Source: an optimization exercise on an open RTL-to-GDS flow (aim: small area). Production flows keep margins and buffers that such runs may drop. At most, simulation tests tie the RTL to the original design; equivalence was not proved. Some runs may be left out. An edit can pass the tests and still lose a function that they never use. Only the layout flow was run in runs 3, 9 and 10; the RTL was not checked for function there.

### Signal wires on met1, run 1

Drawn at 2 px/um. Supply wires on this layer in grey. Cells faint in the background.
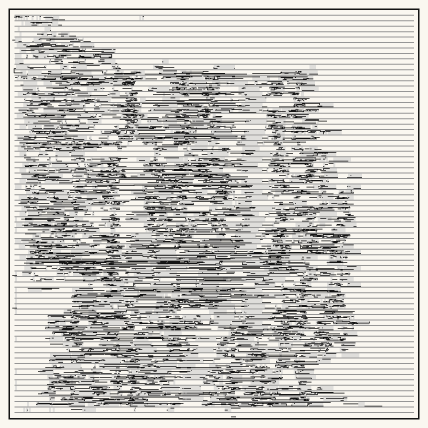
### Metal 2, run 1

Drawn at 2 px/um.
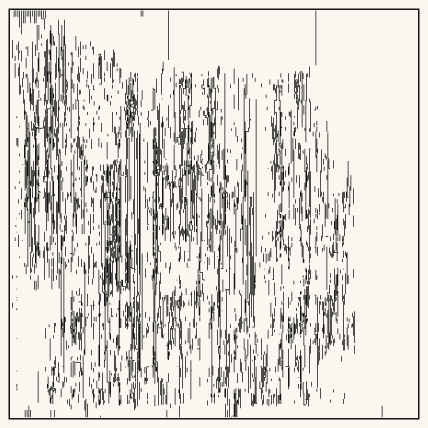
### M3 wires, run 1

Drawn at 3 px/um. Cells faint in the background.
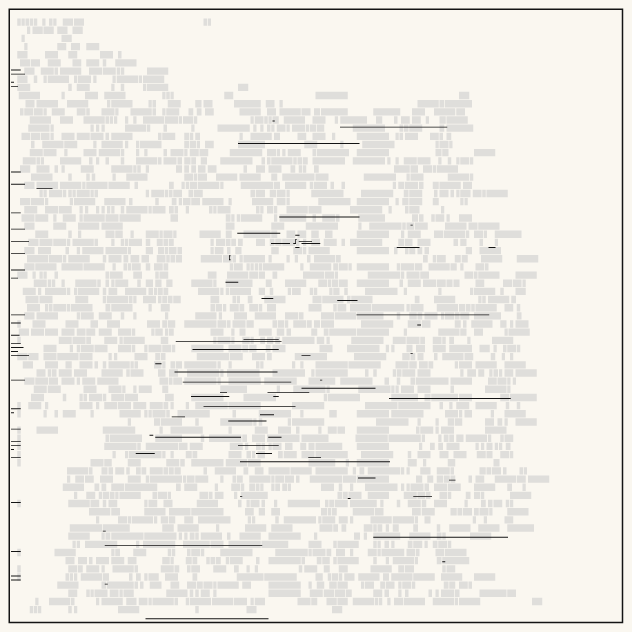
[flow/config.mk]
export PLATFORM = sky130hd
export DESIGN_NAME = blinking_led
export DESIGN_NICKNAME = blinking_led
export VERILOG_FILES = /design/flow/design.v
export SDC_FILE = /design/flow/constraint.sdc
export NUM_CORES = 4
export LEC_CHECK = 0
export CAP_MARGIN = 20
export CORE_MARGIN = 2
export CORE_UTILIZATION = 40
export SLEW_MARGIN = 20
[flow/constraint.sdc]
create_clock -name core_clock -period 10.0 [get_ports {clk}]
set_input_delay 2.0000 -clock core_clock [delete_from_list [all_inputs] [get_ports {clk}]]
set_output_delay 2.0000 -clock core_clock [all_outputs]
set_load 0.01 [all_outputs]
[flow/design.v]
module blinking (
    input  logic        clk,
    input  logic        reset,
    input  logic        we,           
    input  logic [26:0] tnew,         
    output logic        led
);
    logic        valid;               
    logic [26:0] tq;
    logic [31:0] counter;
    logic        ge;
    assign ge = !valid || (counter[31:5] >= tq);
    always_ff @(posedge clk or posedge reset) begin
        if (reset) valid <= 1'b0;
        else if (we) valid <= 1'b1;
    end
    always_ff @(posedge clk) begin
        if (we) tq <= tnew;
    end
    always_ff @(posedge clk) begin
        if (ge) counter <= 32'd0;
        else    counter <= counter + 32'd1;
    end
    always_ff @(posedge clk or posedge reset) begin
        if (reset)   led <= 1'b0;
        else if (ge) led <= ~led;
    end
endmodule
module blinking_led
   #(parameter W = 4)
   (
    input  logic clk,
    input  logic reset,
    input  logic cs,
    input  logic read,
    input  logic write,
    input  logic [4:0] addr,
    input  logic [31:0] wr_data,
    output logic [31:0] rd_data,
    output logic [W-1:0] led_out
   );
   logic        we;
   logic [26:0] tnew;
   assign we   = cs && write && (addr[4:2] == 3'd0);
   assign tnew = wr_data[26:0] * 27'd3125;
   assign rd_data = 32'd0;
   genvar i;
   generate
      for (i = 0; i < W; i++) begin : g_led
         blinking led_i (.clk(clk), .reset(reset), .we(we && addr[1:0] == i),
                         .tnew(tnew), .led(led_out[i]));
      end
   endgenerate
endmodule
[flow/run.sh]
#!/bin/bash
# synth_recipe.tcl (not shown) runs the flow's synth.tcl, then flattens the netlist and writes it again
# the make line also repeats each setting of config.mk as NAME=value (left out here)
make -C /OpenROAD-flow-scripts/flow DESIGN_CONFIG=/design/flow/config.mk WORK_HOME=/design/flow/orfs CLKGATE_MAP_FILE= SYNTH_SCRIPT=/design/flow/synth_recipe.tcl finish
==> run notes, run 1 <==
- Row Count: 73
- Flop2flop setup slack: 7.19 ns
- Excluding fillers, the count of instances in the completed layout stands at 2,222.
- Slew at the pin closest to its max-slew limit: 1.03 ns
- Highest cell delay on the worst timing path: 0.81 ns
- Wire length of the first global-routing pass: 53,400 um
* CTS Hold Buffers Added: 0
- TritonCTS built the clock tree.
- In this run the worst path has a maximum fanout of 7.
* Maximum level of the CTS H-tree: 1
* Post-route cell area: 17,600 sq um
- Once detail routing completed, the nets flagged for antenna violations numbered 0.
- The layout has 284 inverters outside the clock class.
- Critical Path Source: wr_data[1]
- Worst Hold Launch: g_led[1].led_i.counter[0]$_SDFF_PP0_
- Setup slack on the critical path of the routed design comes to 2.71 ns.
- Synth top area share: 20.3%
- In this run the deepest clock path goes through 3 buffers.
- Final #Nets: 2,002
* Hold Vio Cnt, Final: 0
- In the synthesized netlist the async set-or-reset flop fraction comes to 3.28%.
- In the final layout, multi-input gates take up 49.3% of the cell area.
- In this run the clock root is driven by a sky130_fd_sc_hd__clkbuf_16.
- Post_cts resized: 0
- Top cell types by occurrence after synthesis: sky130_fd_sc_hd__inv_1 (284), sky130_fd_sc_hd__ha_1 (221), sky130_fd_sc_hd__nor2_1 (186)
- Number of cells after detailed placement: 2,172
- Between clock sinks in the finished design, the worst skew comes to 0.0158 ns.
- Result of the run: complete, no violations
- Final weighted congestion of routability-driven global placement: 0.818
- In this run, synthesis produced a sequential element count of 244.
- Setup Fix Bufs, Post-CTS: 0
- The number of cells on the worst reg-to-reg path is 9.
- Non-clock buffers in the final layout number 42.
- The critical path is of the primary input to flip-flop type.
- The worst hold path belongs to the class flip-flop to flip-flop.
* Y dimension of the die: 204 um
- Critical-path top delay cell: sky130_fd_sc_hd__xnor2_1
- After clock tree synthesis, the clock-pin slew on the worst setup and hold paths is 0.06 ns.
- The die covers 41,600 sq um.
* Combinational family with the most area after synthesis: adder cells
* Required arrival time at the worst endpoint: 10.18 ns
- Global routing used 15.9% of the available tracks.
* Post-placement setup slack: 2.22 ns
- STA classifies the critical path startpoint as a primary input.
- The startpoint identified for the worst register-to-register timing path is g_led[0].led_i.tq[14]$_DFFE_PP_.
* Ant. Diodes: 0
- Total standard cell area after synthesis: 16,000 sq um
* Post-synthesis cell type with the largest combined area: sky130_fd_sc_hd__edfxtp_1
* Starting DRT DRC Count: 529
- Non-clock buffer share: 2.34%
- Post-route clock period utilization: 72.9%
* Highest Clock Rate: 137 MHz
- For this run, design rule violations remaining after detail routing come to 0.
* Yosys warnings: 1
* Clock tree cell share of total cell area: 4.47%
- Post-DP HPWL: 24,600 um
- The die is 204 um wide.
- For the worst-skew pair, the clock arrives at the later sink with an insertion delay of 0.54 ns.
* Total CTS buffers: 27
- In this run the standard cell core region covers 39,600 sq um.
About 'Signal wires on met1':
longest straight run: 59.3 um
wire length on this layer: 15,600 um
share of all routed wire: 49%
main direction: horizontal
nets with wire on the layer: 1,880
detailed-route via count: 10,500
total length of routed wires: 31,900 um
met1 Use GR: 22.2%

About 'Metal 2':
longest straight run: 85.7 um
wire length on this layer: 14,900 um
share of all routed wire: 47%
nets with wire on the layer: 1,580
met2 Track Usage GR: 27.2%

About 'M3 wires':
nets with wire on the layer: 64
share of all routed wire: 2.7%
longest straight run: 52.2 um
main direction: horizontal
wire length on this layer: 872 um
GRT met3 Usage: 1.36%

-- run 1: through the flow --
stage / hold WS, ns
detailed placement: 0.440
CTS: 0.452
floorplan: 0.418
finish: 0.451
global route: 0.484
global placement: 0.427
-- run 1: registers in the layout (all words and copies together) (netlist names) --
name,count
g_led.led_i.counter,128
g_led.led_i.tq,108
g_led.led_i.led,4
g_led.led_i.valid,4
-- run 1: routing by layer --
metal | routed length [um] | vias to the layer above | GRT usage, % | part of all wire (%)
met2 | 14900 | 130 | 27.2 | 47
met4 | 453 | 0 | 2.87 | 1.4
met1 | 15600 | 4911 | 22.2 | 49
li1 | - | 5421 | - | -
met3 | 871 | 35 | 1.36 | 2.7
met5 | 0 | - | 0 | 0
-- run 1: worst max-delay path, delay by kind of cell --
kind	cells	cell delay [ns]
fa+ha+maj	6	2.31
simple gates	2	0.26
compound gates	5	1.16
xor+xnor	2	0.98
buf+inv	2	0.74
### Clock tree branches, run 1

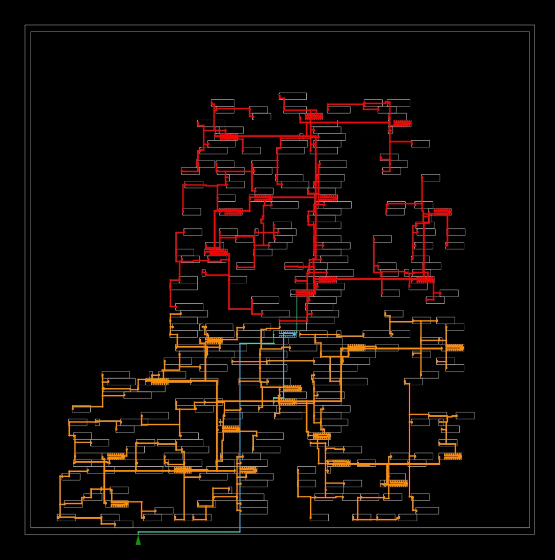

==> inputs of run 2 (changes only) <==
--- a/flow/design.v
+++ b/flow/design.v
@@ -8,6 +8,21 @@
     logic        valid;               
-    logic [26:0] tq;
+    logic [26:0] tqn;                 
     logic [31:0] counter;
+    logic [31:0] cnext;
+    logic [27:0] cy;                  
+    logic [32:0] k;                   
     logic        ge;
-    assign ge = !valid || (counter[31:5] >= tq);
+    always_comb begin
+        cy[0] = 1'b1;
+        for (int i = 0; i < 27; i++)
+            cy[i+1] = (counter[i+5] & tqn[i]) | (counter[i+5] & cy[i]) | (tqn[i] & cy[i]);
+    end
+    assign ge = !valid || cy[27];
+    always_comb begin
+        k[0] = 1'b1;
+        for (int i = 0; i < 32; i++) begin
+            cnext[i] = (counter[i] ^ k[i]) & !ge;
+            k[i+1]   = k[i] & counter[i];
+        end
+    end
     always_ff @(posedge clk or posedge reset) begin
@@ -17,7 +32,6 @@
     always_ff @(posedge clk) begin
-        if (we) tq <= tnew;
+        if (we) tqn <= ~tnew;
     end
     always_ff @(posedge clk) begin
-        if (ge) counter <= 32'd0;
-        else    counter <= counter + 32'd1;
+        counter <= cnext;
     end
@@ -44,3 +58,17 @@
    assign we   = cs && write && (addr[4:2] == 3'd0);
-   assign tnew = wr_data[26:0] * 27'd3125;
+   function automatic logic [26:0] radd(input logic [26:0] a, input logic [26:0] b);
+      logic        c;
+      logic [26:0] s;
+      c = 1'b0;
+      for (int i = 0; i < 27; i++) begin
+         s[i] = a[i] ^ b[i] ^ c;
+         c    = (a[i] & b[i]) | (a[i] & c) | (b[i] & c);
+      end
+      radd = s;
+   endfunction
+   logic [26:0] x5, x3, x195;
+   assign x5   = radd(wr_data[26:0], {wr_data[24:0], 2'b0});
+   assign x3   = radd(wr_data[26:0], {wr_data[25:0], 1'b0});
+   assign x195 = radd(x3, {x3[20:0], 6'b0});
+   assign tnew = radd(x5, {x195[22:0], 4'b0});
    assign rd_data = 32'd0;
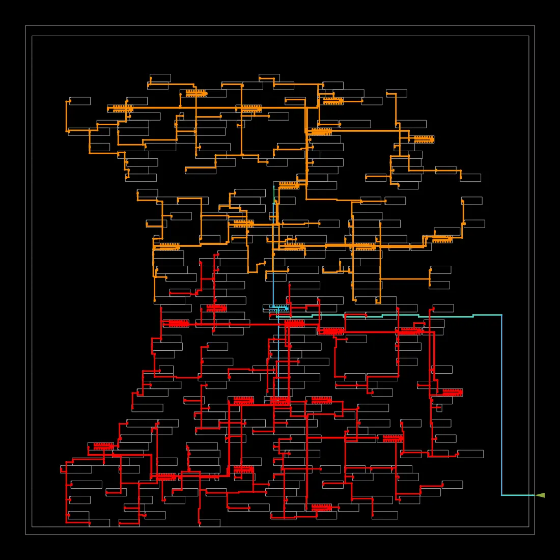
*Clock tree branches, run 2*
clock tree sinks: 244
total CTS buffers: 27
maximum level of the CTS H-tree: 1

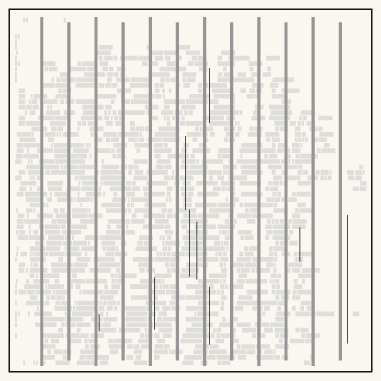
*Signal wires on met4, run 2*
Drawn at 2 px/um. Supply wires on this layer in grey. Cells faint in the background.
main direction: vertical
share of all routed wire: 1.2%
detailed-route via count: 7,251
total length of routed wires: 21,700 um

==> run notes, run 2 <==
- Result of the run: failed layout checks (was complete, no violations).
- A clean result was blocked by setup timing.
- CP Max Fanout: 4 (was 7)
- The layer carrying the most global-route usage is met2 (unchanged).
- The class of the tightest hold or removal check is flip-flop to flip-flop (unchanged).
- The largest stage delay on the critical path is 0.42 ns (was 0.81 ns).
- Post-DP HPWL: 16,500 um (was 24,600 um)
* Slew Limit Headroom: 59.9% (was 30.8%)
* Post-route clock period utilization: 107% (was 72.9%)
- The slowest cell on the critical path is sky130_fd_sc_hd__fa_1 (was sky130_fd_sc_hd__xnor2_1).
- The number of max-cap violations is 0 (unchanged).
- The CTS tree is built (unchanged).
- The antenna diode count is 0 (unchanged).
* Instance count on the critical path: 33 (was 17)
- Row Count: 64 (was 73)
* R2r worst-path depth: 34 (was 9)
* Area of the core: 30,700 sq um (was 39,600 sq um)
- The worst hold margin is 0.420 ns (was 0.451 ns).
* Number of iterations in the first detailed-routing pass: 5 (unchanged)
- Largest registers: g_led.led_i.counter: 128 flops, g_led.led_i.tqn: 108 flops (was g_led.led_i.counter: 128 flops, g_led.led_i.tq: 108 flops)
- Total grt overflow: 0 (unchanged)
- Top routing layer in use: met4 (unchanged)
- Metal1 wirelength: 10,500 um (was 15,600 um)
- The mean cell area of the mapped netlist is 12.9 sq um (was 9.84 sq um).
* Worst setup margin: -0.676 ns (was 2.71 ns)
- Number of cells after detailed placement: 1,419 (was 2,172)
* Post-route cell area: 14,500 sq um (was 17,600 sq um)
- The number of flip-flops in the largest register came to 128 (unchanged).
- The instance area after placement is 13,500 sq um (was 16,800 sq um).
- The total of hold buffers inserted after clock tree synthesis came to 0 (unchanged).
- Met1 Use GR: 18.7% (was 22.2%)
- The path type of the worst setup path was primary input to flip-flop (unchanged).
- Largest cells by area after synthesis: sky130_fd_sc_hd__edfxtp_1 (26%), sky130_fd_sc_hd__dfxtp_1 (21%), sky130_fd_sc_hd__ha_1 (13%), sky130_fd_sc_hd__fa_1 (13%), sky130_fd_sc_hd__nor2b_1 (3.2%) (was sky130_fd_sc_hd__edfxtp_1 (20%), sky130_fd_sc_hd__ha_1 (17%), sky130_fd_sc_hd__dfxtp_1 (16%), sky130_fd_sc_hd__fa_1 (7.9%), sky130_fd_sc_hd__inv_1 (6.7%)).
- Horizontal die dimension: 180 um (was 204 um)
* Count of endpoints failing setup in the final report: 12 (was 0)
- The startpoint of the worst register-to-register path is g_led[2].led_i.counter[0]$_DFF_P_ (was g_led[0].led_i.tq[14]$_DFFE_PP_).
- Number of buffers added on ports: 39 (unchanged)
- Top cell types by occurrence after synthesis: sky130_fd_sc_hd__dfxtp_1 (128), sky130_fd_sc_hd__ha_1 (125), sky130_fd_sc_hd__edfxtp_1 (108) (was sky130_fd_sc_hd__inv_1 (284), sky130_fd_sc_hd__ha_1 (221), sky130_fd_sc_hd__nor2_1 (186))
* Total GRT Usage: 13.4% (was 15.9%)
* Post-placement setup slack: -1.84 ns (was 2.22 ns)
- The area share of the leading cell type in the synthesized netlist is 26.0% (was 20.3%).
- The register bit count reported by yosys came to 244 (unchanged).
* Amount of wire on met3 after detailed routing: 880 um (was 871 um)
- Worst-skew pair later-pin latency: 0.53 ns (was 0.54 ns)
* Highest Clock Rate: 93.7 MHz (was 137 MHz)
- The share of flip-flops with an asynchronous set or reset after synthesis came to 3.28% (unchanged).
- Final weighted congestion of routability-driven global placement: 0.795 (was 0.818)
* Post-synthesis cell type with the largest combined area: sky130_fd_sc_hd__edfxtp_1 (unchanged)
* Post-Layout Cell Count: 1,471 (was 2,222)
* CP delay by family, top: adder cells (unchanged)
- CP bufs+invs: 4 (was 2)
* Clock Tree Buf Depth: 3 (unchanged)
* Worst Skew: 0.0203 ns (was 0.0158 ns)
- Y dimension of the die: 180 um (was 204 um)
- The global-route wire length before repair is 35,600 um (was 53,400 um).
- DIE AREA: 32,600 sq um (was 41,600 sq um)
- CTS clock-pin slew for the worst setup and hold paths: 0.06 ns (about the same)
* Yosys warnings: 2 (was 1)
* Flop2flop setup slack: 2.76 ns (was 7.19 ns)
* Detailed-routed wire length on met2: 10000 um (was 14,900 um)
- Post-route DRC violation count: 0 (unchanged)
- The largest net degree at the start of global routing was 34 (unchanged).
- The timing startpoint of the critical path is wr_data[0] (was wr_data[1]).
* Wirelength per Cell: 14.7 um (was 14.3 um)
- The final hold violation count came to 0 (unchanged).
* Total standard cell area after synthesis: 12,500 sq um (was 16,000 sq um)
- The number of nets at the end of the flow came to 1,299 (was 2,002).
- Root buffer cell: sky130_fd_sc_hd__clkbuf_16 (unchanged)
- The kind of launch point of the worst setup path is a primary input (unchanged).
* Number of antenna-violating nets in the routed design: 0 (unchanged)
* Final count of pins violating max slew: 0 (unchanged)
* Combinational family with the most area after synthesis: adder cells (unchanged)
- Required arrival time at the worst endpoint: 10.24 ns (was 10.18 ns)
- Area added between synthesis and finish: 16.6% (was 10.1%)
- The slew at the pin with the worst max-slew slack was 0.601 ns (was 1.03 ns).
- Worst Hold Launch: g_led[0].led_i.counter[0]$_DFF_P_ (was g_led[1].led_i.counter[0]$_SDFF_PP0_)
- Starting DRT DRC Count: 402 (was 529)
- Post-synth EDFFs: 108 (unchanged)
- The register containing the most flip-flops in the final layout was g_led.led_i.counter (unchanged).
* Met2 Track Usage GR: 22.2% (was 27.2%)
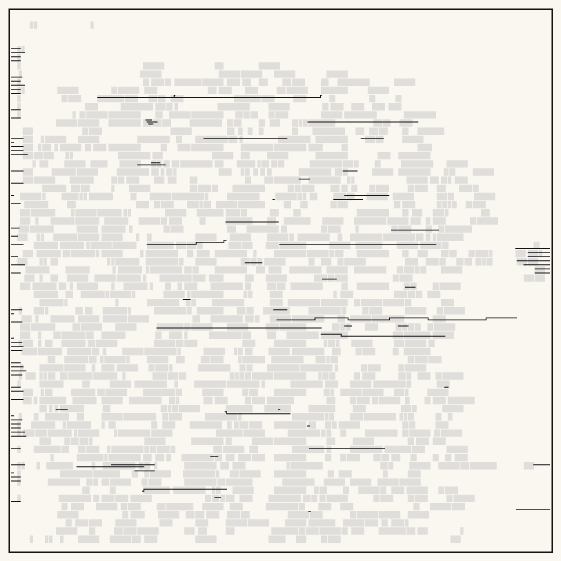
*M3 wires, run 2*
Drawn at 3 px/um. Cells faint in the background.
main direction: horizontal
longest straight run: 74.3 um
share of all routed wire: 4.1%
GRT met3 Usage: 2.12%

run 2: cell types whose count changed after synthesis, sizes merged, moves of 30 or more:
cell | previous run | this run
nor2 | 189 | 29
a21oi | 49 | 19
nor2b | 8 | 64
ha | 221 | 125
nand4 | 37 | 5
inv | 284 | 66
xor2 | 82 | 4
and2 | 3 | 70
nand3 | 56 | 5
xnor2 | 77 | 10
nand2 | 82 | 18
run 2: logic make-up after synthesis:
family	Yosys count
compound gates	160
fa+ha+maj	214
other cells	1
buf+inv	114
flops	244
xor+xnor	14
simple gates	220
mux	1
run 2: final cells by class:
cell class,instances,area (sq um)
fillers,2689,16100
clock inverters,7,42.5
multi-input cells,641,6160
clock buffers,43,906
well taps,396,495
repair buffers,74,671
flip-flops and latches,244,6010
inverters,66,250
run 2: worst register-to-register path, delay by kind of cell, from the launching register on:
kind / cells / cell delay [ns]
DFF: 1 / 0.31
AOI/OAI and AO/OA: 3 / 0.38
adders and majority gates: 30 / 6.04
and+or+nand+nor: 1 / 0.44
run 2: repair_timing:
item,CTS,global route
setup buffers,3,0
pin swaps,4,0
gates resized for setup,20,8
endpoints found under the setup margin,20,16
### Signal wires on met1, run 2

Drawn at 2 px/um. Supply wires on this layer in grey. Cells faint in the background.
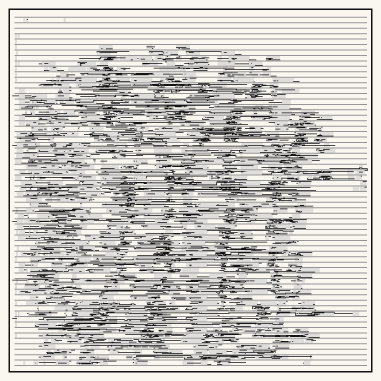

==> inputs of run 3 (changes only) <==
==> flow/design.v (replaced) <==
module blinking #(   
)(
    input  logic clk,
    input  logic reset,
    input  logic [31:0] rate_ms,    
    output logic led
);
    localparam CLK_FREQ = 100_000_000;
    logic [31:0] counter;
    logic [31:0] toggle_count;
    always_comb begin
        if (rate_ms != 0)
            toggle_count = (CLK_FREQ / 1000) * rate_ms;
        else
            toggle_count = 32'd0;
    end
    always_ff @(posedge clk or posedge reset) begin
        if (reset) begin
            counter <= 0;
            led <= 0;
        end else begin
            if (counter >= toggle_count) begin
                counter <= 0;
                led <= ~led;
            end else begin
                counter <= counter + 1;
            end
        end
    end
endmodule
module blinking_led
   #(parameter W = 4)
   (
    input  logic clk,
    input  logic reset,
    input  logic cs,
    input  logic read,
    input  logic write,
    input  logic [4:0] addr,
    input  logic [31:0] wr_data,
    output logic [31:0] rd_data,
    output logic [W-1:0] led_out
   );
    logic [31:0] led_rate [3:0];   
   always_ff @(posedge clk or posedge reset) begin
      if (reset) begin
            led_rate[0] <= 32'd0;
            led_rate[1] <= 32'd0;
            led_rate[2] <= 32'd0;
            led_rate[3] <= 32'd0;
      end 
      else if (cs && write) begin
         case (addr)
            5'd0: led_rate[0] <= wr_data;
            5'd1: led_rate[1] <= wr_data;
            5'd2: led_rate[2] <= wr_data;
            5'd3: led_rate[3] <= wr_data;
            default: ;  
         endcase
      end
   end
   assign rd_data = 32'd0;
   blinking led0(.clk(clk), .reset(reset), .rate_ms(led_rate[0]), .led(led_out[0]));
   blinking led1(.clk(clk), .reset(reset), .rate_ms(led_rate[1]), .led(led_out[1]));
   blinking led2(.clk(clk), .reset(reset), .rate_ms(led_rate[2]), .led(led_out[2]));
   blinking led3(.clk(clk), .reset(reset), .rate_ms(led_rate[3]), .led(led_out[3]));
endmodule
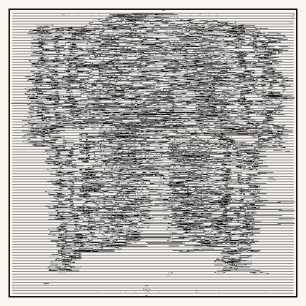
*Signal wires on met1, run 3*
Drawn at 1 px/um. Supply wires on this layer in grey. Cells faint in the background.
nets with wire on the layer: 4,086
wire length on this layer: 32.0 mm
total length of routed wires: 66,500 um
met1 Use GR: 23.2%
detailed-route via count: 21,400

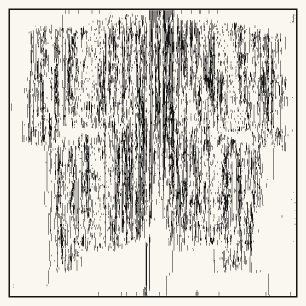
*Metal 2, run 3*
Drawn at 1 px/um.
share of all routed wire: 47%
main direction: vertical
nets with wire on the layer: 3,305
longest straight run: 105 um
wire length on this layer: 31.2 mm
met2 Track Usage GR: 28.6%

==> run notes, run 3 <==
- Tap cell count: 1,050 (was 396)
* Critical Path Source: led_rate[0][10]$_DFFE_PP0P_ (was wr_data[0])
- Post-DP HPWL: 54,500 um (was 16,500 um)
- The layout filler cell count came to 7,739 (was 2,689).
- The number of buffers between clock root and the deepest sink is 3 (unchanged).
- Register name with the most flops: led_rate (was g_led.led_i.counter)
- The critical path depth in cells is 27 (was 33).
- The multi-input gate share of total cell area came to 63.6% (was 42.4%).
- Worst Hold Launch: led1.led$_DFFE_PP0P_ (was g_led[0].led_i.counter[0]$_DFF_P_)
- Number of antenna-violating nets in the routed design: 0 (unchanged)
* Horizontal die dimension: 286 um (was 180 um)
- Setup Fix Bufs, Post-CTS: 0 (was 3)
* Total grt overflow: 0 (unchanged)
- The count of placed standard cells in the final layout, fillers left out came to 4,531 (was 1,471).
- The path type of the worst setup path was flip-flop to flip-flop (was primary input to flip-flop).
- The multi-input logic cell count is 2,305 (was 641).
- Clock tree cell share of total cell area: 3.60% (was 6.53%)
* Clock buffer count in the final layout: 44 (was 43)
* Worst Skew: 0.0207 ns (was 0.0203 ns)
- The die span in y came to 286 um (was 180 um).
- The area of the die was 81,800 sq um (was 32,600 sq um).
- The share of the clock period used by the worst path after layout was 70.5% (was 107%).
* Total standard cell area after synthesis: 31,800 sq um (was 12,500 sq um)
- The kind of launch point of the worst setup path was a flip-flop (was primary input).
- The kind of cell with the highest combined delay on the critical path was adder cells (unchanged).
- The total of hold buffers inserted after clock tree synthesis is 0 (unchanged).
* Area added between synthesis and finish: 8.75% (was 16.6%)
- Final weighted congestion of routability-driven global placement: 0.872 (was 0.795)
* Yosys warnings: 4 (was 2)
- Number of cells after detailed placement: 4,468 (was 1,419)
- Clock tree sinks: 260 (was 244)
- The per-cell via count in the routed design was 4.72 (was 4.93).
- The number of flip-flops in the largest register was 128 (unchanged).
- The global-route wire length before repair was 114,000 um (was 35,600 um).
- Area of combinational cells with multiple inputs: 22,000 sq um (was 6160 sq um)
* Synth top area share: 22.9% (was 26.0%)
- Number of buffers added on ports: 44 (was 39)
- Top cell types by occurrence after synthesis: sky130_fd_sc_hd__inv_1 (796), sky130_fd_sc_hd__ha_1 (582), sky130_fd_sc_hd__dfrtp_1 (260), sky130_fd_sc_hd__fa_1 (260), sky130_fd_sc_hd__nand2_1 (222) (was sky130_fd_sc_hd__dfxtp_1 (128), sky130_fd_sc_hd__ha_1 (125), sky130_fd_sc_hd__edfxtp_1 (108))
- Post-synth EDFFs: 0 (was 108)
- Slew Limit Headroom: 45.1% (was 59.9%)
- Final hold slack: 0.463 ns (was 0.420 ns)
- Leading cell kind: multi-input combinational cells (unchanged)
- Area of the core: 78,900 sq um (was 30,700 sq um)
* Largest cells by area after synthesis: sky130_fd_sc_hd__ha_1 (23%), sky130_fd_sc_hd__dfrtp_1 (20%), sky130_fd_sc_hd__fa_1 (16%), sky130_fd_sc_hd__inv_1 (9.4%), sky130_fd_sc_hd__mux2_2 (3.9%) (was sky130_fd_sc_hd__edfxtp_1 (26%), sky130_fd_sc_hd__dfxtp_1 (21%), sky130_fd_sc_hd__ha_1 (13%), sky130_fd_sc_hd__fa_1 (13%), sky130_fd_sc_hd__nor2b_1 (3.2%))
- The first-pass iteration count of the detailed router was 5 (unchanged).
- The setup slack on the worst flop-to-flop path was 2.95 ns (was 2.76 ns).
- The per-cell routed wire length was 14.7 um (about the same).
* Inverters: 796 (was 66)
- The CTS clock-pin slew for the worst setup and hold paths came to 0.06 ns (about the same).
* Starting density of the core: 40.3% (was 40.6%)
* CP bufs+invs: 6 (was 4)
- Non-clock buffer count in the final layout: 57 (was 74)
* Register cell area after layout: 6510 sq um (was 6010 sq um)
* Ant. Diodes: 1 (was 0)
- Total CTS buffers: 35 (was 27)
- Slew at the pin closest to its max-slew limit: 0.823 ns (was 0.601 ns)
* Hold path cells: 1 (unchanged)
* R2r worst-path depth: 27 (was 34)
- The slowest cell on the critical path was sky130_fd_sc_hd__fa_1 (unchanged).
* Worst-skew pair later-pin latency: 0.56 ns (was 0.53 ns)
- The CTS tree is built (unchanged).
- Fraction of area in registers: 18.8% (was 41.3%)
- Cell area after placement: 33,400 sq um (was 13,500 sq um)
* Count of endpoints failing setup in the final report: 0 (was 12)
* Number of sequential cells in the layout: 260 (was 244)
* Post-route cell area: 34,600 sq um (was 14,500 sq um)
- Maximum level of the CTS H-tree: 2 (was 1)
- The main flop type after synthesis is sky130_fd_sc_hd__dfrtp_1 (was sky130_fd_sc_hd__dfxtp_1).
- Final #Nets: 4,339 (was 1,299)
- Element type at the critical path end: flip-flop (unchanged)
- Final count of pins violating max slew: 0 (unchanged)
* Highest Clock Rate: 142 MHz (was 93.7 MHz)
- The share of flip-flops with an asynchronous set or reset after synthesis is 100% (was 3.28%).
- Highest cell delay on the worst timing path: 0.56 ns (was 0.42 ns)
- Post-synthesis register bit count: 260 (was 244)
- Row Count: 103 (was 64)
* Post_cts resized: 0 (was 20)
* Pin count of the biggest net entering global routing: 97 (was 34)
- The overall track demand over capacity in global routing is 17.0% (was 13.4%).
- Synthesized area per cell: 9.33 sq um (was 12.9 sq um)
* Post-synthesis cell type with the largest combined area: sky130_fd_sc_hd__ha_1 (was sky130_fd_sc_hd__edfxtp_1)
- The clock root buffer master is sky130_fd_sc_hd__clkbuf_16 (unchanged).
- The number of violations reported at the end of detailed-routing iteration 0 is 757 (was 402).
- Required arrival time at the worst endpoint: 10.43 ns (was 10.24 ns)
- The total DRC errors in the routed layout is 0 (unchanged).
- Startpoint of the worst register-to-register path: led_rate[0][10]$_DFFE_PP0P_ (was g_led[2].led_i.counter[0]$_DFF_P_)
* CP Max Fanout: 35 (was 4)
* Hold Vio Cnt, Final: 0 (unchanged)
* Result of the run: complete, no violations (was failed layout checks)
- The non-clock buffer area fraction after layout is 1.55% (was 4.62%).
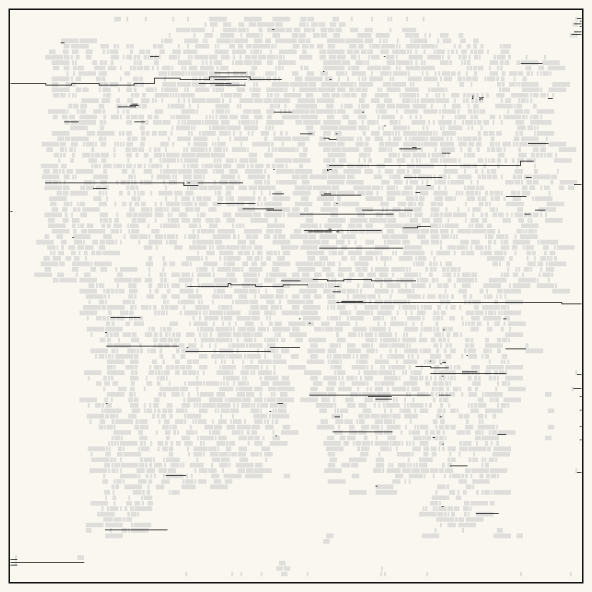
*M3 wires, run 3*
Drawn at 2 px/um. Cells faint in the background.
longest straight run: 113 um
share of all routed wire: 2.3%
wire length on this layer: 1,530 um
main direction: horizontal
nets with wire on the layer: 69
GRT met3 Usage: 1.97%

-- run 3: changes by cell type after synthesis, moves of 126 or more --
cell,delta
sky130_fd_sc_hd__dfrtp_1,+252
sky130_fd_sc_hd__dfxtp_1,-128
sky130_fd_sc_hd__fa_1,+182
sky130_fd_sc_hd__ha_1,+457
sky130_fd_sc_hd__inv_1,+730
sky130_fd_sc_hd__nand2_1,+204
sky130_fd_sc_hd__nor2_1,+157
sky130_fd_sc_hd__xnor2_1,+126
-- run 3: per-layer routing --
layer / share of wire [%] / vias to the layer above / track usage, %
met1: 48 / 10100 / 23.2
li1: - / 11000 / -
met5: 0 / - / 0
met2: 47 / 166 / 28.6
met4: 2.6 / 0 / 4.63
met3: 2.3 / 87 / 1.97
-- run 3: kinds of logic (layout without fill, tap and decap cells) --
logic type | after synthesis | after routing | synth area share (%)
buffers and inverters | 876 | 915 | 10.8
multiplexers | 114 | 114 | 4.03
AO/OA/AOI/OAI | 359 | 359 | 7.44
XOR/XNOR | 242 | 242 | 6.66
AND/OR/NAND/NOR | 716 | 716 | 11.3
flip-flops | 260 | 260 | 20.4
other | 1 | 33 | 0.0118
adder cells (fa/ha/maj) | 842 | 842 | 39.2
### Signal wires on met4, run 3

Drawn at 1.5 px/um. Supply wires on this layer in grey. Cells faint in the background.
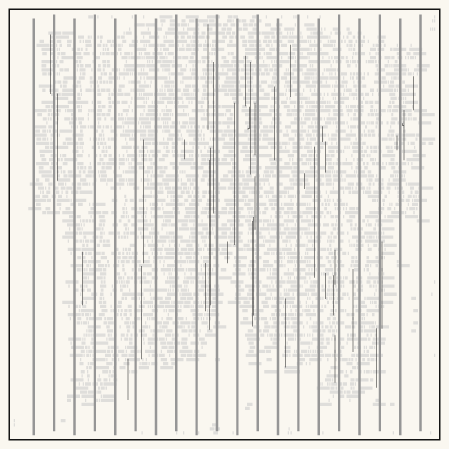

## Run 4: files that changed since run 3, shown whole
removed: flow/run.sh
==> flow/design.v <==
module blinking (
    input  logic        clk,
    input  logic        reset,
    input  logic        we,           
    input  logic [26:0] tnew,         
    output logic        led
);
    logic        valid;               
    logic [26:0] tqn;                 
    logic [31:0] counter;
    logic [31:0] cnext;
    logic [27:0] cy;                  
    logic [32:0] k;                   
    logic        ge;
    always_comb begin
        cy[0] = 1'b1;
        for (int i = 0; i < 27; i++)
            cy[i+1] = tqn[i] ? (counter[i+5] | cy[i]) : (counter[i+5] & cy[i]);
    end
    assign ge = !valid || cy[27];
    always_comb begin
        k[0] = 1'b1;
        for (int i = 0; i < 32; i++) begin
            cnext[i] = (counter[i] ^ k[i]) & !ge;
            k[i+1]   = k[i] & counter[i];
        end
    end
    always_ff @(posedge clk or posedge reset) begin
        if (reset) valid <= 1'b0;
        else if (we) valid <= 1'b1;
    end
    always_ff @(posedge clk) begin
        if (we) tqn <= ~tnew;
    end
    always_ff @(posedge clk) begin
        counter <= cnext;
    end
    always_ff @(posedge clk or posedge reset) begin
        if (reset)   led <= 1'b0;
        else if (ge) led <= ~led;
    end
endmodule
module blinking_led
   #(parameter W = 4)
   (
    input  logic clk,
    input  logic reset,
    input  logic cs,
    input  logic read,
    input  logic write,
    input  logic [4:0] addr,
    input  logic [31:0] wr_data,
    output logic [31:0] rd_data,
    output logic [W-1:0] led_out
   );
   logic        we;
   logic [26:0] tnew;
   assign we   = cs && write && (addr[4:2] == 3'd0);
   logic [26:0] x, y;
   assign x    = wr_data[26:0];
   assign tnew = y;
   logic s1;
   logic c2;
   logic s3;
   logic c4;
   logic s5;
   logic c6;
   logic s7;
   logic c8;
   logic s9;
   logic c10;
   logic s11;
   logic c12;
   logic s13;
   logic c14;
   logic s15;
   logic c16;
   logic s17;
   logic c18;
   logic s19;
   logic c20;
   logic s21;
   logic c22;
   logic s23;
   logic c24;
   logic s25;
   logic c26;
   logic s27;
   logic c28;
   logic s29;
   logic c30;
   logic s31;
   logic c32;
   logic s33;
   logic c34;
   logic s35;
   logic c36;
   logic s37;
   logic c38;
   logic s39;
   logic c40;
   logic s41;
   logic c42;
   logic s43;
   logic c44;
   logic s45;
   logic c46;
   logic s47;
   logic c48;
   logic s49;
   logic c50;
   logic s51;
   logic c52;
   logic s53;
   logic c54;
   logic s55;
   logic c56;
   logic s57;
   logic c58;
   logic s59;
   logic c60;
   logic s61;
   logic c62;
   logic s63;
   logic c64;
   logic s65;
   logic c66;
   logic s67;
   logic c68;
   logic s69;
   logic c70;
   logic s71;
   logic c72;
   logic s73;
   logic c74;
   logic s75;
   logic c76;
   logic s77;
   logic c78;
   logic s79;
   logic c80;
   logic s81;
   logic c82;
   logic s83;
   logic c84;
   logic s85;
   logic c86;
   logic s87;
   logic c88;
   logic s89;
   logic c90;
   logic s91;
   logic c92;
   logic s93;
   logic c94;
   logic s95;
   logic c96;
   logic s97;
   logic c98;
   logic s99;
   logic c100;
   logic s101;
   logic c102;
   logic s103;
   logic c104;
   logic s105;
   logic c106;
   logic s107;
   logic c108;
   logic s109;
   logic c110;
   logic s111;
   logic c112;
   logic s113;
   logic c114;
   logic s115;
   logic c116;
   logic s117;
   logic c118;
   logic s119;
   logic c120;
   logic s121;
   logic c122;
   logic s123;
   logic c124;
   logic s125;
   logic c126;
   logic s127;
   logic c128;
   logic s129;
   logic c130;
   logic s131;
   logic c132;
   logic s133;
   logic c134;
   logic s135;
   logic c136;
   logic s137;
   logic c138;
   logic s139;
   logic c140;
   logic s141;
   logic c142;
   logic s143;
   logic c144;
   logic s145;
   logic c146;
   logic s147;
   logic c148;
   logic s149;
   logic c150;
   logic s151;
   logic c152;
   logic s153;
   logic c154;
   logic s155;
   logic c156;
   logic s157;
   logic c158;
   logic s159;
   logic c160;
   logic s161;
   logic c162;
   logic s163;
   logic c164;
   logic s165;
   logic c166;
   logic s167;
   logic c168;
   logic s169;
   logic c170;
   logic s171;
   logic c172;
   logic s173;
   logic c174;
   logic s175;
   logic c176;
   logic s177;
   logic c178;
   logic s179;
   logic c180;
   logic s181;
   logic c182;
   logic s183;
   logic c184;
   logic s185;
   logic c186;
   logic s187;
   logic c188;
   logic s189;
   logic c190;
   logic s191;
   logic c192;
   logic s193;
   logic c194;
   logic s195;
   logic c196;
   logic s197;
   logic c198;
   logic s199;
   logic c200;
   logic s201;
   logic c202;
   logic s203;
   logic c204;
   logic s205;
   logic c206;
   logic q207;
   logic p208;
   logic q209;
   logic p210;
   logic q211;
   logic p212;
   logic q213;
   logic p214;
   logic q215;
   logic p216;
   logic q217;
   logic p218;
   logic q219;
   assign s1 = x[10] ^ x[8];
   assign c2 = x[10] & x[8];
   assign s3 = x[11] ^ x[9] ^ x[7];
   assign c4 = (x[11] & x[9]) | (x[11] & x[7]) | (x[9] & x[7]);
   assign s5 = x[6] ^ x[1];
   assign c6 = x[6] & x[1];
   assign s7 = x[12] ^ x[10] ^ x[8];
   assign c8 = (x[12] & x[10]) | (x[12] & x[8]) | (x[10] & x[8]);
   assign s9 = x[7] ^ x[2] ^ x[1];
   assign c10 = (x[7] & x[2]) | (x[7] & x[1]) | (x[2] & x[1]);
   assign s11 = x[13] ^ x[11] ^ x[9];
   assign c12 = (x[13] & x[11]) | (x[13] & x[9]) | (x[11] & x[9]);
   assign s13 = x[8] ^ x[3] ^ x[2];
   assign c14 = (x[8] & x[3]) | (x[8] & x[2]) | (x[3] & x[2]);
   assign s15 = x[14] ^ x[12] ^ x[10];
   assign c16 = (x[14] & x[12]) | (x[14] & x[10]) | (x[12] & x[10]);
   assign s17 = x[9] ^ x[4] ^ x[3];
   assign c18 = (x[9] & x[4]) | (x[9] & x[3]) | (x[4] & x[3]);
   assign s19 = x[15] ^ x[13] ^ x[11];
   assign c20 = (x[15] & x[13]) | (x[15] & x[11]) | (x[13] & x[11]);
   assign s21 = x[10] ^ x[5] ^ x[4];
   assign c22 = (x[10] & x[5]) | (x[10] & x[4]) | (x[5] & x[4]);
   assign s23 = x[16] ^ x[14] ^ x[12];
   assign c24 = (x[16] & x[14]) | (x[16] & x[12]) | (x[14] & x[12]);
   assign s25 = x[11] ^ x[6] ^ x[5];
   assign c26 = (x[11] & x[6]) | (x[11] & x[5]) | (x[6] & x[5]);
   assign s27 = x[17] ^ x[15] ^ x[13];
   assign c28 = (x[17] & x[15]) | (x[17] & x[13]) | (x[15] & x[13]);
   assign s29 = x[12] ^ x[7] ^ x[6];
   assign c30 = (x[12] & x[7]) | (x[12] & x[6]) | (x[7] & x[6]);
   assign s31 = x[18] ^ x[16] ^ x[14];
   assign c32 = (x[18] & x[16]) | (x[18] & x[14]) | (x[16] & x[14]);
   assign s33 = x[13] ^ x[8] ^ x[7];
   assign c34 = (x[13] & x[8]) | (x[13] & x[7]) | (x[8] & x[7]);
   assign s35 = x[19] ^ x[17] ^ x[15];
   assign c36 = (x[19] & x[17]) | (x[19] & x[15]) | (x[17] & x[15]);
   assign s37 = x[14] ^ x[9] ^ x[8];
   assign c38 = (x[14] & x[9]) | (x[14] & x[8]) | (x[9] & x[8]);
   assign s39 = x[20] ^ x[18] ^ x[16];
   assign c40 = (x[20] & x[18]) | (x[20] & x[16]) | (x[18] & x[16]);
   assign s41 = x[15] ^ x[10] ^ x[9];
   assign c42 = (x[15] & x[10]) | (x[15] & x[9]) | (x[10] & x[9]);
   assign s43 = x[21] ^ x[19] ^ x[17];
   assign c44 = (x[21] & x[19]) | (x[21] & x[17]) | (x[19] & x[17]);
   assign s45 = x[16] ^ x[11] ^ x[10];
   assign c46 = (x[16] & x[11]) | (x[16] & x[10]) | (x[11] & x[10]);
   assign s47 = x[22] ^ x[20] ^ x[18];
   assign c48 = (x[22] & x[20]) | (x[22] & x[18]) | (x[20] & x[18]);
   assign s49 = x[17] ^ x[12] ^ x[11];
   assign c50 = (x[17] & x[12]) | (x[17] & x[11]) | (x[12] & x[11]);
   assign s51 = x[23] ^ x[21] ^ x[19];
   assign c52 = (x[23] & x[21]) | (x[23] & x[19]) | (x[21] & x[19]);
   assign s53 = x[18] ^ x[13] ^ x[12];
   assign c54 = (x[18] & x[13]) | (x[18] & x[12]) | (x[13] & x[12]);
   assign s55 = x[24] ^ x[22] ^ x[20];
   assign c56 = (x[24] & x[22]) | (x[24] & x[20]) | (x[22] & x[20]);
   assign s57 = x[19] ^ x[14] ^ x[13];
   assign c58 = (x[19] & x[14]) | (x[19] & x[13]) | (x[14] & x[13]);
   assign s59 = x[25] ^ x[23] ^ x[21];
   assign c60 = (x[25] & x[23]) | (x[25] & x[21]) | (x[23] & x[21]);
   assign s61 = x[20] ^ x[15] ^ x[14];
   assign c62 = (x[20] & x[15]) | (x[20] & x[14]) | (x[15] & x[14]);
   assign s63 = x[26] ^ x[24] ^ x[22];
   assign c64 = (x[26] & x[24]) | (x[26] & x[22]) | (x[24] & x[22]);
   assign s65 = x[21] ^ x[16] ^ x[15];
   assign c66 = (x[21] & x[16]) | (x[21] & x[15]) | (x[16] & x[15]);
   assign s67 = x[5] ^ x[3];
   assign c68 = x[5] & x[3];
   assign s69 = x[6] ^ x[4] ^ x[2];
   assign c70 = (x[6] & x[4]) | (x[6] & x[2]) | (x[4] & x[2]);
   assign s71 = x[7] ^ x[5] ^ x[3];
   assign c72 = (x[7] & x[5]) | (x[7] & x[3]) | (x[5] & x[3]);
   assign s73 = x[8] ^ x[6] ^ x[4];
   assign c74 = (x[8] & x[6]) | (x[8] & x[4]) | (x[6] & x[4]);
   assign s75 = x[9] ^ x[7] ^ x[5];
   assign c76 = (x[9] & x[7]) | (x[9] & x[5]) | (x[7] & x[5]);
   assign s77 = s1 ^ x[6] ^ x[5];
   assign c78 = (s1 & x[6]) | (s1 & x[5]) | (x[6] & x[5]);
   assign s79 = s3 ^ s5 ^ x[0];
   assign c80 = (s3 & s5) | (s3 & x[0]) | (s5 & x[0]);
   assign s81 = s7 ^ s9 ^ c4;
   assign c82 = (s7 & s9) | (s7 & c4) | (s9 & c4);
   assign s83 = s11 ^ s13 ^ c8;
   assign c84 = (s11 & s13) | (s11 & c8) | (s13 & c8);
   assign s85 = s15 ^ s17 ^ c12;
   assign c86 = (s15 & s17) | (s15 & c12) | (s17 & c12);
   assign s87 = s19 ^ s21 ^ c16;
   assign c88 = (s19 & s21) | (s19 & c16) | (s21 & c16);
   assign s89 = s23 ^ s25 ^ c20;
   assign c90 = (s23 & s25) | (s23 & c20) | (s25 & c20);
   assign s91 = s27 ^ s29 ^ c24;
   assign c92 = (s27 & s29) | (s27 & c24) | (s29 & c24);
   assign s93 = s31 ^ s33 ^ c28;
   assign c94 = (s31 & s33) | (s31 & c28) | (s33 & c28);
   assign s95 = s35 ^ s37 ^ c32;
   assign c96 = (s35 & s37) | (s35 & c32) | (s37 & c32);
   assign s97 = s39 ^ s41 ^ c36;
   assign c98 = (s39 & s41) | (s39 & c36) | (s41 & c36);
   assign s99 = s43 ^ s45 ^ c40;
   assign c100 = (s43 & s45) | (s43 & c40) | (s45 & c40);
   assign s101 = s47 ^ s49 ^ c44;
   assign c102 = (s47 & s49) | (s47 & c44) | (s49 & c44);
   assign s103 = s51 ^ s53 ^ c48;
   assign c104 = (s51 & s53) | (s51 & c48) | (s53 & c48);
   assign s105 = s55 ^ s57 ^ c52;
   assign c106 = (s55 & s57) | (s55 & c52) | (s57 & c52);
   assign s107 = s59 ^ s61 ^ c56;
   assign c108 = (s59 & s61) | (s59 & c56) | (s61 & c56);
   assign s109 = s63 ^ s65 ^ c60;
   assign c110 = (s63 & s65) | (s63 & c60) | (s65 & c60);
   assign s111 = x[4] ^ x[2];
   assign c112 = x[4] & x[2];
   assign s113 = s67 ^ x[1] ^ x[0];
   assign c114 = (s67 & x[1]) | (s67 & x[0]) | (x[1] & x[0]);
   assign s115 = s69 ^ x[1] ^ c68;
   assign c116 = (s69 & x[1]) | (s69 & c68) | (x[1] & c68);
   assign s117 = s71 ^ x[2] ^ c70;
   assign c118 = (s71 & x[2]) | (s71 & c70) | (x[2] & c70);
   assign s119 = s73 ^ x[3] ^ c72;
   assign c120 = (s73 & x[3]) | (s73 & c72) | (x[3] & c72);
   assign s121 = s75 ^ x[4] ^ c74;
   assign c122 = (s75 & x[4]) | (s75 & c74) | (x[4] & c74);
   assign s123 = s77 ^ x[0] ^ c76;
   assign c124 = (s77 & x[0]) | (s77 & c76) | (x[0] & c76);
   assign s125 = s79 ^ c2 ^ c78;
   assign c126 = (s79 & c2) | (s79 & c78) | (c2 & c78);
   assign s127 = s81 ^ c6 ^ c80;
   assign c128 = (s81 & c6) | (s81 & c80) | (c6 & c80);
   assign s129 = s83 ^ c10 ^ c82;
   assign c130 = (s83 & c10) | (s83 & c82) | (c10 & c82);
   assign s131 = s85 ^ c14 ^ c84;
   assign c132 = (s85 & c14) | (s85 & c84) | (c14 & c84);
   assign s133 = s87 ^ c18 ^ c86;
   assign c134 = (s87 & c18) | (s87 & c86) | (c18 & c86);
   assign s135 = s89 ^ c22 ^ c88;
   assign c136 = (s89 & c22) | (s89 & c88) | (c22 & c88);
   assign s137 = s91 ^ c26 ^ c90;
   assign c138 = (s91 & c26) | (s91 & c90) | (c26 & c90);
   assign s139 = s93 ^ c30 ^ c92;
   assign c140 = (s93 & c30) | (s93 & c92) | (c30 & c92);
   assign s141 = s95 ^ c34 ^ c94;
   assign c142 = (s95 & c34) | (s95 & c94) | (c34 & c94);
   assign s143 = s97 ^ c38 ^ c96;
   assign c144 = (s97 & c38) | (s97 & c96) | (c38 & c96);
   assign s145 = s99 ^ c42 ^ c98;
   assign c146 = (s99 & c42) | (s99 & c98) | (c42 & c98);
   assign s147 = s101 ^ c46 ^ c100;
   assign c148 = (s101 & c46) | (s101 & c100) | (c46 & c100);
   assign s149 = s103 ^ c50 ^ c102;
   assign c150 = (s103 & c50) | (s103 & c102) | (c50 & c102);
   assign s151 = s105 ^ c54 ^ c104;
   assign c152 = (s105 & c54) | (s105 & c104) | (c54 & c104);
   assign s153 = s107 ^ c58 ^ c106;
   assign c154 = (s107 & c58) | (s107 & c106) | (c58 & c106);
   assign s155 = s109 ^ c62 ^ c108;
   assign c156 = (s109 & c62) | (s109 & c108) | (c62 & c108);
   assign s157 = x[2] ^ x[0];
   assign c158 = x[2] & x[0];
   assign s159 = x[3] ^ x[1] ^ c158;
   assign c160 = (x[3] & x[1]) | (x[3] & c158) | (x[1] & c158);
   assign s161 = s111 ^ x[0] ^ c160;
   assign c162 = (s111 & x[0]) | (s111 & c160) | (x[0] & c160);
   assign s163 = s113 ^ c112 ^ c162;
   assign c164 = (s113 & c112) | (s113 & c162) | (c112 & c162);
   assign s165 = s115 ^ c114 ^ c164;
   assign c166 = (s115 & c114) | (s115 & c164) | (c114 & c164);
   assign s167 = s117 ^ c116 ^ c166;
   assign c168 = (s117 & c116) | (s117 & c166) | (c116 & c166);
   assign s169 = s119 ^ c118 ^ c168;
   assign c170 = (s119 & c118) | (s119 & c168) | (c118 & c168);
   assign s171 = s121 ^ c120 ^ c170;
   assign c172 = (s121 & c120) | (s121 & c170) | (c120 & c170);
   assign s173 = s123 ^ c122 ^ c172;
   assign c174 = (s123 & c122) | (s123 & c172) | (c122 & c172);
   assign s175 = s125 ^ c124 ^ c174;
   assign c176 = (s125 & c124) | (s125 & c174) | (c124 & c174);
   assign s177 = s127 ^ c126 ^ c176;
   assign c178 = (s127 & c126) | (s127 & c176) | (c126 & c176);
   assign s179 = s129 ^ c128 ^ c178;
   assign c180 = (s129 & c128) | (s129 & c178) | (c128 & c178);
   assign s181 = s131 ^ c130 ^ c180;
   assign c182 = (s131 & c130) | (s131 & c180) | (c130 & c180);
   assign s183 = s133 ^ c132 ^ c182;
   assign c184 = (s133 & c132) | (s133 & c182) | (c132 & c182);
   assign s185 = s135 ^ c134 ^ c184;
   assign c186 = (s135 & c134) | (s135 & c184) | (c134 & c184);
   assign s187 = s137 ^ c136 ^ c186;
   assign c188 = (s137 & c136) | (s137 & c186) | (c136 & c186);
   assign s189 = s139 ^ c138 ^ c188;
   assign c190 = (s139 & c138) | (s139 & c188) | (c138 & c188);
   assign s191 = s141 ^ c140;
   assign c192 = s141 & c140;
   assign s193 = s143 ^ c142 ^ c192;
   assign c194 = (s143 & c142) | (s143 & c192) | (c142 & c192);
   assign s195 = s145 ^ c144 ^ c194;
   assign c196 = (s145 & c144) | (s145 & c194) | (c144 & c194);
   assign s197 = s147 ^ c146 ^ c196;
   assign c198 = (s147 & c146) | (s147 & c196) | (c146 & c196);
   assign s199 = s149 ^ c148 ^ c198;
   assign c200 = (s149 & c148) | (s149 & c198) | (c148 & c198);
   assign s201 = s151 ^ c150 ^ c200;
   assign c202 = (s151 & c150) | (s151 & c200) | (c150 & c200);
   assign s203 = s153 ^ c152 ^ c202;
   assign c204 = (s153 & c152) | (s153 & c202) | (c152 & c202);
   assign s205 = s155 ^ c154 ^ c204;
   assign c206 = (s155 & c154) | (s155 & c204) | (c154 & c204);
   assign y[19] = s191 ^ c190;
   assign q207 = c190 & s191;
   assign y[20] = s193 ^ q207;
   assign p208 = s191 & s193;
   assign q209 = c190 & p208;
   assign y[21] = s195 ^ q209;
   assign p210 = p208 & s195;
   assign q211 = c190 & p210;
   assign y[22] = s197 ^ q211;
   assign p212 = p210 & s197;
   assign q213 = c190 & p212;
   assign y[23] = s199 ^ q213;
   assign p214 = p212 & s199;
   assign q215 = c190 & p214;
   assign y[24] = s201 ^ q215;
   assign p216 = p214 & s201;
   assign q217 = c190 & p216;
   assign y[25] = s203 ^ q217;
   assign p218 = p216 & s203;
   assign q219 = c190 & p218;
   assign y[26] = s205 ^ q219;
   assign y[0] = x[0];
   assign y[1] = x[1];
   assign y[2] = s157;
   assign y[3] = s159;
   assign y[4] = s161;
   assign y[5] = s163;
   assign y[6] = s165;
   assign y[7] = s167;
   assign y[8] = s169;
   assign y[9] = s171;
   assign y[10] = s173;
   assign y[11] = s175;
   assign y[12] = s177;
   assign y[13] = s179;
   assign y[14] = s181;
   assign y[15] = s183;
   assign y[16] = s185;
   assign y[17] = s187;
   assign y[18] = s189;
   assign rd_data = 32'd0;
   genvar i;
   generate
      for (i = 0; i < W; i++) begin : g_led
         blinking led_i (.clk(clk), .reset(reset), .we(we && addr[1:0] == i),
                         .tnew(tnew), .led(led_out[i]));
      end
   endgenerate
endmodule
==> flow/flow/run.sh <==
#!/bin/bash
# Own layout flow: the standard flow with the standard synthesis unchanged, plus
#  - polopt.py: after synthesis, the full adders' polarities are chosen so that fewer
#    inverters sit between them (same logic function, same registers);
#  - the port buffers made of the smallest buffer cell (buf_1) instead of the flow's pick;
#  - the clock tree built from clkbuf_16 in clusters of up to 25 sinks, without dummy loads.
# Each tool's output goes to a log file of its own in this folder.
set -euo pipefail
R="$PWD/orfs/results/$FLOW_PLATFORM/blinking_led/base"
bash standard.sh "$R/1_2_yosys.v" > make_synth.log 2>&1
cp "$R/1_2_yosys.v" "$R/1_2_yosys_standard.v"
python3 flow/polopt.py "$R/1_2_yosys_standard.v" "$R/1_2_yosys.v" > polopt.log 2>&1
bash standard.sh \
  "BUFFER_PORTS_ARGS=-buffer_cell sky130_fd_sc_hd__buf_1" \
  "CTS_ARGS=-sink_clustering_enable -repair_clock_nets -sink_clustering_size 25 -sink_clustering_max_diameter 100 -buf_list sky130_fd_sc_hd__clkbuf_16 -dont_use_dummy_load" \
  finish > make_finish.log 2>&1
==> flow/flow/polopt.py <==
#!/usr/bin/env python3
"""Inverter clean-up for a Yosys netlist of sky130 cells.

A full adder is self-dual: fa(~a, ~b, ~c) = (~sum, ~cout). Synthesis leaves inverters between
full adders wherever it picked the other polarity. This script chooses, for each full adder,
whether it computes its signals true or inverted so that as few inverters as possible are needed,
then rebuilds the inverters: every net keeps its logic function at every non-full-adder pin.
Registers, ports and all other cells are left as they are.

usage: polopt.py IN.v OUT.v
"""
import re
import sys
import collections

src = open(sys.argv[1]).read()
m = re.search(r"^module\s.*?;\n", src, re.S | re.M)
head_end = m.end()
body_start = re.search(r"^\s*sky130_fd_sc_hd__", src[head_end:], re.M).start() + head_end
endm = src.rindex("endmodule")
decls = src[head_end:body_start]
inst_text = src[body_start:endm]

inst_re = re.compile(r"\s*(sky130_fd_sc_hd__\w+)\s+(\\\S+ |\S+)\s*\((.*?)\);\n", re.S)
pin_re = re.compile(r"\.(\w+)\(([^()]*)\)")
insts = []
pos = 0
while pos < len(inst_text):
    mm = inst_re.match(inst_text, pos)
    if not mm:
        rest = inst_text[pos:].strip()
        assert rest == "", "unparsed: " + inst_text[pos:pos + 200]
        break
    typ, name, body = mm.groups()
    pins = [(p, n.strip()) for p, n in pin_re.findall(body)]
    insts.append([typ, name, pins])
    pos = mm.end()

OUT_PINS = {"X", "Y", "Q", "Q_N", "SUM", "COUT", "HI", "LO"}
ports_out = set()
for line in decls.splitlines():
    mo = re.match(r"\s*output\s+(\[(\d+):(\d+)\]\s+)?(\S+);", line)
    if mo:
        if mo.group(1):
            hi, lo = int(mo.group(2)), int(mo.group(3))
            for i in range(min(hi, lo), max(hi, lo) + 1):
                ports_out.add(f"{mo.group(4)}[{i}]")
        else:
            ports_out.add(mo.group(4))

def is_inv(t):
    return re.match(r"sky130_fd_sc_hd__(inv|clkinv)_\d+$", t) is not None

def is_fa(t):
    return re.match(r"sky130_fd_sc_hd__fa_\d+$", t) is not None

# inverters that may be removed: output not a port
inv_of = {}  # out net -> in net
removable = set()
for i, (t, n, pins) in enumerate(insts):
    if is_inv(t):
        d = dict(pins)
        if d["Y"] not in ports_out:
            inv_of[d["Y"]] = d["A"]
            removable.add(i)

def lit(net):
    ph = 0
    while net in inv_of:
        net = inv_of[net]
        ph ^= 1
    return net, ph

driver = {}
for i, (t, n, pins) in enumerate(insts):
    if i in removable:
        continue
    for p, net in pins:
        if p in OUT_PINS:
            driver[net] = (i, p)

# consumers: (inst, pin index, base, phase)
cons = []
for i, (t, n, pins) in enumerate(insts):
    if i in removable:
        continue
    for k, (p, net) in enumerate(pins):
        if p in OUT_PINS or net == "" or net.startswith("1'b"):
            continue
        b, ph = lit(net)
        cons.append((i, k, b, ph))

fa_ids = [i for i, (t, n, p) in enumerate(insts) if is_fa(t)]
flip = collections.defaultdict(int)
by_base = collections.defaultdict(list)
for c in cons:
    by_base[c[2]].append(c)
fa_bases = collections.defaultdict(set)  # fa -> bases it touches
for c in cons:
    if is_fa(insts[c[0]][0]):
        fa_bases[c[0]].add(c[2])
for b, (i, p) in driver.items():
    if is_fa(insts[i][0]):
        fa_bases[i].add(b)

def provided(b):
    d = driver.get(b)
    if d and is_fa(insts[d[0]][0]):
        return flip[d[0]]
    return 0

def cost(b):
    pv = provided(b)
    for (i, k, bb, ph) in by_base[b]:
        req = ph ^ (flip[i] if is_fa(insts[i][0]) else 0)
        if req != pv:
            return 1
    return 0

def total():
    return sum(cost(b) for b in by_base)

before = total()
improved = True
while improved:
    improved = False
    for f in fa_ids:
        bs = fa_bases[f]
        c0 = sum(cost(b) for b in bs)
        flip[f] ^= 1
        c1 = sum(cost(b) for b in bs)
        if c1 < c0:
            improved = True
        else:
            flip[f] ^= 1
after = total()

# rebuild
new_inv = {}
extra_decl = []
def inv_net(b):
    if b not in new_inv:
        nm = f"_pol{len(new_inv)}_"
        new_inv[b] = nm
        extra_decl.append(f"  wire {nm};\n")
    return new_inv[b]

for (i, k, b, ph) in cons:
    req = ph ^ (flip[i] if is_fa(insts[i][0]) else 0)
    p, _ = insts[i][2][k]
    insts[i][2][k] = (p, b if req == provided(b) else inv_net(b))

def esc(net):
    return net + " " if net.startswith("\\") else net

out = [src[:head_end], decls] + extra_decl
for i, (t, n, pins) in enumerate(insts):
    if i in removable:
        continue
    out.append(f"  {t} {n}(\n" + ",\n".join(f"    .{p}({esc(net)})" for p, net in pins) + "\n  );\n")
for k, (b, nm) in enumerate(new_inv.items()):
    out.append(f"  sky130_fd_sc_hd__inv_1 _polinv{k}_ (\n    .A({esc(b)}),\n    .Y({nm})\n  );\n")
out.append(src[endm:])
open(sys.argv[2], "w").write("".join(out))
print(f"polopt: {len(removable)} inverters before, {len(new_inv)} after "
      f"(bases needing one: {before} -> {after}); {sum(flip[f] for f in fa_ids)} of {len(fa_ids)} full adders flipped")
==> flow/standard.sh <==
#!/bin/bash
# synth_recipe.tcl (not shown) runs the flow's synth.tcl, then flattens the netlist and writes it again
# the make line also repeats each setting of config.mk as NAME=value (left out here)
make -C /OpenROAD-flow-scripts/flow DESIGN_CONFIG=/design/flow/config.mk WORK_HOME=/design/flow/orfs CLKGATE_MAP_FILE= SYNTH_SCRIPT=/design/flow/synth_recipe.tcl "${@:-finish}"
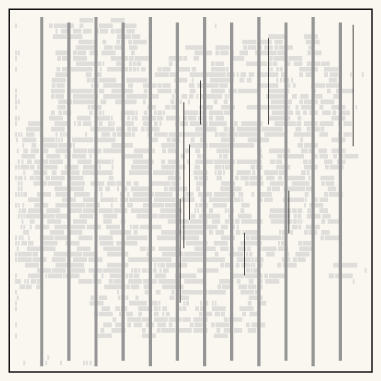
*Signal wires on met4, run 4*
Drawn at 2 px/um. Supply wires on this layer in grey. Cells faint in the background.
longest straight run: 72.8 um
main direction: vertical
share of all routed wire: 1.4%
detailed-route via count: 7,027
total length of routed wires: 23,000 um

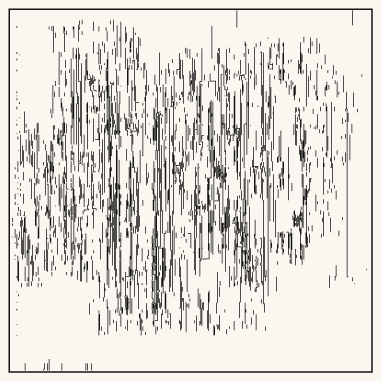
*Metal 2, run 4*
Drawn at 2 px/um.
longest straight run: 84.0 um
share of all routed wire: 46%
nets with wire on the layer: 1,029
main direction: vertical
wire length on this layer: 10,500 um
met2 Track Usage GR: 22.9%

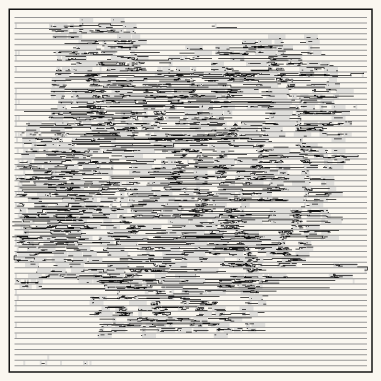
*Signal wires on met1, run 4*
Drawn at 2 px/um. Supply wires on this layer in grey. Cells faint in the background.
share of all routed wire: 50%
nets with wire on the layer: 1,132
main direction: horizontal
longest straight run: 72.7 um
wire length on this layer: 11,400 um
met1 Use GR: 21.6%

==> run notes, run 4 <==
- Commonest non-fill, non-tap cells in the layout: sky130_fd_sc_hd__dfxtp_1 (128), sky130_fd_sc_hd__ha_1 (127), sky130_fd_sc_hd__edfxtp_1 (108) (was sky130_fd_sc_hd__inv_1 (795), sky130_fd_sc_hd__ha_1 (582), sky130_fd_sc_hd__fa_1 (260), sky130_fd_sc_hd__dfrtp_1 (260), sky130_fd_sc_hd__nand2_1 (222))
- Count of max-cap constraint violations: 0 (unchanged)
- The register containing the most flip-flops in the final layout is g_led.led_i.counter (was led_rate).
- The number of violations reported at the end of detailed-routing iteration 0 came to 506 (was 757).
- Worst Path Class, Setup: primary input to flip-flop (was flip-flop to flip-flop)
- Post-route cell area: 13,400 sq um (was 34,600 sq um)
- The mean cell area of the mapped netlist was 13.1 sq um (was 9.33 sq um).
- The core box area is 30,700 sq um (was 78,900 sq um).
- Number of buffers added on ports: 39 (was 44)
- The number of setup violations in the final report came to 0 (unchanged).
- The met3 routed wirelength is 786 um (was 1530 um).
- The clock root buffer master is sky130_fd_sc_hd__clkbuf_16 (unchanged).
- The area of the die was 32,600 sq um (was 81,800 sq um).
- The number of flip-flops in the largest register is 128 (unchanged).
- Required arrival time at the worst endpoint: 10.20 ns (was 10.43 ns)
* Critical Path Source: wr_data[0] (was led_rate[0][10]$_DFFE_PP0P_)
- The share of the clock period used by the worst path after layout came to 96.5% (was 70.5%).
* Critical-path top delay cell: sky130_fd_sc_hd__fa_1 (unchanged)
* Top routing layer in use: met4 (unchanged)
- The fmax is 104 MHz (was 142 MHz).
- Result of the run: complete, no violations (unchanged)
* CP Max Fanout: 4 (was 35)
- The final hold violation count came to 0 (unchanged).
* Slew at the pin closest to its max-slew limit: 0.929 ns (was 0.823 ns)
- The post-layout worst setup margin came to 0.348 ns (was 2.95 ns).
- The overall track demand over capacity in global routing was 14.4% (was 17.0%).
- The shortest period the worst path allows was 9.65 ns (was 7.05 ns).
- Maximum level of the CTS H-tree: 1 (was 2)
* Number of cells after detailed placement: 1,389 (was 4,468)
- The post-synthesis instance area came to 12,500 sq um (was 31,800 sq um).
- The largest registers in the layout are g_led.led_i.counter: 128 flops, g_led.led_i.tqn: 108 flops.
- Area added between synthesis and finish: 7.29% (was 8.75%)
- The instance area after placement is 13,000 sq um (was 33,400 sq um).
* Final #Nets: 1,269 (was 4,339)
- The capturing point of the worst reg2reg path is g_led[3].led_i.counter[31]$_DFF_P_ (was led0.led$_DFFE_PP0P_).
* Instance count on the critical path: 27 (unchanged)
- Clock Tree Buf Depth: 3 (unchanged)
- Wire length of the first global-routing pass: 37,300 um (was 114,000 um)
- Final weighted congestion of routability-driven global placement: 0.805 (was 0.872)
* R2r worst-path depth: 32 (was 27)
- The most common library cell in the layout ignoring fill and taps was sky130_fd_sc_hd__dfxtp_1 (was sky130_fd_sc_hd__inv_1).
- Arrival @ worst endpoint: 9.86 ns (was 7.47 ns)
- Post-route DRC violation count: 0 (unchanged)
* Setup repair after global routing missed its margin: false (unchanged)
- Flop2flop setup slack: 3.23 ns (was 2.95 ns)
- Wirelength per Cell: 16.4 um (was 14.7 um)
- Post-Layout Cell Count: 1,402 (was 4,531)
- Highest cell delay on the worst timing path: 0.48 ns (was 0.56 ns)
* Startpoint of the worst register-to-register path: g_led[3].led_i.counter[0]$_DFF_P_ (was led_rate[0][10]$_DFFE_PP0P_)
- Yosys warnings: 1 (was 4)
* Row Count: 64 (was 103)
- Worst Skew: 0.0114 ns (was 0.0207 ns)
* CP bufs+invs: 4 (was 6)
* Post-placement setup slack: -0.476 ns (was 2.94 ns)
- The first-pass iteration count of the detailed router came to 7 (was 5).
- Slew Limit Headroom: 37.9% (was 45.1%)
- The effective utilization at floorplan came to 40.7% (was 40.3%).
- Pin count of the biggest net entering global routing: 33 (was 97)
- The share of layout cells above drive strength 1 came to 5.07% (was 7.07%).
* Detailed-routed wire length on met2: 10,500 um (was 31,200 um)
* CTS Hold Buffers Added: 0 (unchanged)
- The class of the tightest hold or removal check is flip-flop to flip-flop (unchanged).
* Total CTS buffers: 13 (was 35)
* Ant. Diodes: 0 (was 1)
* Hold path cells: 1 (unchanged)
- The die extent in x is 181 um (was 286 um).
* Mean number of vias per cell: 5.01 (was 4.72)
- Worst-skew pair later-pin latency: 0.47 ns (was 0.56 ns)
- Final hold slack: 0.423 ns (was 0.463 ns)
- Element type at the critical path end: flip-flop (unchanged)
- Post-DP HPWL: 17,700 um (was 54,500 um)
* Total grt overflow: 0 (unchanged)
- The CTS tree is built (unchanged).
- The kind of cell with the highest combined delay on the critical path was adder cells (unchanged).
- Critical path launch point type: primary input (was flip-flop)
- The CTS clock-pin slew for the worst setup and hold paths was 0.09 ns (was 0.06 ns).
- The start point of the worst min-delay path is g_led[0].led_i.counter[0]$_DFF_P_ (was led1.led$_DFFE_PP0P_).
* Y dimension of the die: 181 um (was 286 um)
- Metal1 wirelength: 11,400 um (was 32,000 um)
* Clock tree sinks: 244 (was 260)
* Final count of pins violating max slew: 0 (unchanged)
- The remaining number of nets flagged by the antenna check after routing was 0 (unchanged).
==> run 4: cell types whose count changed in the layout (fill, tap and decap cells not counted), sizes merged, moves of 148 or more <==
cell,delta
inv,-765
ha,-455
dfrtp,-252
nand2,-179
fa,-168
nor2,-148
==> run 4: metal layers <==
layer | vias to the layer above | GRT usage (%)
li1 | 3435 | -
met2 | 131 | 22.9
met3 | 18 | 1.31
met4 | 0 | 2.77
met5 | - | 0
met1 | 3443 | 21.6
==> run 4: final cells by class <==
class | instances | area, sq um
fillers | 2807 | 17300
multi-input cells | 655 | 6120
flip-flops and latches | 244 | 6010
well taps | 396 | 495
clock buffers | 13 | 325
repair buffers | 61 | 312
inverters | 33 | 124
==> run 4: what timing repair did <==
action	4_1_cts	5_1_grt
setup buffers	0	0
gates resized for setup	1	3
gates cloned	0	0
pin swaps	0	1
endpoints found under the setup margin	4	16
### Clock tree branches, run 4

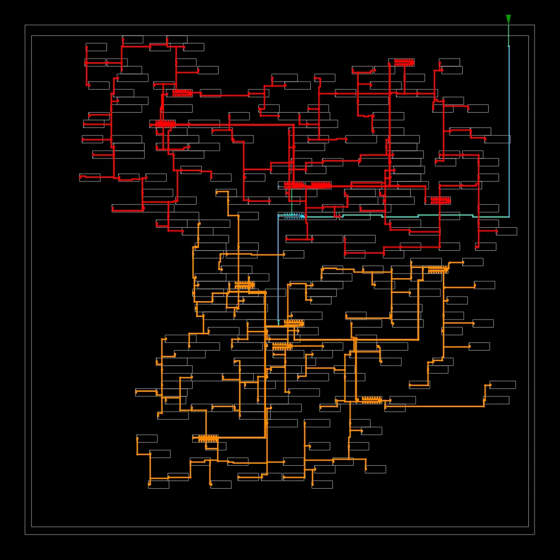

==> inputs of run 5 (changes only) <==
==> flow/flow/run.sh (replaced) <==
#!/bin/bash
# Own layout flow: the standard flow with the standard synthesis unchanged, plus
#  - polopt.py: after synthesis, the full adders' polarities are chosen so that fewer
#    inverters sit between them (same logic function, same registers);
#  - the port buffers made of the smallest buffer cell (buf_1) instead of the flow's pick;
#  - tiemerge.tcl: after global placement, one tie cell drives all the constant-0 output
#    ports instead of one tie cell per port;
#  - the clock tree built from clkbuf_16 in clusters of up to 25 sinks, without dummy loads.
# Each tool's output goes to a log file of its own in this folder.
set -euo pipefail
R="$PWD/orfs/results/$FLOW_PLATFORM/blinking_led/base"
ARGS=(
  "BUFFER_PORTS_ARGS=-buffer_cell sky130_fd_sc_hd__buf_1"
  "CTS_ARGS=-sink_clustering_enable -repair_clock_nets -sink_clustering_size 20 -sink_clustering_max_diameter 60 -buf_list sky130_fd_sc_hd__clkbuf_8 -dont_use_dummy_load"
)
bash standard.sh "$R/1_2_yosys.v" > make_synth.log 2>&1
cp "$R/1_2_yosys.v" "$R/1_2_yosys_standard.v"
python3 flow/polopt.py "$R/1_2_yosys_standard.v" "$R/1_2_yosys.v" > polopt.log 2>&1
bash standard.sh "${ARGS[@]}" "$R/3_3_place_gp.odb" > make_place.log 2>&1
TIE_DB="$R/3_3_place_gp.odb" openroad -no_init -exit flow/tiemerge.tcl > tiemerge.log 2>&1
bash standard.sh "${ARGS[@]}" finish > make_finish.log 2>&1
==> flow/flow/tiemerge.tcl (new file) <==
# Merge the tie cells that drive only output ports: one conb_1 per constant value drives all
# the ports that need that value (the flow's repair_tie_fanout gives each port its own).
set db_file $::env(TIE_DB)
read_db $db_file
set block [ord::get_db_block]
array set keep {}
set removed 0
foreach inst [$block getInsts] {
  if {[[$inst getMaster] getName] ne "sky130_fd_sc_hd__conb_1"} { continue }
  set used {}
  foreach it [$inst getITerms] {
    set n [$it getNet]
    if {$n ne "NULL" && [[$it getMTerm] getName] in {HI LO}} { lappend used [list [[$it getMTerm] getName] $n] }
  }
  if {[llength $used] != 1} { continue }
  lassign [lindex $used 0] pin net
  # only nets whose sole loads are ports
  if {[llength [$net getITerms]] != 1 || [llength [$net getBTerms]] == 0} { continue }
  if {![info exists keep($pin)]} { set keep($pin) $net; continue }
  foreach bt [$net getBTerms] { $bt connect $keep($pin) }
  odb::dbInst_destroy $inst
  odb::dbNet_destroy $net
  incr removed
}
puts "tiemerge: removed $removed tie cells"
write_db $db_file
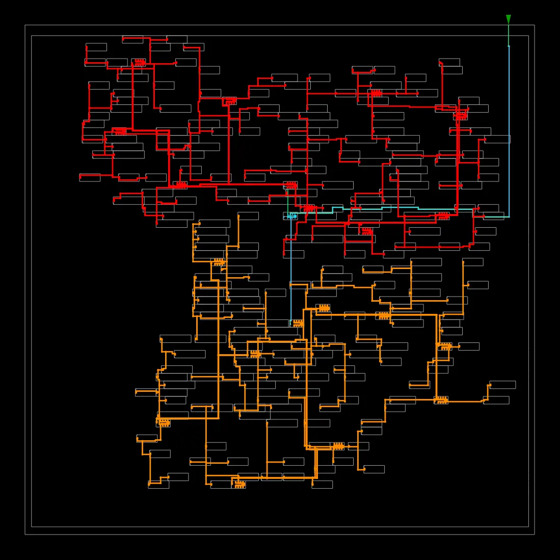
*Clock tree branches, run 5*
total CTS buffers: 21
root buffer cell: sky130_fd_sc_hd__clkbuf_8

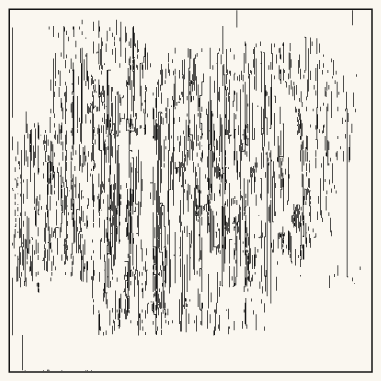
*Metal 2, run 5*
Drawn at 2 px/um.
wire length on this layer: 10,700 um
share of all routed wire: 46%
main direction: vertical
detailed-route via count: 6,974
total length of routed wires: 23,100 um
met2 Track Usage GR: 23.9%

==> run notes, run 5 <==
- The mean cell area of the mapped netlist was 13.1 sq um (unchanged).
* Wire length of the first global-routing pass: 37,700 um (was 37,300 um)
* CP Max Fanout: 4 (unchanged)
- The shortest period the worst path allows came to 9.66 ns (was 9.65 ns).
- Clock Tree Buf Depth: 3 (unchanged)
- Worst-skew pair later-pin latency: 0.55 ns (was 0.47 ns)
- Post-route DRC violation count: 0 (unchanged)
- Result of the run: complete, no violations (unchanged).
- The quantity of gates resized following cts is 0 (was 1).
- The CTS clock-pin slew for the worst setup and hold paths came to 0.07 ns (was 0.09 ns).
* Register cell area after layout: 6010 sq um (unchanged)
- The capturing point of the worst reg2reg path is g_led[3].led_i.counter[31]$_DFF_P_ (unchanged).
- The final instance area came to 13,200 sq um (was 13,400 sq um).
- Mean number of vias per cell: 5.06 (was 5.01)
- The worst-case setup slack after placement came to -0.475 ns (was -0.476 ns).
- Area added between synthesis and finish: 6.05% (was 7.29%)
* Antenna violations before repair: 1 (was 0)
- The kind of launch point of the worst setup path was a primary input (unchanged).
- The final hold violation count was 0 (unchanged).
- The post-layout worst setup margin was 0.339 ns (was 0.348 ns).
- The core box area came to 30,700 sq um (unchanged).
- Largest registers: g_led.led_i.counter: 128 flops, g_led.led_i.tqn: 108 flops (unchanged)
* Critical-path top delay cell: sky130_fd_sc_hd__fa_1 (unchanged)
- The die span in y was 181 um (unchanged).
- The most common library cell in the layout ignoring fill and taps was sky130_fd_sc_hd__dfxtp_1 (unchanged).
- Total standard cell area after synthesis: 12,500 sq um (unchanged)
- Ant. Diodes: 0 (unchanged)
- The level count of the clock H-tree came to 1 (unchanged).
* Highest Clock Rate: 104 MHz (about the same)
* Cell area after placement: 12,900 sq um (was 13,000 sq um)
- Filler Cell Count: 2,830 (was 2,807)
* Post-route clock period utilization: 96.6% (was 96.5%)
- Setup repair after global routing missed its margin: false (unchanged).
* Pin count of the biggest net entering global routing: 33 (unchanged)
* Required arrival time at the worst endpoint: 10.24 ns (was 10.20 ns)
- Number of buffers added on ports: 39 (unchanged)
- Post-DP HPWL: 17,900 um (was 17,700 um)
- Register name with the most flops: g_led.led_i.counter (unchanged)
* Final hold slack: 0.419 ns (was 0.423 ns)
- The clock sink count is 244 (unchanged).
- The startpoint of the worst register-to-register path is g_led[3].led_i.counter[0]$_DFF_P_ (unchanged).
- The start point of the worst min-delay path is g_led[0].led_i.counter[0]$_DFF_P_ (unchanged).
- The setup clock skew after layout came to 0.0576 ns (was 0.0114 ns).
- Critical Path Source: wr_data[0] (unchanged)
* Highest cell delay on the worst timing path: 0.48 ns (about the same)
- Count of max-cap constraint violations: 0 (unchanged)
* Arrival @ worst endpoint: 9.90 ns (was 9.86 ns)
- The count of placed standard cells in the final layout, fillers left out is 1,379 (was 1,402).
- The per-cell routed wire length came to 16.8 um (was 16.4 um).
* Yosys warnings: 1 (unchanged)
- Element type at the critical path end: flip-flop (unchanged)
* Total grt overflow: 0 (unchanged)
* Area of combinational cells with multiple inputs: 6000 sq um (was 6120 sq um)
* Flip-flop count of the largest register after layout: 128 (unchanged)
- The die extent in x was 181 um (unchanged).
* Classification of the worst-slack hold path: flip-flop to flip-flop (unchanged)
- The number of placed instances with taps included came to 1,358 (was 1,389).
- The first-pass iteration count of the detailed router came to 4 (was 7).
- The CTS tree was built (unchanged).
- DIE AREA: 32,600 sq um (unchanged)
* CTS Hold Buffers Added: 0 (unchanged)
* Starting density of the core: 40.7% (unchanged)
* Count of endpoints failing setup in the final report: 0 (unchanged)
- Flop2flop setup slack: 3.25 ns (was 3.23 ns)
- Commonest non-fill, non-tap cells in the layout: sky130_fd_sc_hd__dfxtp_1 (128), sky130_fd_sc_hd__ha_1 (127), sky130_fd_sc_hd__edfxtp_1 (108) (unchanged).
- The remaining number of nets flagged by the antenna check after routing is 0 (unchanged).
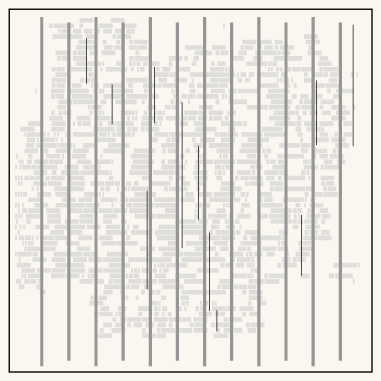
*Signal wires on met4, run 5*
Drawn at 2 px/um. Supply wires on this layer in grey. Cells faint in the background.
wire length on this layer: 400 um
share of all routed wire: 1.7%
main direction: vertical
nets with wire on the layer: 5
longest straight run: 72.8 um

-- run 5: cell count changes in the layout (fill, tap and decap cells not counted) --
cell / previous run / this run
sky130_fd_sc_hd__clkbuf_16: 13 / 0
sky130_fd_sc_hd__clkbuf_8: 0 / 21
sky130_fd_sc_hd__conb_1: 32 / 1
sky130_fd_sc_hd__fa_1: 89 / 90
sky130_fd_sc_hd__fa_2: 3 / 2
-- run 5: routing by layer --
| metal | wire (um) | track usage [%] | vias up | share of wire [%] |
|---|---|---|---|---|
| li1 | - | - | 3409 | - |
| met1 | 11100 | 20.8 | 3399 | 48 |
| met2 | 10700 | 23.9 | 142 | 46 |
| met3 | 944 | 1.68 | 24 | 4.1 |
| met4 | 399 | 3.42 | 0 | 1.7 |
| met5 | 0 | 0 | - | 0 |
-- run 5: worst max-delay path: cells and delay by family --
family / cells / cell delay (ns)
and+or+nand+nor: 5 / 0.53
xor gates and xnor gates: 1 / 0.16
buffers and inverters: 4 / 0.32
adders and majority gates: 17 / 6.90
-- run 5: cell type report --
cell class / count / area share, %
sequential: 244 / 45.4
inverter: 33 / 0.937
tap: 396 / 3.75
clock buffer: 21 / 2.19
timing repair buffer: 61 / 2.36
multi-input combinational: 624 / 45.4
### M3 wires, run 5

Drawn at 3 px/um. Cells faint in the background.
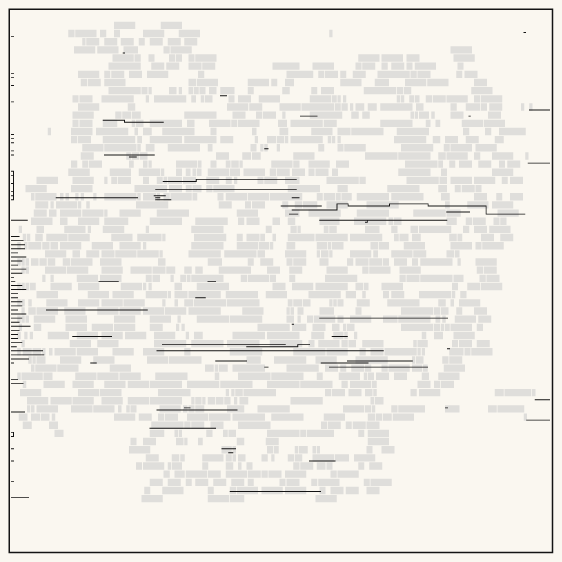

==> inputs of run 6 (changes only) <==
--- a/flow/flow/run.sh
+++ b/flow/flow/run.sh
@@ -13,3 +13,3 @@
   "BUFFER_PORTS_ARGS=-buffer_cell sky130_fd_sc_hd__buf_1"
-  "CTS_ARGS=-sink_clustering_enable -repair_clock_nets -sink_clustering_size 20 -sink_clustering_max_diameter 60 -buf_list sky130_fd_sc_hd__clkbuf_8 -dont_use_dummy_load"
+  "CTS_ARGS=-sink_clustering_enable -repair_clock_nets -sink_clustering_size 25 -sink_clustering_max_diameter 100 -buf_list sky130_fd_sc_hd__clkbuf_16 -root_buf sky130_fd_sc_hd__clkbuf_4 -tree_buf sky130_fd_sc_hd__clkbuf_4 -dont_use_dummy_load"
 )
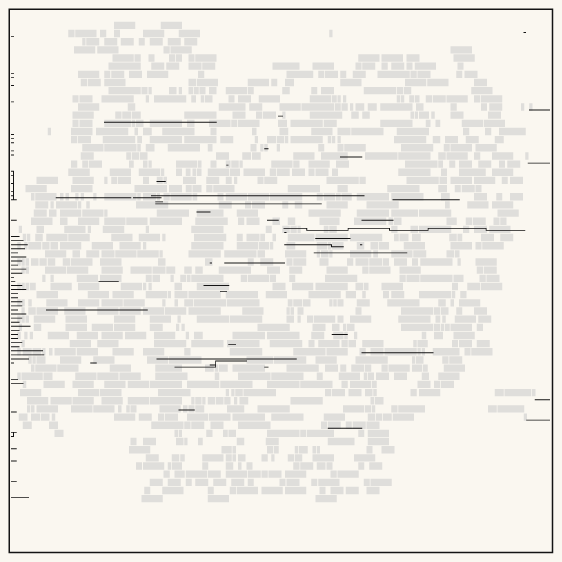
*M3 wires, run 6*
Drawn at 3 px/um. Cells faint in the background.
wire length on this layer: 783 um
share of all routed wire: 3.4%
detailed-route via count: 6,951
GRT met3 Usage: 1.54%
total length of routed wires: 22,900 um

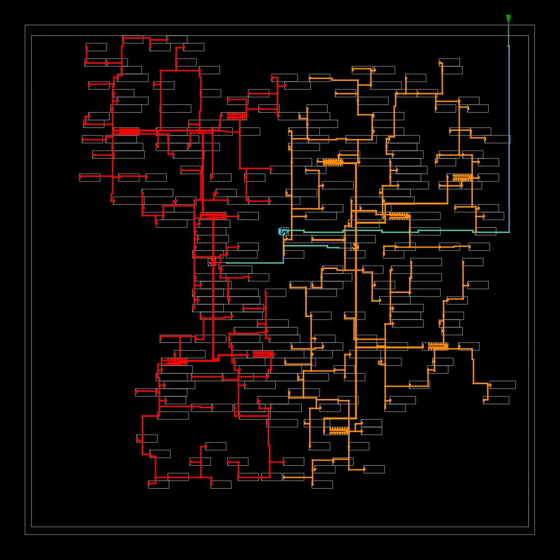
*Clock tree branches, run 6*
number of sequential cells in the layout: 244
root buffer cell: sky130_fd_sc_hd__clkbuf_4
total CTS buffers: 13

==> run notes, run 6 <==
- Slew at the pin closest to its max-slew limit: 0.906 ns (was 0.928 ns)
- The total DRC errors in the routed layout came to 0 (unchanged).
- The number of flip-flops in the largest register came to 128 (unchanged).
- Worst-skew pair later-pin latency: 0.62 ns (was 0.55 ns)
- Critical Path Source: wr_data[0] (unchanged)
- Number of iterations in the first detailed-routing pass: 5 (was 4)
- The worst-case setup slack after placement was -0.475 ns (unchanged).
* CTS clock-pin slew for the worst setup and hold paths: 0.09 ns (was 0.07 ns)
- The hold path depth came to 1 (unchanged).
- Arrival @ worst endpoint: 10.03 ns (was 9.90 ns)
* Post-Layout Cell Count: 1,372 (was 1,379)
- Critical-path top delay cell: sky130_fd_sc_hd__fa_1 (unchanged)
- Row Count: 64 (unchanged)
* R2r worst-path depth: 32 (unchanged)
* TritonCTS clock tree: built (unchanged)
* Minimum clock period after layout: 9.69 ns (was 9.66 ns)
- Total GRT Usage: 14.4% (was 14.6%)
- The number of buffers between clock root and the deepest sink is 3 (unchanged).
* Post-DP HPWL: 17,900 um (unchanged)
* Clock tree sinks: 244 (unchanged)
- Largest registers: g_led.led_i.counter: 128 flops, g_led.led_i.tqn: 108 flops (unchanged).
- Pin count of the biggest net entering global routing: 33 (unchanged)
- Startpoint of the worst register-to-register path: g_led[3].led_i.counter[0]$_DFF_P_ (unchanged)
* Crit Reg-Reg Endpoint: g_led[3].led_i.counter[31]$_DFF_P_ (unchanged)
* CTS Hold Buffers Added: 0 (unchanged)
* Result of the run: complete, no violations (unchanged)
- The register containing the most flip-flops in the final layout is g_led.led_i.counter (unchanged).
- The routability congestion estimate from global placement came to 0.805 (unchanged).
- The kind of launch point of the worst setup path is a primary input (unchanged).
- The mean cell area of the mapped netlist came to 13.1 sq um (unchanged).
* Starting DRT DRC Count: 470 (was 452)
- The worst hold margin is 0.423 ns (was 0.419 ns).
* Cell area after placement: 12,900 sq um (unchanged)
* Worst Skew: 0.0289 ns (was 0.0576 ns)
- Final #Nets: 1,238 (was 1,246)
- The area of the die is 32,600 sq um (unchanged).
- Number of antenna-violating nets in the routed design: 0 (unchanged)
- Flop2flop setup slack: 3.24 ns (was 3.25 ns)
- The most common library cell in the layout ignoring fill and taps is sky130_fd_sc_hd__dfxtp_1 (unchanged).
* Worst Path Class, Setup: primary input to flip-flop (unchanged)
- Worst setup margin: 0.313 ns (was 0.339 ns)
* Post-route clock period utilization: 96.9% (was 96.6%)
- Worst Hold Launch: g_led[0].led_i.counter[0]$_DFF_P_ (unchanged)
- Final count of pins violating max slew: 0 (unchanged)
- Total standard cell area after synthesis: 12,500 sq um (unchanged)
- The number of setup violations in the final report came to 0 (unchanged).
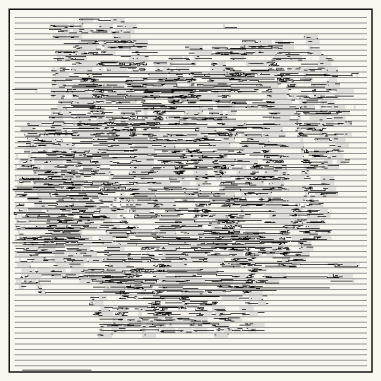
*Signal wires on met1, run 6*
Drawn at 2 px/um. Supply wires on this layer in grey. Cells faint in the background.
wire length on this layer: 11,100 um
longest straight run: 72.7 um
nets with wire on the layer: 1,132
share of all routed wire: 48%
met1 Use GR: 20.7%

==> run 6: worst max-delay path: cells and delay by family <==
kind | cells | cell delay (ns)
fa+ha+maj | 17 | 7.01
simple gates | 5 | 0.53
xor+xnor | 1 | 0.16
buf+inv | 4 | 0.32
==> run 6: metal layers <==
metal  GRT usage [%]  routed length, um  share of wire, %  up-vias
li1                -                  -                 -     3399
met4            2.65                362               1.6        0
met1            20.7              11100                48     3416
met5               0                  0                 0        -
met2            23.9              10600                46      117
met3            1.54                783               3.4       19
==> run 6: repair_timing <==
action,CTS,global route
hold endpoints to repair,0,0
gates resized for setup,0,1
endpoints found under the setup margin,0,4
==> run 6: layout make-up <==
class	count	area, sq um	share of cell area [%]
flip-flops and latches	244	6010	45.5
multi-input cells	624	5990	45.4
well taps	396	495	3.75
repair buffers	61	312	2.36
clock buffers	13	273	2.07
inverters	33	124	0.938
diodes	1	2.50	0.0189
### Signal wires on met4, run 6

Drawn at 2 px/um. Supply wires on this layer in grey. Cells faint in the background.
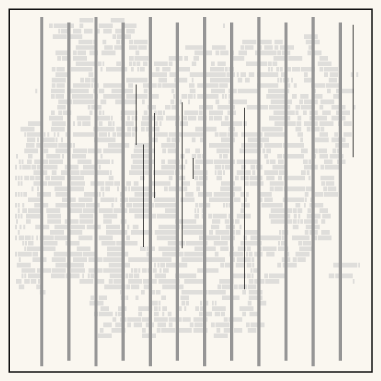

==> inputs of run 7 (changes only) <==
--- a/flow/flow/run.sh
+++ b/flow/flow/run.sh
@@ -13,3 +13,3 @@
   "BUFFER_PORTS_ARGS=-buffer_cell sky130_fd_sc_hd__buf_1"
-  "CTS_ARGS=-sink_clustering_enable -repair_clock_nets -sink_clustering_size 25 -sink_clustering_max_diameter 100 -buf_list sky130_fd_sc_hd__clkbuf_16 -root_buf sky130_fd_sc_hd__clkbuf_4 -tree_buf sky130_fd_sc_hd__clkbuf_4 -dont_use_dummy_load"
+  "CTS_ARGS=-sink_clustering_enable -repair_clock_nets -sink_clustering_size 25 -sink_clustering_max_diameter 100 -buf_list sky130_fd_sc_hd__clkbuf_16 -dont_use_dummy_load"
 )
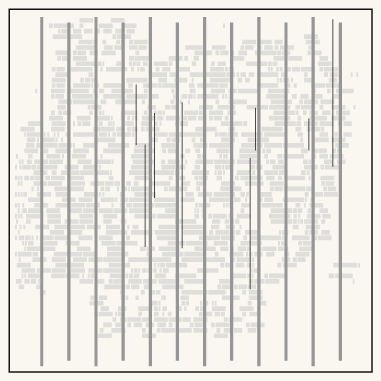
*Signal wires on met4, run 7*
Drawn at 2 px/um. Supply wires on this layer in grey. Cells faint in the background.
nets with wire on the layer: 5
main direction: vertical
share of all routed wire: 1.6%
longest straight run: 73.4 um
detailed-route via count: 6,948
total length of routed wires: 22,900 um

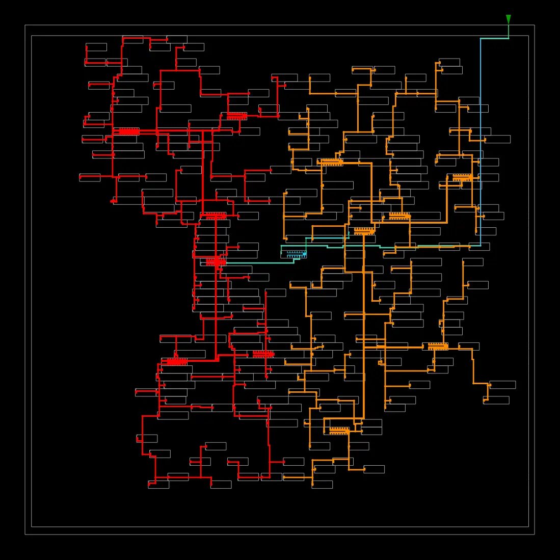
*Clock tree branches, run 7*
root buffer cell: sky130_fd_sc_hd__clkbuf_16

==> run notes, run 7 <==
- Result of the run: complete, no violations (unchanged).
- The number of buffer and inverter instances along the worst setup path is 5 (was 4).
* Count of max-cap constraint violations: 0 (unchanged)
- Post-DP HPWL: 17,900 um (unchanged)
- The largest net degree at the start of global routing is 33 (unchanged).
- Total CTS buffers: 13 (unchanged)
* Maximum level of the CTS H-tree: 1 (unchanged)
* Number of cells after detailed placement: 1,358 (unchanged)
- The worst path arrival time came to 9.96 ns (was 10.03 ns).
- The total of buffers placed on input and output ports came to 39 (unchanged).
- DIE AREA: 32,600 sq um (unchanged)
* Synthesized area per cell: 13.1 sq um (unchanged)
* R2r worst-path depth: 32 (unchanged)
* Fraction of layout instances using a drive strength above 1: 5.13% (was 4.92%)
- The kind of launch point of the worst setup path is a primary input (unchanged).
* Total grt overflow: 0 (unchanged)
- The slowest cell on the critical path is sky130_fd_sc_hd__fa_1 (unchanged).
- Clock tree sinks: 244 (unchanged)
- The start point of the worst min-delay path was g_led[0].led_i.counter[0]$_DFF_P_ (unchanged).
- Slew at the pin closest to its max-slew limit: 0.903 ns (was 0.906 ns)
* Final #Nets: 1,238 (unchanged)
- Number of iterations in the first detailed-routing pass: 4 (was 5)
- The number of antenna violations at the first check in global routing came to 1 (was 2).
* Worst-skew pair later-pin latency: 0.47 ns (was 0.62 ns)
* Worst Skew: 0.0179 ns (was 0.0289 ns)
- The class of the tightest hold or removal check was flip-flop to flip-flop (unchanged).
- The antenna diode count is 0 (was 1).
- The post-synthesis instance area was 12,500 sq um (unchanged).
- The share of the clock period used by the worst path after layout came to 97.0% (was 96.9%).
- Most common cell after layout, fill and taps aside: sky130_fd_sc_hd__dfxtp_1 (unchanged)
- Post-Layout Cell Count: 1,371 (was 1,372)
* Commonest non-fill, non-tap cells in the layout: sky130_fd_sc_hd__dfxtp_1 (128), sky130_fd_sc_hd__ha_1 (127), sky130_fd_sc_hd__edfxtp_1 (108) (unchanged)
* Post-route DRC violation count: 0 (unchanged)
- The capturing point of the worst reg2reg path was g_led[3].led_i.counter[31]$_DFF_P_ (unchanged).
- Largest registers: g_led.led_i.counter: 128 flops, g_led.led_i.tqn: 108 flops (unchanged)
* CP Max Fanout: 4 (unchanged)
- The per-cell via count in the routed design was 5.07 (about the same).
- Final hold slack: 0.423 ns (about the same)
- The required time reported for the critical path endpoint is 10.26 ns (was 10.34 ns).
- The final number of max-transition violations was 0 (unchanged).
- Row Count: 64 (unchanged)
* Setup Fix Bufs, Post-CTS: 0 (unchanged)
* Area of the core: 30,700 sq um (unchanged)
- Setup repair after global routing missed its margin: false (unchanged).
- The kind of cell with the highest combined delay on the critical path was adder cells (unchanged).
- The worst slew slack as a fraction of its limit is 39.7% (was 39.5%).
* Critical Path Source: wr_data[0] (unchanged)
- The remaining number of nets flagged by the antenna check after routing came to 0 (unchanged).
- The total of hold buffers inserted after clock tree synthesis is 0 (unchanged).
- The register containing the most flip-flops in the final layout is g_led.led_i.counter (unchanged).
- Count of endpoints failing setup in the final report: 0 (unchanged)
- The setup slack on the worst flop-to-flop path came to 3.24 ns (about the same).
- Final weighted congestion of routability-driven global placement: 0.805 (unchanged)
* Wire length of the first global-routing pass: 37,300 um (was 37,200 um)
- The hold path depth came to 1 (unchanged).
- Hold Vio Cnt, Final: 0 (unchanged)
* Post_cts resized: 0 (unchanged)
- The warning count from the yosys run was 1 (unchanged).
* Element type at the critical path end: flip-flop (unchanged)
* Horizontal die dimension: 181 um (unchanged)
* Minimum clock period after layout: 9.70 ns (was 9.69 ns)
- The per-cell routed wire length was 16.7 um (about the same).
- The number of flip-flops in the largest register is 128 (unchanged).
* Highest cell delay on the worst timing path: 0.48 ns (about the same)
* Worst Path Class, Setup: primary input to flip-flop (unchanged)
- Starting DRT DRC Count: 539 (was 470)
- The critical path depth in cells was 27 (unchanged).
- Starting density of the core: 40.7% (unchanged)
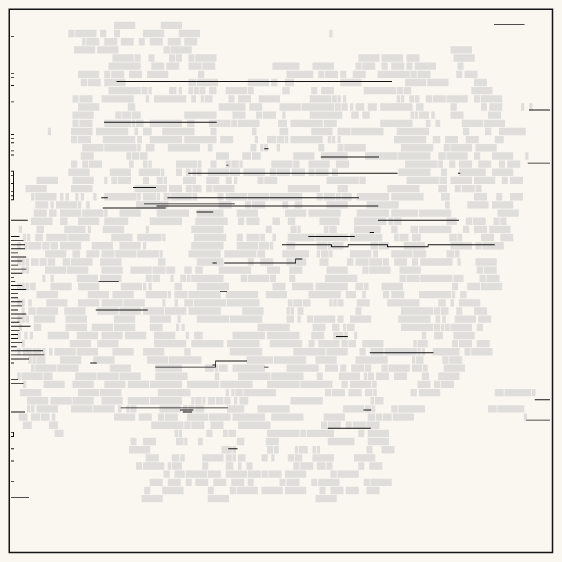
*M3 wires, run 7*
Drawn at 3 px/um. Cells faint in the background.
longest straight run: 91.5 um
main direction: horizontal

-- run 7: stage by stage --
step | TNS, ns | area (sq um) | utilization [%] | worst slack, ns
finish | 0 | 13300 | 43.2 | 0.295
global route | 0 | 13300 | 43.2 | 0.00168
CTS | 0 | 13200 | 43.2 | 0.0174
detailed placement | -7.43 | 12900 | 42.1 | -0.475
global placement | -3.28 | 13000 | 42.5 | -0.289
floorplan | 0 | 12600 | - | 0.173
-- run 7: layout make-up --
class / instances / area [sq um]
multi-input combinational: 624 / 6000
inverter: 33 / 124
fill: 2816 / 17400
sequential: 244 / 6010
clock buffer: 13 / 325
tap: 396 / 495
timing repair buffer: 61 / 312
-- run 7: routing by layer --
layer  wire [um]  global-route usage, %
met5           0                      0
met4         371                   2.74
met3         911                   1.54
met2       10600                   23.9
met1       11000                   20.7
### Metal 2, run 7

Drawn at 2 px/um.
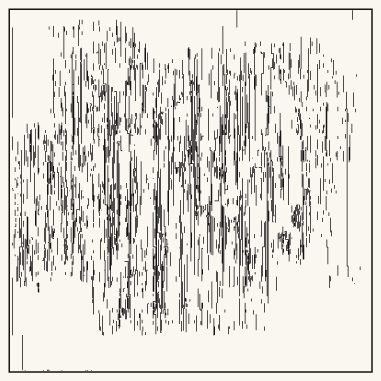

==> inputs of run 8 (changes only) <==
--- a/flow/flow/run.sh
+++ b/flow/flow/run.sh
@@ -13,3 +13,3 @@
   "BUFFER_PORTS_ARGS=-buffer_cell sky130_fd_sc_hd__buf_1"
-  "CTS_ARGS=-sink_clustering_enable -repair_clock_nets -sink_clustering_size 25 -sink_clustering_max_diameter 100 -buf_list sky130_fd_sc_hd__clkbuf_16 -dont_use_dummy_load"
+  "CTS_ARGS=-sink_clustering_enable -repair_clock_nets -sink_clustering_size 31 -sink_clustering_max_diameter 120 -buf_list sky130_fd_sc_hd__clkbuf_16 -root_buf sky130_fd_sc_hd__clkbuf_2 -tree_buf sky130_fd_sc_hd__clkbuf_2 -dont_use_dummy_load"
 )
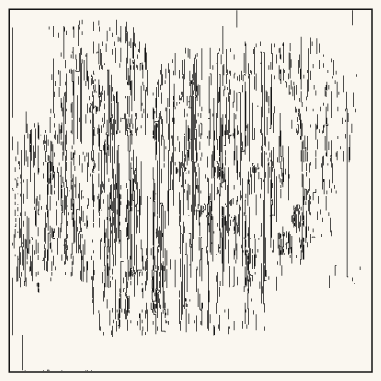
*Metal 2, run 8*
Drawn at 2 px/um.
main direction: vertical
nets with wire on the layer: 1,005
longest straight run: 84.0 um
detailed-route via count: 6,949
met2 Track Usage GR: 23.8%

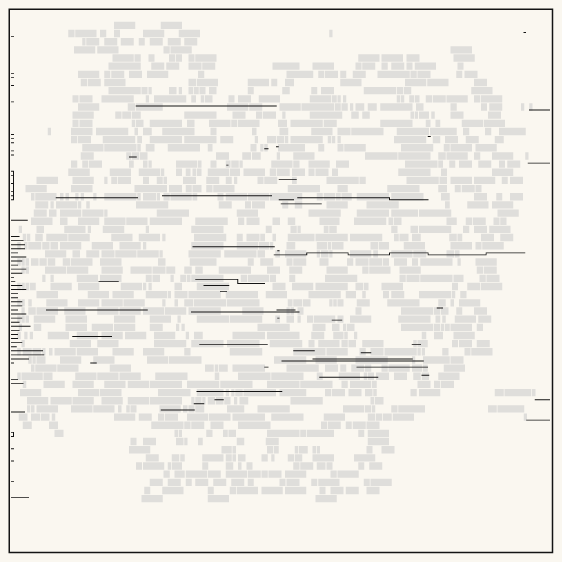
*M3 wires, run 8*
Drawn at 3 px/um. Cells faint in the background.
main direction: horizontal
nets with wire on the layer: 69
longest straight run: 47.2 um
share of all routed wire: 3.6%
total length of routed wires: 22,800 um
GRT met3 Usage: 1.39%

==> run notes, run 8 <==
- Result of the run: complete, no violations (unchanged)
* R2r worst-path depth: 32 (unchanged)
- The post-synthesis instance area was 12,500 sq um (unchanged).
- The instance area after placement is 12,900 sq um (unchanged).
- Setup total negative slack: 0 ns (unchanged)
- The level count of the clock H-tree was 1 (unchanged).
* Largest registers: g_led.led_i.counter: 128 flops, g_led.led_i.tqn: 108 flops (unchanged)
- Row Count: 64 (unchanged)
* Final count of pins violating max slew: 0 (unchanged)
- Multi-input combinational cell count: 624 (unchanged)
- Area of combinational cells with multiple inputs: 5990 sq um (was 6000 sq um)
- Fraction of area in registers: 45.7% (was 45.3%)
- CTS clock-pin slew for the worst setup and hold paths: 0.11 ns (was 0.09 ns)
- The setup clock skew after layout was 0.0158 ns (was 0.0179 ns).
- Element type at the critical path end: flip-flop (unchanged)
* Final weighted congestion of routability-driven global placement: 0.805 (unchanged)
- Count of max-cap constraint violations: 0 (unchanged)
- The register containing the most flip-flops in the final layout is g_led.led_i.counter (unchanged).
* Minimum clock period after layout: 9.59 ns (was 9.70 ns)
* Highest cell delay on the worst timing path: 0.48 ns (about the same)
* CP bufs+invs: 4 (was 5)
- Area added between synthesis and finish: 5.44% (was 6.34%)
- The number of flip-flops and latches was 244 (unchanged).
- Clock tree cell share of total cell area: 1.64% (was 2.45%)
* Post-placement setup slack: -0.475 ns (unchanged)
* Flop2flop setup slack: 3.22 ns (was 3.24 ns)
* Hold path cells: 1 (unchanged)
- The global-route wire length before repair was 37,400 um (was 37,300 um).
- Post-route DRC violation count: 0 (unchanged)
* Post-DP HPWL: 17,900 um (unchanged)
- The layout filler cell count was 2,832 (was 2,816).
* Number of iterations in the first detailed-routing pass: 5 (was 4)
* Starting DRT DRC Count: 490 (was 539)
- Post-route cell area: 13,100 sq um (was 13,300 sq um)
* Number of buffers added on ports: 39 (unchanged)
- The number of setup violations in the final report came to 0 (unchanged).
* Final #Nets: 1,236 (was 1,238)
- The overall track demand over capacity in global routing came to 14.4% (about the same).
- Highest Clock Rate: 104 MHz (was 103 MHz)
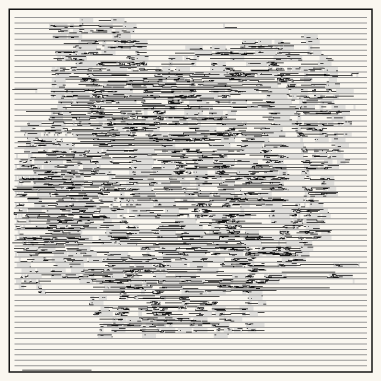
*Signal wires on met1, run 8*
Drawn at 2 px/um. Supply wires on this layer in grey. Cells faint in the background.
longest straight run: 67.6 um
wire length on this layer: 11,100 um
met1 Use GR: 20.9%

## run 8: cell count changes in the layout (fill, tap and decap cells not counted), sizes merged
cell | previous run | this run
diode | 0 | 1
clkbuf | 13 | 11
## run 8: routing by layer
layer	up-vias	track usage, %	share of wire [%]
li1	3396	-	-
met5	-	0	0
met1	3405	20.9	49
met3	16	1.39	3.6
met2	132	23.8	47
met4	0	2.61	1.2
## run 8: worst max path at each step
stage	start	end
3_5_place_dp	wr_data[0]	g_led[1].led_i.tqn[26]$_DFFE_PP_
2_1_floorplan	wr_data[0]	g_led[0].led_i.tqn[26]$_DFFE_PP_
6_report	wr_data[0]	g_led[3].led_i.tqn[26]$_DFFE_PP_
5_1_grt	wr_data[0]	g_led[3].led_i.tqn[26]$_DFFE_PP_
4_1_cts	wr_data[0]	g_led[3].led_i.tqn[26]$_DFFE_PP_
3_3_place_gp	wr_data[0]	g_led[3].led_i.tqn[26]$_DFFE_PP_
## run 8: what timing repair did
action | in CTS | in global routing
setup buffers | 0 | 0
setup endpoints to repair | 0 | 4
hold buffers | 0 | 0
resized for setup | 0 | 1
hold endpoints to repair | 0 | 0
### Signal wires on met4, run 8

Drawn at 2 px/um. Supply wires on this layer in grey. Cells faint in the background.
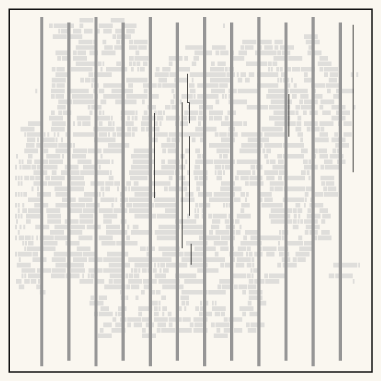

==> inputs of run 9 (changes only) <==
--- a/flow/design.v
+++ b/flow/design.v
@@ -274,8 +274,2 @@
    logic q213;
-   logic p214;
-   logic q215;
-   logic p216;
-   logic q217;
-   logic p218;
-   logic q219;
    assign s1 = x[10] ^ x[8];
@@ -470,4 +464,4 @@
    assign c190 = (s139 & c138) | (s139 & c188) | (c138 & c188);
-   assign s191 = s141 ^ c140;
-   assign c192 = s141 & c140;
+   assign s191 = s141 ^ c140 ^ c190;
+   assign c192 = (s141 & c140) | (s141 & c190) | (c140 & c190);
    assign s193 = s143 ^ c142 ^ c192;
@@ -476,4 +470,4 @@
    assign c196 = (s145 & c144) | (s145 & c194) | (c144 & c194);
-   assign s197 = s147 ^ c146 ^ c196;
-   assign c198 = (s147 & c146) | (s147 & c196) | (c146 & c196);
+   assign s197 = s147 ^ c146;
+   assign c198 = s147 & c146;
    assign s199 = s149 ^ c148 ^ c198;
@@ -486,23 +480,14 @@
    assign c206 = (s155 & c154) | (s155 & c204) | (c154 & c204);
-   assign y[19] = s191 ^ c190;
-   assign q207 = c190 & s191;
-   assign y[20] = s193 ^ q207;
-   assign p208 = s191 & s193;
-   assign q209 = c190 & p208;
-   assign y[21] = s195 ^ q209;
-   assign p210 = p208 & s195;
-   assign q211 = c190 & p210;
-   assign y[22] = s197 ^ q211;
-   assign p212 = p210 & s197;
-   assign q213 = c190 & p212;
-   assign y[23] = s199 ^ q213;
-   assign p214 = p212 & s199;
-   assign q215 = c190 & p214;
-   assign y[24] = s201 ^ q215;
-   assign p216 = p214 & s201;
-   assign q217 = c190 & p216;
-   assign y[25] = s203 ^ q217;
-   assign p218 = p216 & s203;
-   assign q219 = c190 & p218;
-   assign y[26] = s205 ^ q219;
+   assign y[22] = s197 ^ c196;
+   assign q207 = c196 & s197;
+   assign y[23] = s199 ^ q207;
+   assign p208 = s197 & s199;
+   assign q209 = c196 & p208;
+   assign y[24] = s201 ^ q209;
+   assign p210 = p208 & s201;
+   assign q211 = c196 & p210;
+   assign y[25] = s203 ^ q211;
+   assign p212 = p210 & s203;
+   assign q213 = c196 & p212;
+   assign y[26] = s205 ^ q213;
    assign y[0] = x[0];
@@ -526,2 +511,5 @@
    assign y[18] = s189;
+   assign y[19] = s191;
+   assign y[20] = s193;
+   assign y[21] = s195;
    assign rd_data = 32'd0;
--- a/flow/flow/run.sh
+++ b/flow/flow/run.sh
@@ -13,3 +13,3 @@
   "BUFFER_PORTS_ARGS=-buffer_cell sky130_fd_sc_hd__buf_1"
-  "CTS_ARGS=-sink_clustering_enable -repair_clock_nets -sink_clustering_size 31 -sink_clustering_max_diameter 120 -buf_list sky130_fd_sc_hd__clkbuf_16 -root_buf sky130_fd_sc_hd__clkbuf_2 -tree_buf sky130_fd_sc_hd__clkbuf_2 -dont_use_dummy_load"
+  "CTS_ARGS=-sink_clustering_enable -repair_clock_nets -sink_clustering_size 25 -sink_clustering_max_diameter 100 -buf_list sky130_fd_sc_hd__clkbuf_16 -dont_use_dummy_load"
 )
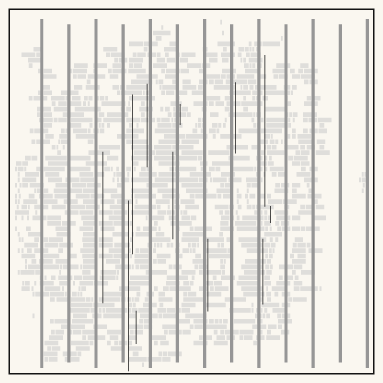
*Signal wires on met4, run 9*
Drawn at 2 px/um. Supply wires on this layer in grey. Cells faint in the background.
main direction: vertical
wire length on this layer: 539 um
share of all routed wire: 2.2%
nets with wire on the layer: 8
detailed-route via count: 7,291
total length of routed wires: 24,200 um

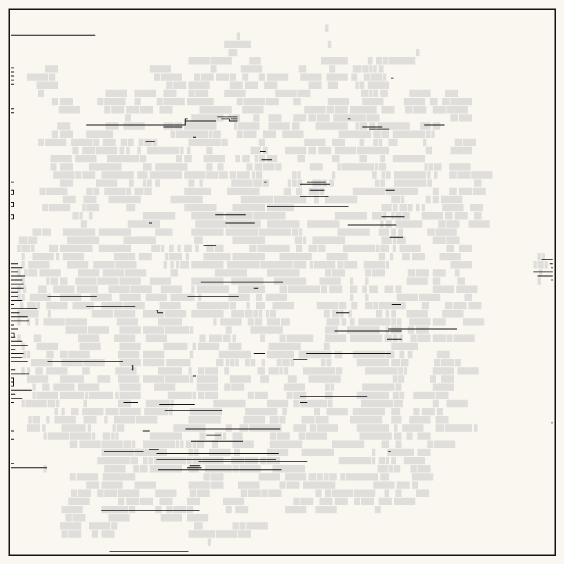
*M3 wires, run 9*
Drawn at 3 px/um. Cells faint in the background.
nets with wire on the layer: 76
main direction: horizontal
GRT met3 Usage: 1.34%

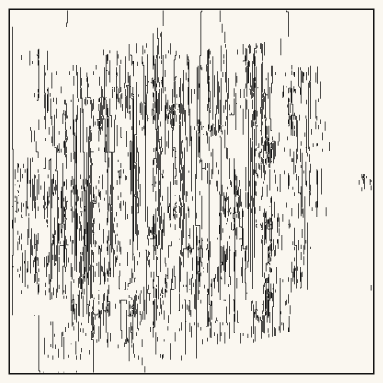
*Metal 2, run 9*
Drawn at 2 px/um.
wire length on this layer: 11,100 um
nets with wire on the layer: 1,031
met2 Track Usage GR: 24.5%

==> run notes, run 9 <==
- Result of the run: complete, no violations (unchanged).
- Post-DP HPWL: 18,000 um (was 17,900 um)
- The register containing the most flip-flops in the final layout is g_led.led_i.counter (unchanged).
- The clock sink count came to 244 (unchanged).
- The number of buffers inserted to repair setup after CTS came to 0 (unchanged).
- The die span in y came to 181 um (about the same).
- The shortest period the worst path allows is 9.66 ns (was 9.59 ns).
* Count of max-cap constraint violations: 0 (unchanged)
- Final #Nets: 1,269 (was 1,236)
- Total GRT Usage: 15.0% (was 14.4%)
* Element type at the critical path end: flip-flop (unchanged)
- Largest registers: g_led.led_i.counter: 128 flops, g_led.led_i.tqn: 108 flops (unchanged)
- Total standard cell area after synthesis: 12,600 sq um (was 12,500 sq um)
- Gr busiest metal: met2 (unchanged)
- The number of antenna violations at the first check in global routing was 0 (was 2).
- Wire length of the first global-routing pass: 38,700 um (was 37,400 um)
* Synthesized area per cell: 12.9 sq um (was 13.1 sq um)
- The level count of the clock H-tree came to 1 (unchanged).
* Critical path launch point type: primary input (unchanged)
- Worst Hold Launch: g_led[2].led_i.counter[0]$_DFF_P_ (was g_led[1].led_i.counter[0]$_DFF_P_)
- Met1 Use GR: 21.5% (was 20.9%)
- Pin count of the biggest net entering global routing: 34 (was 33)
- Setup repair after global routing missed its margin: false (unchanged).
* Instance count on the critical path: 27 (unchanged)
- The required time reported for the critical path endpoint came to 10.18 ns (was 10.44 ns).
* CTS Hold Buffers Added: 0 (unchanged)
- The number of buffers between clock root and the deepest sink is 3 (unchanged).
* Startpoint of the worst register-to-register path: g_led[3].led_i.counter[0]$_DFF_P_ (unchanged)
* Row Count: 64 (unchanged)
* Flop2flop setup slack: 3.36 ns (was 3.22 ns)
- Commonest non-fill, non-tap cells in the layout: sky130_fd_sc_hd__dfxtp_1 (128), sky130_fd_sc_hd__ha_1 (127), sky130_fd_sc_hd__edfxtp_1 (108) (unchanged)
* Highest Clock Rate: 104 MHz (about the same)
- The remaining number of nets flagged by the antenna check after routing came to 0 (unchanged).
- The met1 routed wirelength after detailed routing came to 11,600 um (was 11,100 um).
- Detailed-routed wire length on met2: 11,100 um (was 10,600 um)
- The area of the die was 32,900 sq um (was 32,600 sq um).
- The slowest cell on the critical path was sky130_fd_sc_hd__fa_1 (unchanged).
* Post-route clock period utilization: 96.6% (was 95.9%)
## run 9: per-stage QoR
step                utilization [%]  instance area [sq um]  TNS (ns)  hold slack [ns]  instances
global placement               42.9                  13200     -4.60            0.406       1418
finish                         43.8                  13500         0            0.421       1402
floorplan                         -                  12700         0            0.395       1009
detailed placement             42.5                  13100     -5.63            0.412       1387
global route                   43.8                  13500         0            0.450       1402
CTS                            43.7                  13500         0            0.426       1401
## run 9: how the worst max path moves through the flow
stage,slack [ns],from,endpoint
floorplan,0.02,wr_data[2],g_led[0].led_i.tqn[26]$_DFFE_PP_
detailed placement,-0.42,wr_data[2],g_led[2].led_i.tqn[26]$_DFFE_PP_
finish,0.34,wr_data[2],g_led[1].led_i.tqn[26]$_DFFE_PP_
CTS,0.07,wr_data[2],g_led[2].led_i.tqn[26]$_DFFE_PP_
global route,0.02,wr_data[2],g_led[2].led_i.tqn[26]$_DFFE_PP_
global placement,-0.29,wr_data[2],g_led[0].led_i.tqn[26]$_DFFE_PP_
## run 9: layout make-up
type	count	area, sq um
clock buffers	14	350
fillers	2773	17300
inverters	42	158
multi-input cells	641	6130
flip-flops and latches	244	6010
well taps	396	495
repair buffers	65	345
### Signal wires on met1, run 9

Drawn at 2 px/um. Supply wires on this layer in grey. Cells faint in the background.
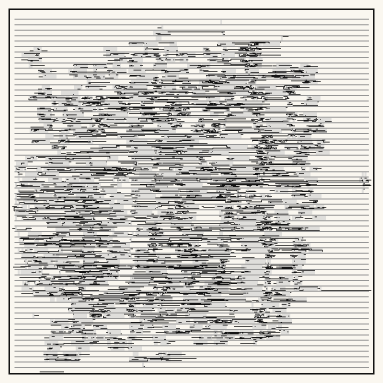

==> inputs of run 10 (changes only) <==
--- a/flow/design.v
+++ b/flow/design.v
@@ -272,4 +272,2 @@
    logic q211;
-   logic p212;
-   logic q213;
    assign s1 = x[10] ^ x[8];
@@ -470,6 +468,6 @@
    assign c196 = (s145 & c144) | (s145 & c194) | (c144 & c194);
-   assign s197 = s147 ^ c146;
-   assign c198 = s147 & c146;
-   assign s199 = s149 ^ c148 ^ c198;
-   assign c200 = (s149 & c148) | (s149 & c198) | (c148 & c198);
+   assign s197 = s147 ^ c146 ^ c196;
+   assign c198 = (s147 & c146) | (s147 & c196) | (c146 & c196);
+   assign s199 = s149 ^ c148;
+   assign c200 = s149 & c148;
    assign s201 = s151 ^ c150 ^ c200;
@@ -480,14 +478,11 @@
    assign c206 = (s155 & c154) | (s155 & c204) | (c154 & c204);
-   assign y[22] = s197 ^ c196;
-   assign q207 = c196 & s197;
-   assign y[23] = s199 ^ q207;
-   assign p208 = s197 & s199;
-   assign q209 = c196 & p208;
-   assign y[24] = s201 ^ q209;
-   assign p210 = p208 & s201;
-   assign q211 = c196 & p210;
-   assign y[25] = s203 ^ q211;
-   assign p212 = p210 & s203;
-   assign q213 = c196 & p212;
-   assign y[26] = s205 ^ q213;
+   assign y[23] = s199 ^ c198;
+   assign q207 = c198 & s199;
+   assign y[24] = s201 ^ q207;
+   assign p208 = s199 & s201;
+   assign q209 = c198 & p208;
+   assign y[25] = s203 ^ q209;
+   assign p210 = p208 & s203;
+   assign q211 = c198 & p210;
+   assign y[26] = s205 ^ q211;
    assign y[0] = x[0];
@@ -514,2 +509,3 @@
    assign y[21] = s195;
+   assign y[22] = s197;
    assign rd_data = 32'd0;
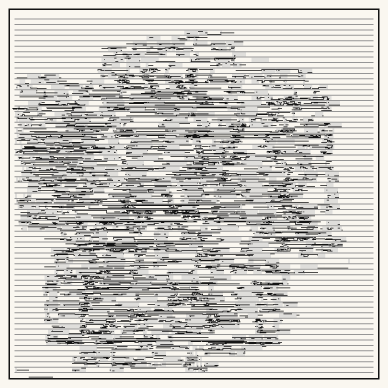
*Signal wires on met1, run 10*
Drawn at 2 px/um. Supply wires on this layer in grey. Cells faint in the background.
share of all routed wire: 46%
nets with wire on the layer: 1,172
main direction: horizontal
wire length on this layer: 11,400 um
met1 Use GR: 21.3%
total length of routed wires: 24,700 um
detailed-route via count: 7,282

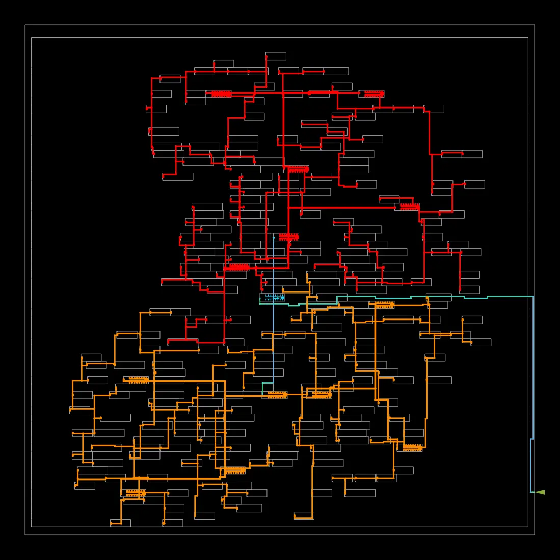
*Clock tree branches, run 10*
total CTS buffers: 14

==> run notes, run 10 <==
- Result of the run: complete, no violations (unchanged)
- CTS clock-pin slew for the worst setup and hold paths: 0.09 ns (was 0.06 ns)
- The core box area is 31,700 sq um (was 30,800 sq um).
- The area overhead of the layout relative to synthesis came to 6.53% (was 7.06%).
- Setup Fix Bufs, Post-CTS: 0 (unchanged)
* Post_cts resized: 1 (was 0)
- The inserted tap cell count is 402 (was 396).
- The met1 routed wirelength after detailed routing came to 11,400 um (was 11,600 um).
* Top routing layer in use: met4 (unchanged)
* Highest cell delay on the worst timing path: 0.54 ns (was 0.53 ns)
- The later-pin clock latency in the skew report is 0.49 ns (was 0.48 ns).
* Filler Cell Count: 2,921 (was 2,773)
- Worst setup margin: 0.247 ns (was 0.341 ns)
- The area occupied by registers was 6010 sq um (unchanged).
- Amount of wire on met3 after detailed routing: 1020 um (was 934 um)
- The number of violations reported at the end of detailed-routing iteration 0 was 472 (was 490).
- Flip-flop count of the largest register after layout: 128 (unchanged)
- Met2 Track Usage GR: 26.9% (was 24.5%)
- The number of placed instances with taps included was 1,404 (was 1,387).
- The non-clock buffer area fraction after layout came to 2.36% (was 2.56%).
- The antenna diode count came to 0 (unchanged).
* Area of combinational cells with multiple inputs: 6490 sq um (was 6130 sq um)
* Final #Nets: 1,279 (was 1,269)
- Post-layout util: 43.5% (was 43.8%)
* Hold Vio Cnt, Final: 0 (unchanged)
* Yosys warnings: 1 (unchanged)
- The routability congestion estimate from global placement came to 0.801 (was 0.824).
* Starting density of the core: 40.9% (about the same)
* Required arrival time at the worst endpoint: 10.21 ns (was 10.18 ns)
- Detailed-routed wire length on met2: 11,900 um (was 11,100 um)
- Highest Clock Rate: 103 MHz (was 104 MHz)
- Wire length of the first global-routing pass: 40,900 um (was 38,700 um)
- The overall track demand over capacity in global routing was 15.6% (was 15.0%).
- Critical-path top delay cell: sky130_fd_sc_hd__fa_1 (unchanged)
- The die extent in x came to 184 um (was 181 um).
- The remaining number of nets flagged by the antenna check after routing was 0 (unchanged).
* Number of buffers added on ports: 39 (unchanged)
* Startpoint of the worst register-to-register path: g_led[3].led_i.counter[0]$_DFF_P_ (unchanged)
- Final hold slack: 0.425 ns (was 0.421 ns)
- The met3 global-route usage was 1.82% (was 1.34%).
- The area of the die came to 33,900 sq um (was 32,900 sq um).
- Clock tree sinks: 244 (unchanged)
* Slew Limit Headroom: 32.3% (was 34.1%)
* Minimum clock period after layout: 9.75 ns (was 9.66 ns)
- Largest registers: g_led.led_i.counter: 128 flops, g_led.led_i.tqn: 108 flops (unchanged).
- The share of the clock period used by the worst path after layout is 97.5% (was 96.6%).
- Post-Layout Cell Count: 1,418 (was 1,402)
- The clock root buffer master is sky130_fd_sc_hd__clkbuf_16 (unchanged).
- Antenna violations before repair: 0 (unchanged)
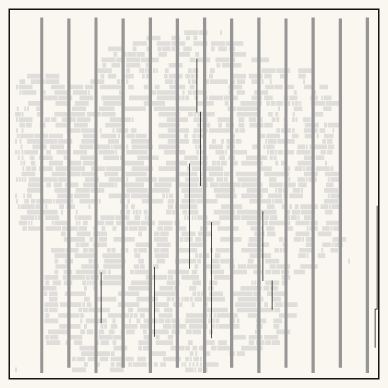
*Signal wires on met4, run 10*
Drawn at 2 px/um. Supply wires on this layer in grey. Cells faint in the background.
nets with wire on the layer: 6
share of all routed wire: 1.4%

-- run 10: cell types whose count changed in the layout (fill, tap and decap cells not counted), sizes merged, moves of 4 or more --
cell,previous run,this run
a31oi,10,14
nor2,41,58
or2,5,14
and2,95,65
nor3,16,11
nand2,29,54
a22oi,18,11
o211ai,0,6
and3,1,34
o22a,2,7
a211oi,10,6
a22o,1,5
inv,42,37
a21boi,30,0
-- run 10: stage by stage --
stage	cell area, sq um	TNS [ns]
after CTS	13800	0
final	13800	0
after global placement	13500	-4.78
after global routing	13800	0
after floorplan	13100	0
after detailed placement	13400	-6.78
-- run 10: path summary, 6_finish.rpt --
path / end / depth (start not counted)
max in group asynchronous: g_led[2].led_i.led$_DFFE_PP0N_ / 2
setup / recovery: g_led[3].led_i.tqn[26]$_DFFE_PP_ / 26
hold / removal: g_led[0].led_i.counter[0]$_DFF_P_ / 1
setup reg to reg: g_led[3].led_i.counter[31]$_DFF_P_ / 32
min in group asynchronous: g_led[3].led_i.led$_DFFE_PP0N_ / 2
hold reg to reg: g_led[0].led_i.counter[0]$_DFF_P_ / 1

## what the ideal ports hide
Ports are ideal in the flow. The routed layouts listed here were re-timed in OpenROAD. Step 1, drivers: a clkbuf_16 drives clk and a buf_2 each remaining input, both assumed. Step 2, shift: input delay + t, output delay - t, t = (earliest + latest rising clock arrival at the registers) / 2. This alone moves slack from input paths to output paths. a / b / c = ideal / step 1 / step 2; a / b = the first two.
run | t (ns) | setup WS [ns] | worst register clock-pin slew, ns | cell pins on the clock port's net
run 1 | 0.573 | 2.714 / 2.733 / 2.159 | 0.06 / 0.06 | 1
run 2 | 0.568 | -0.676 / -0.679 / -1.246 | 0.06 / 0.06 | 1
run 3 | 0.617 | 2.954 / 2.954 / 2.954 | 0.06 / 0.06 | 1
run 4 | 0.514 | 0.348 / 0.371 / -0.143 | 0.10 / 0.10 | 1
run 5 | 0.560 | 0.339 / 0.359 / -0.201 | 0.12 / 0.12 | 1
run 6 | 0.646 | 0.313 / 0.334 / -0.312 | 0.10 / 0.10 | 1
run 7 | 0.508 | 0.295 / 0.323 / -0.185 | 0.09 / 0.09 | 1
run 8 | 0.730 | 0.414 / 0.437 / -0.293 | 0.12 / 0.12 | 1
run 9 | 0.505 | 0.341 / 0.361 / -0.144 | 0.10 / 0.10 | 1
run 10 | 0.518 | 0.247 / 0.276 / -0.242 | 0.10 / 0.10 | 1
With both steps, setup timing fails in 7 of these runs, where it was met with ideal ports. For run 8, which loses most, drivers alone change the setup slack by +0.023 ns; drivers and shift together by -0.707 ns.
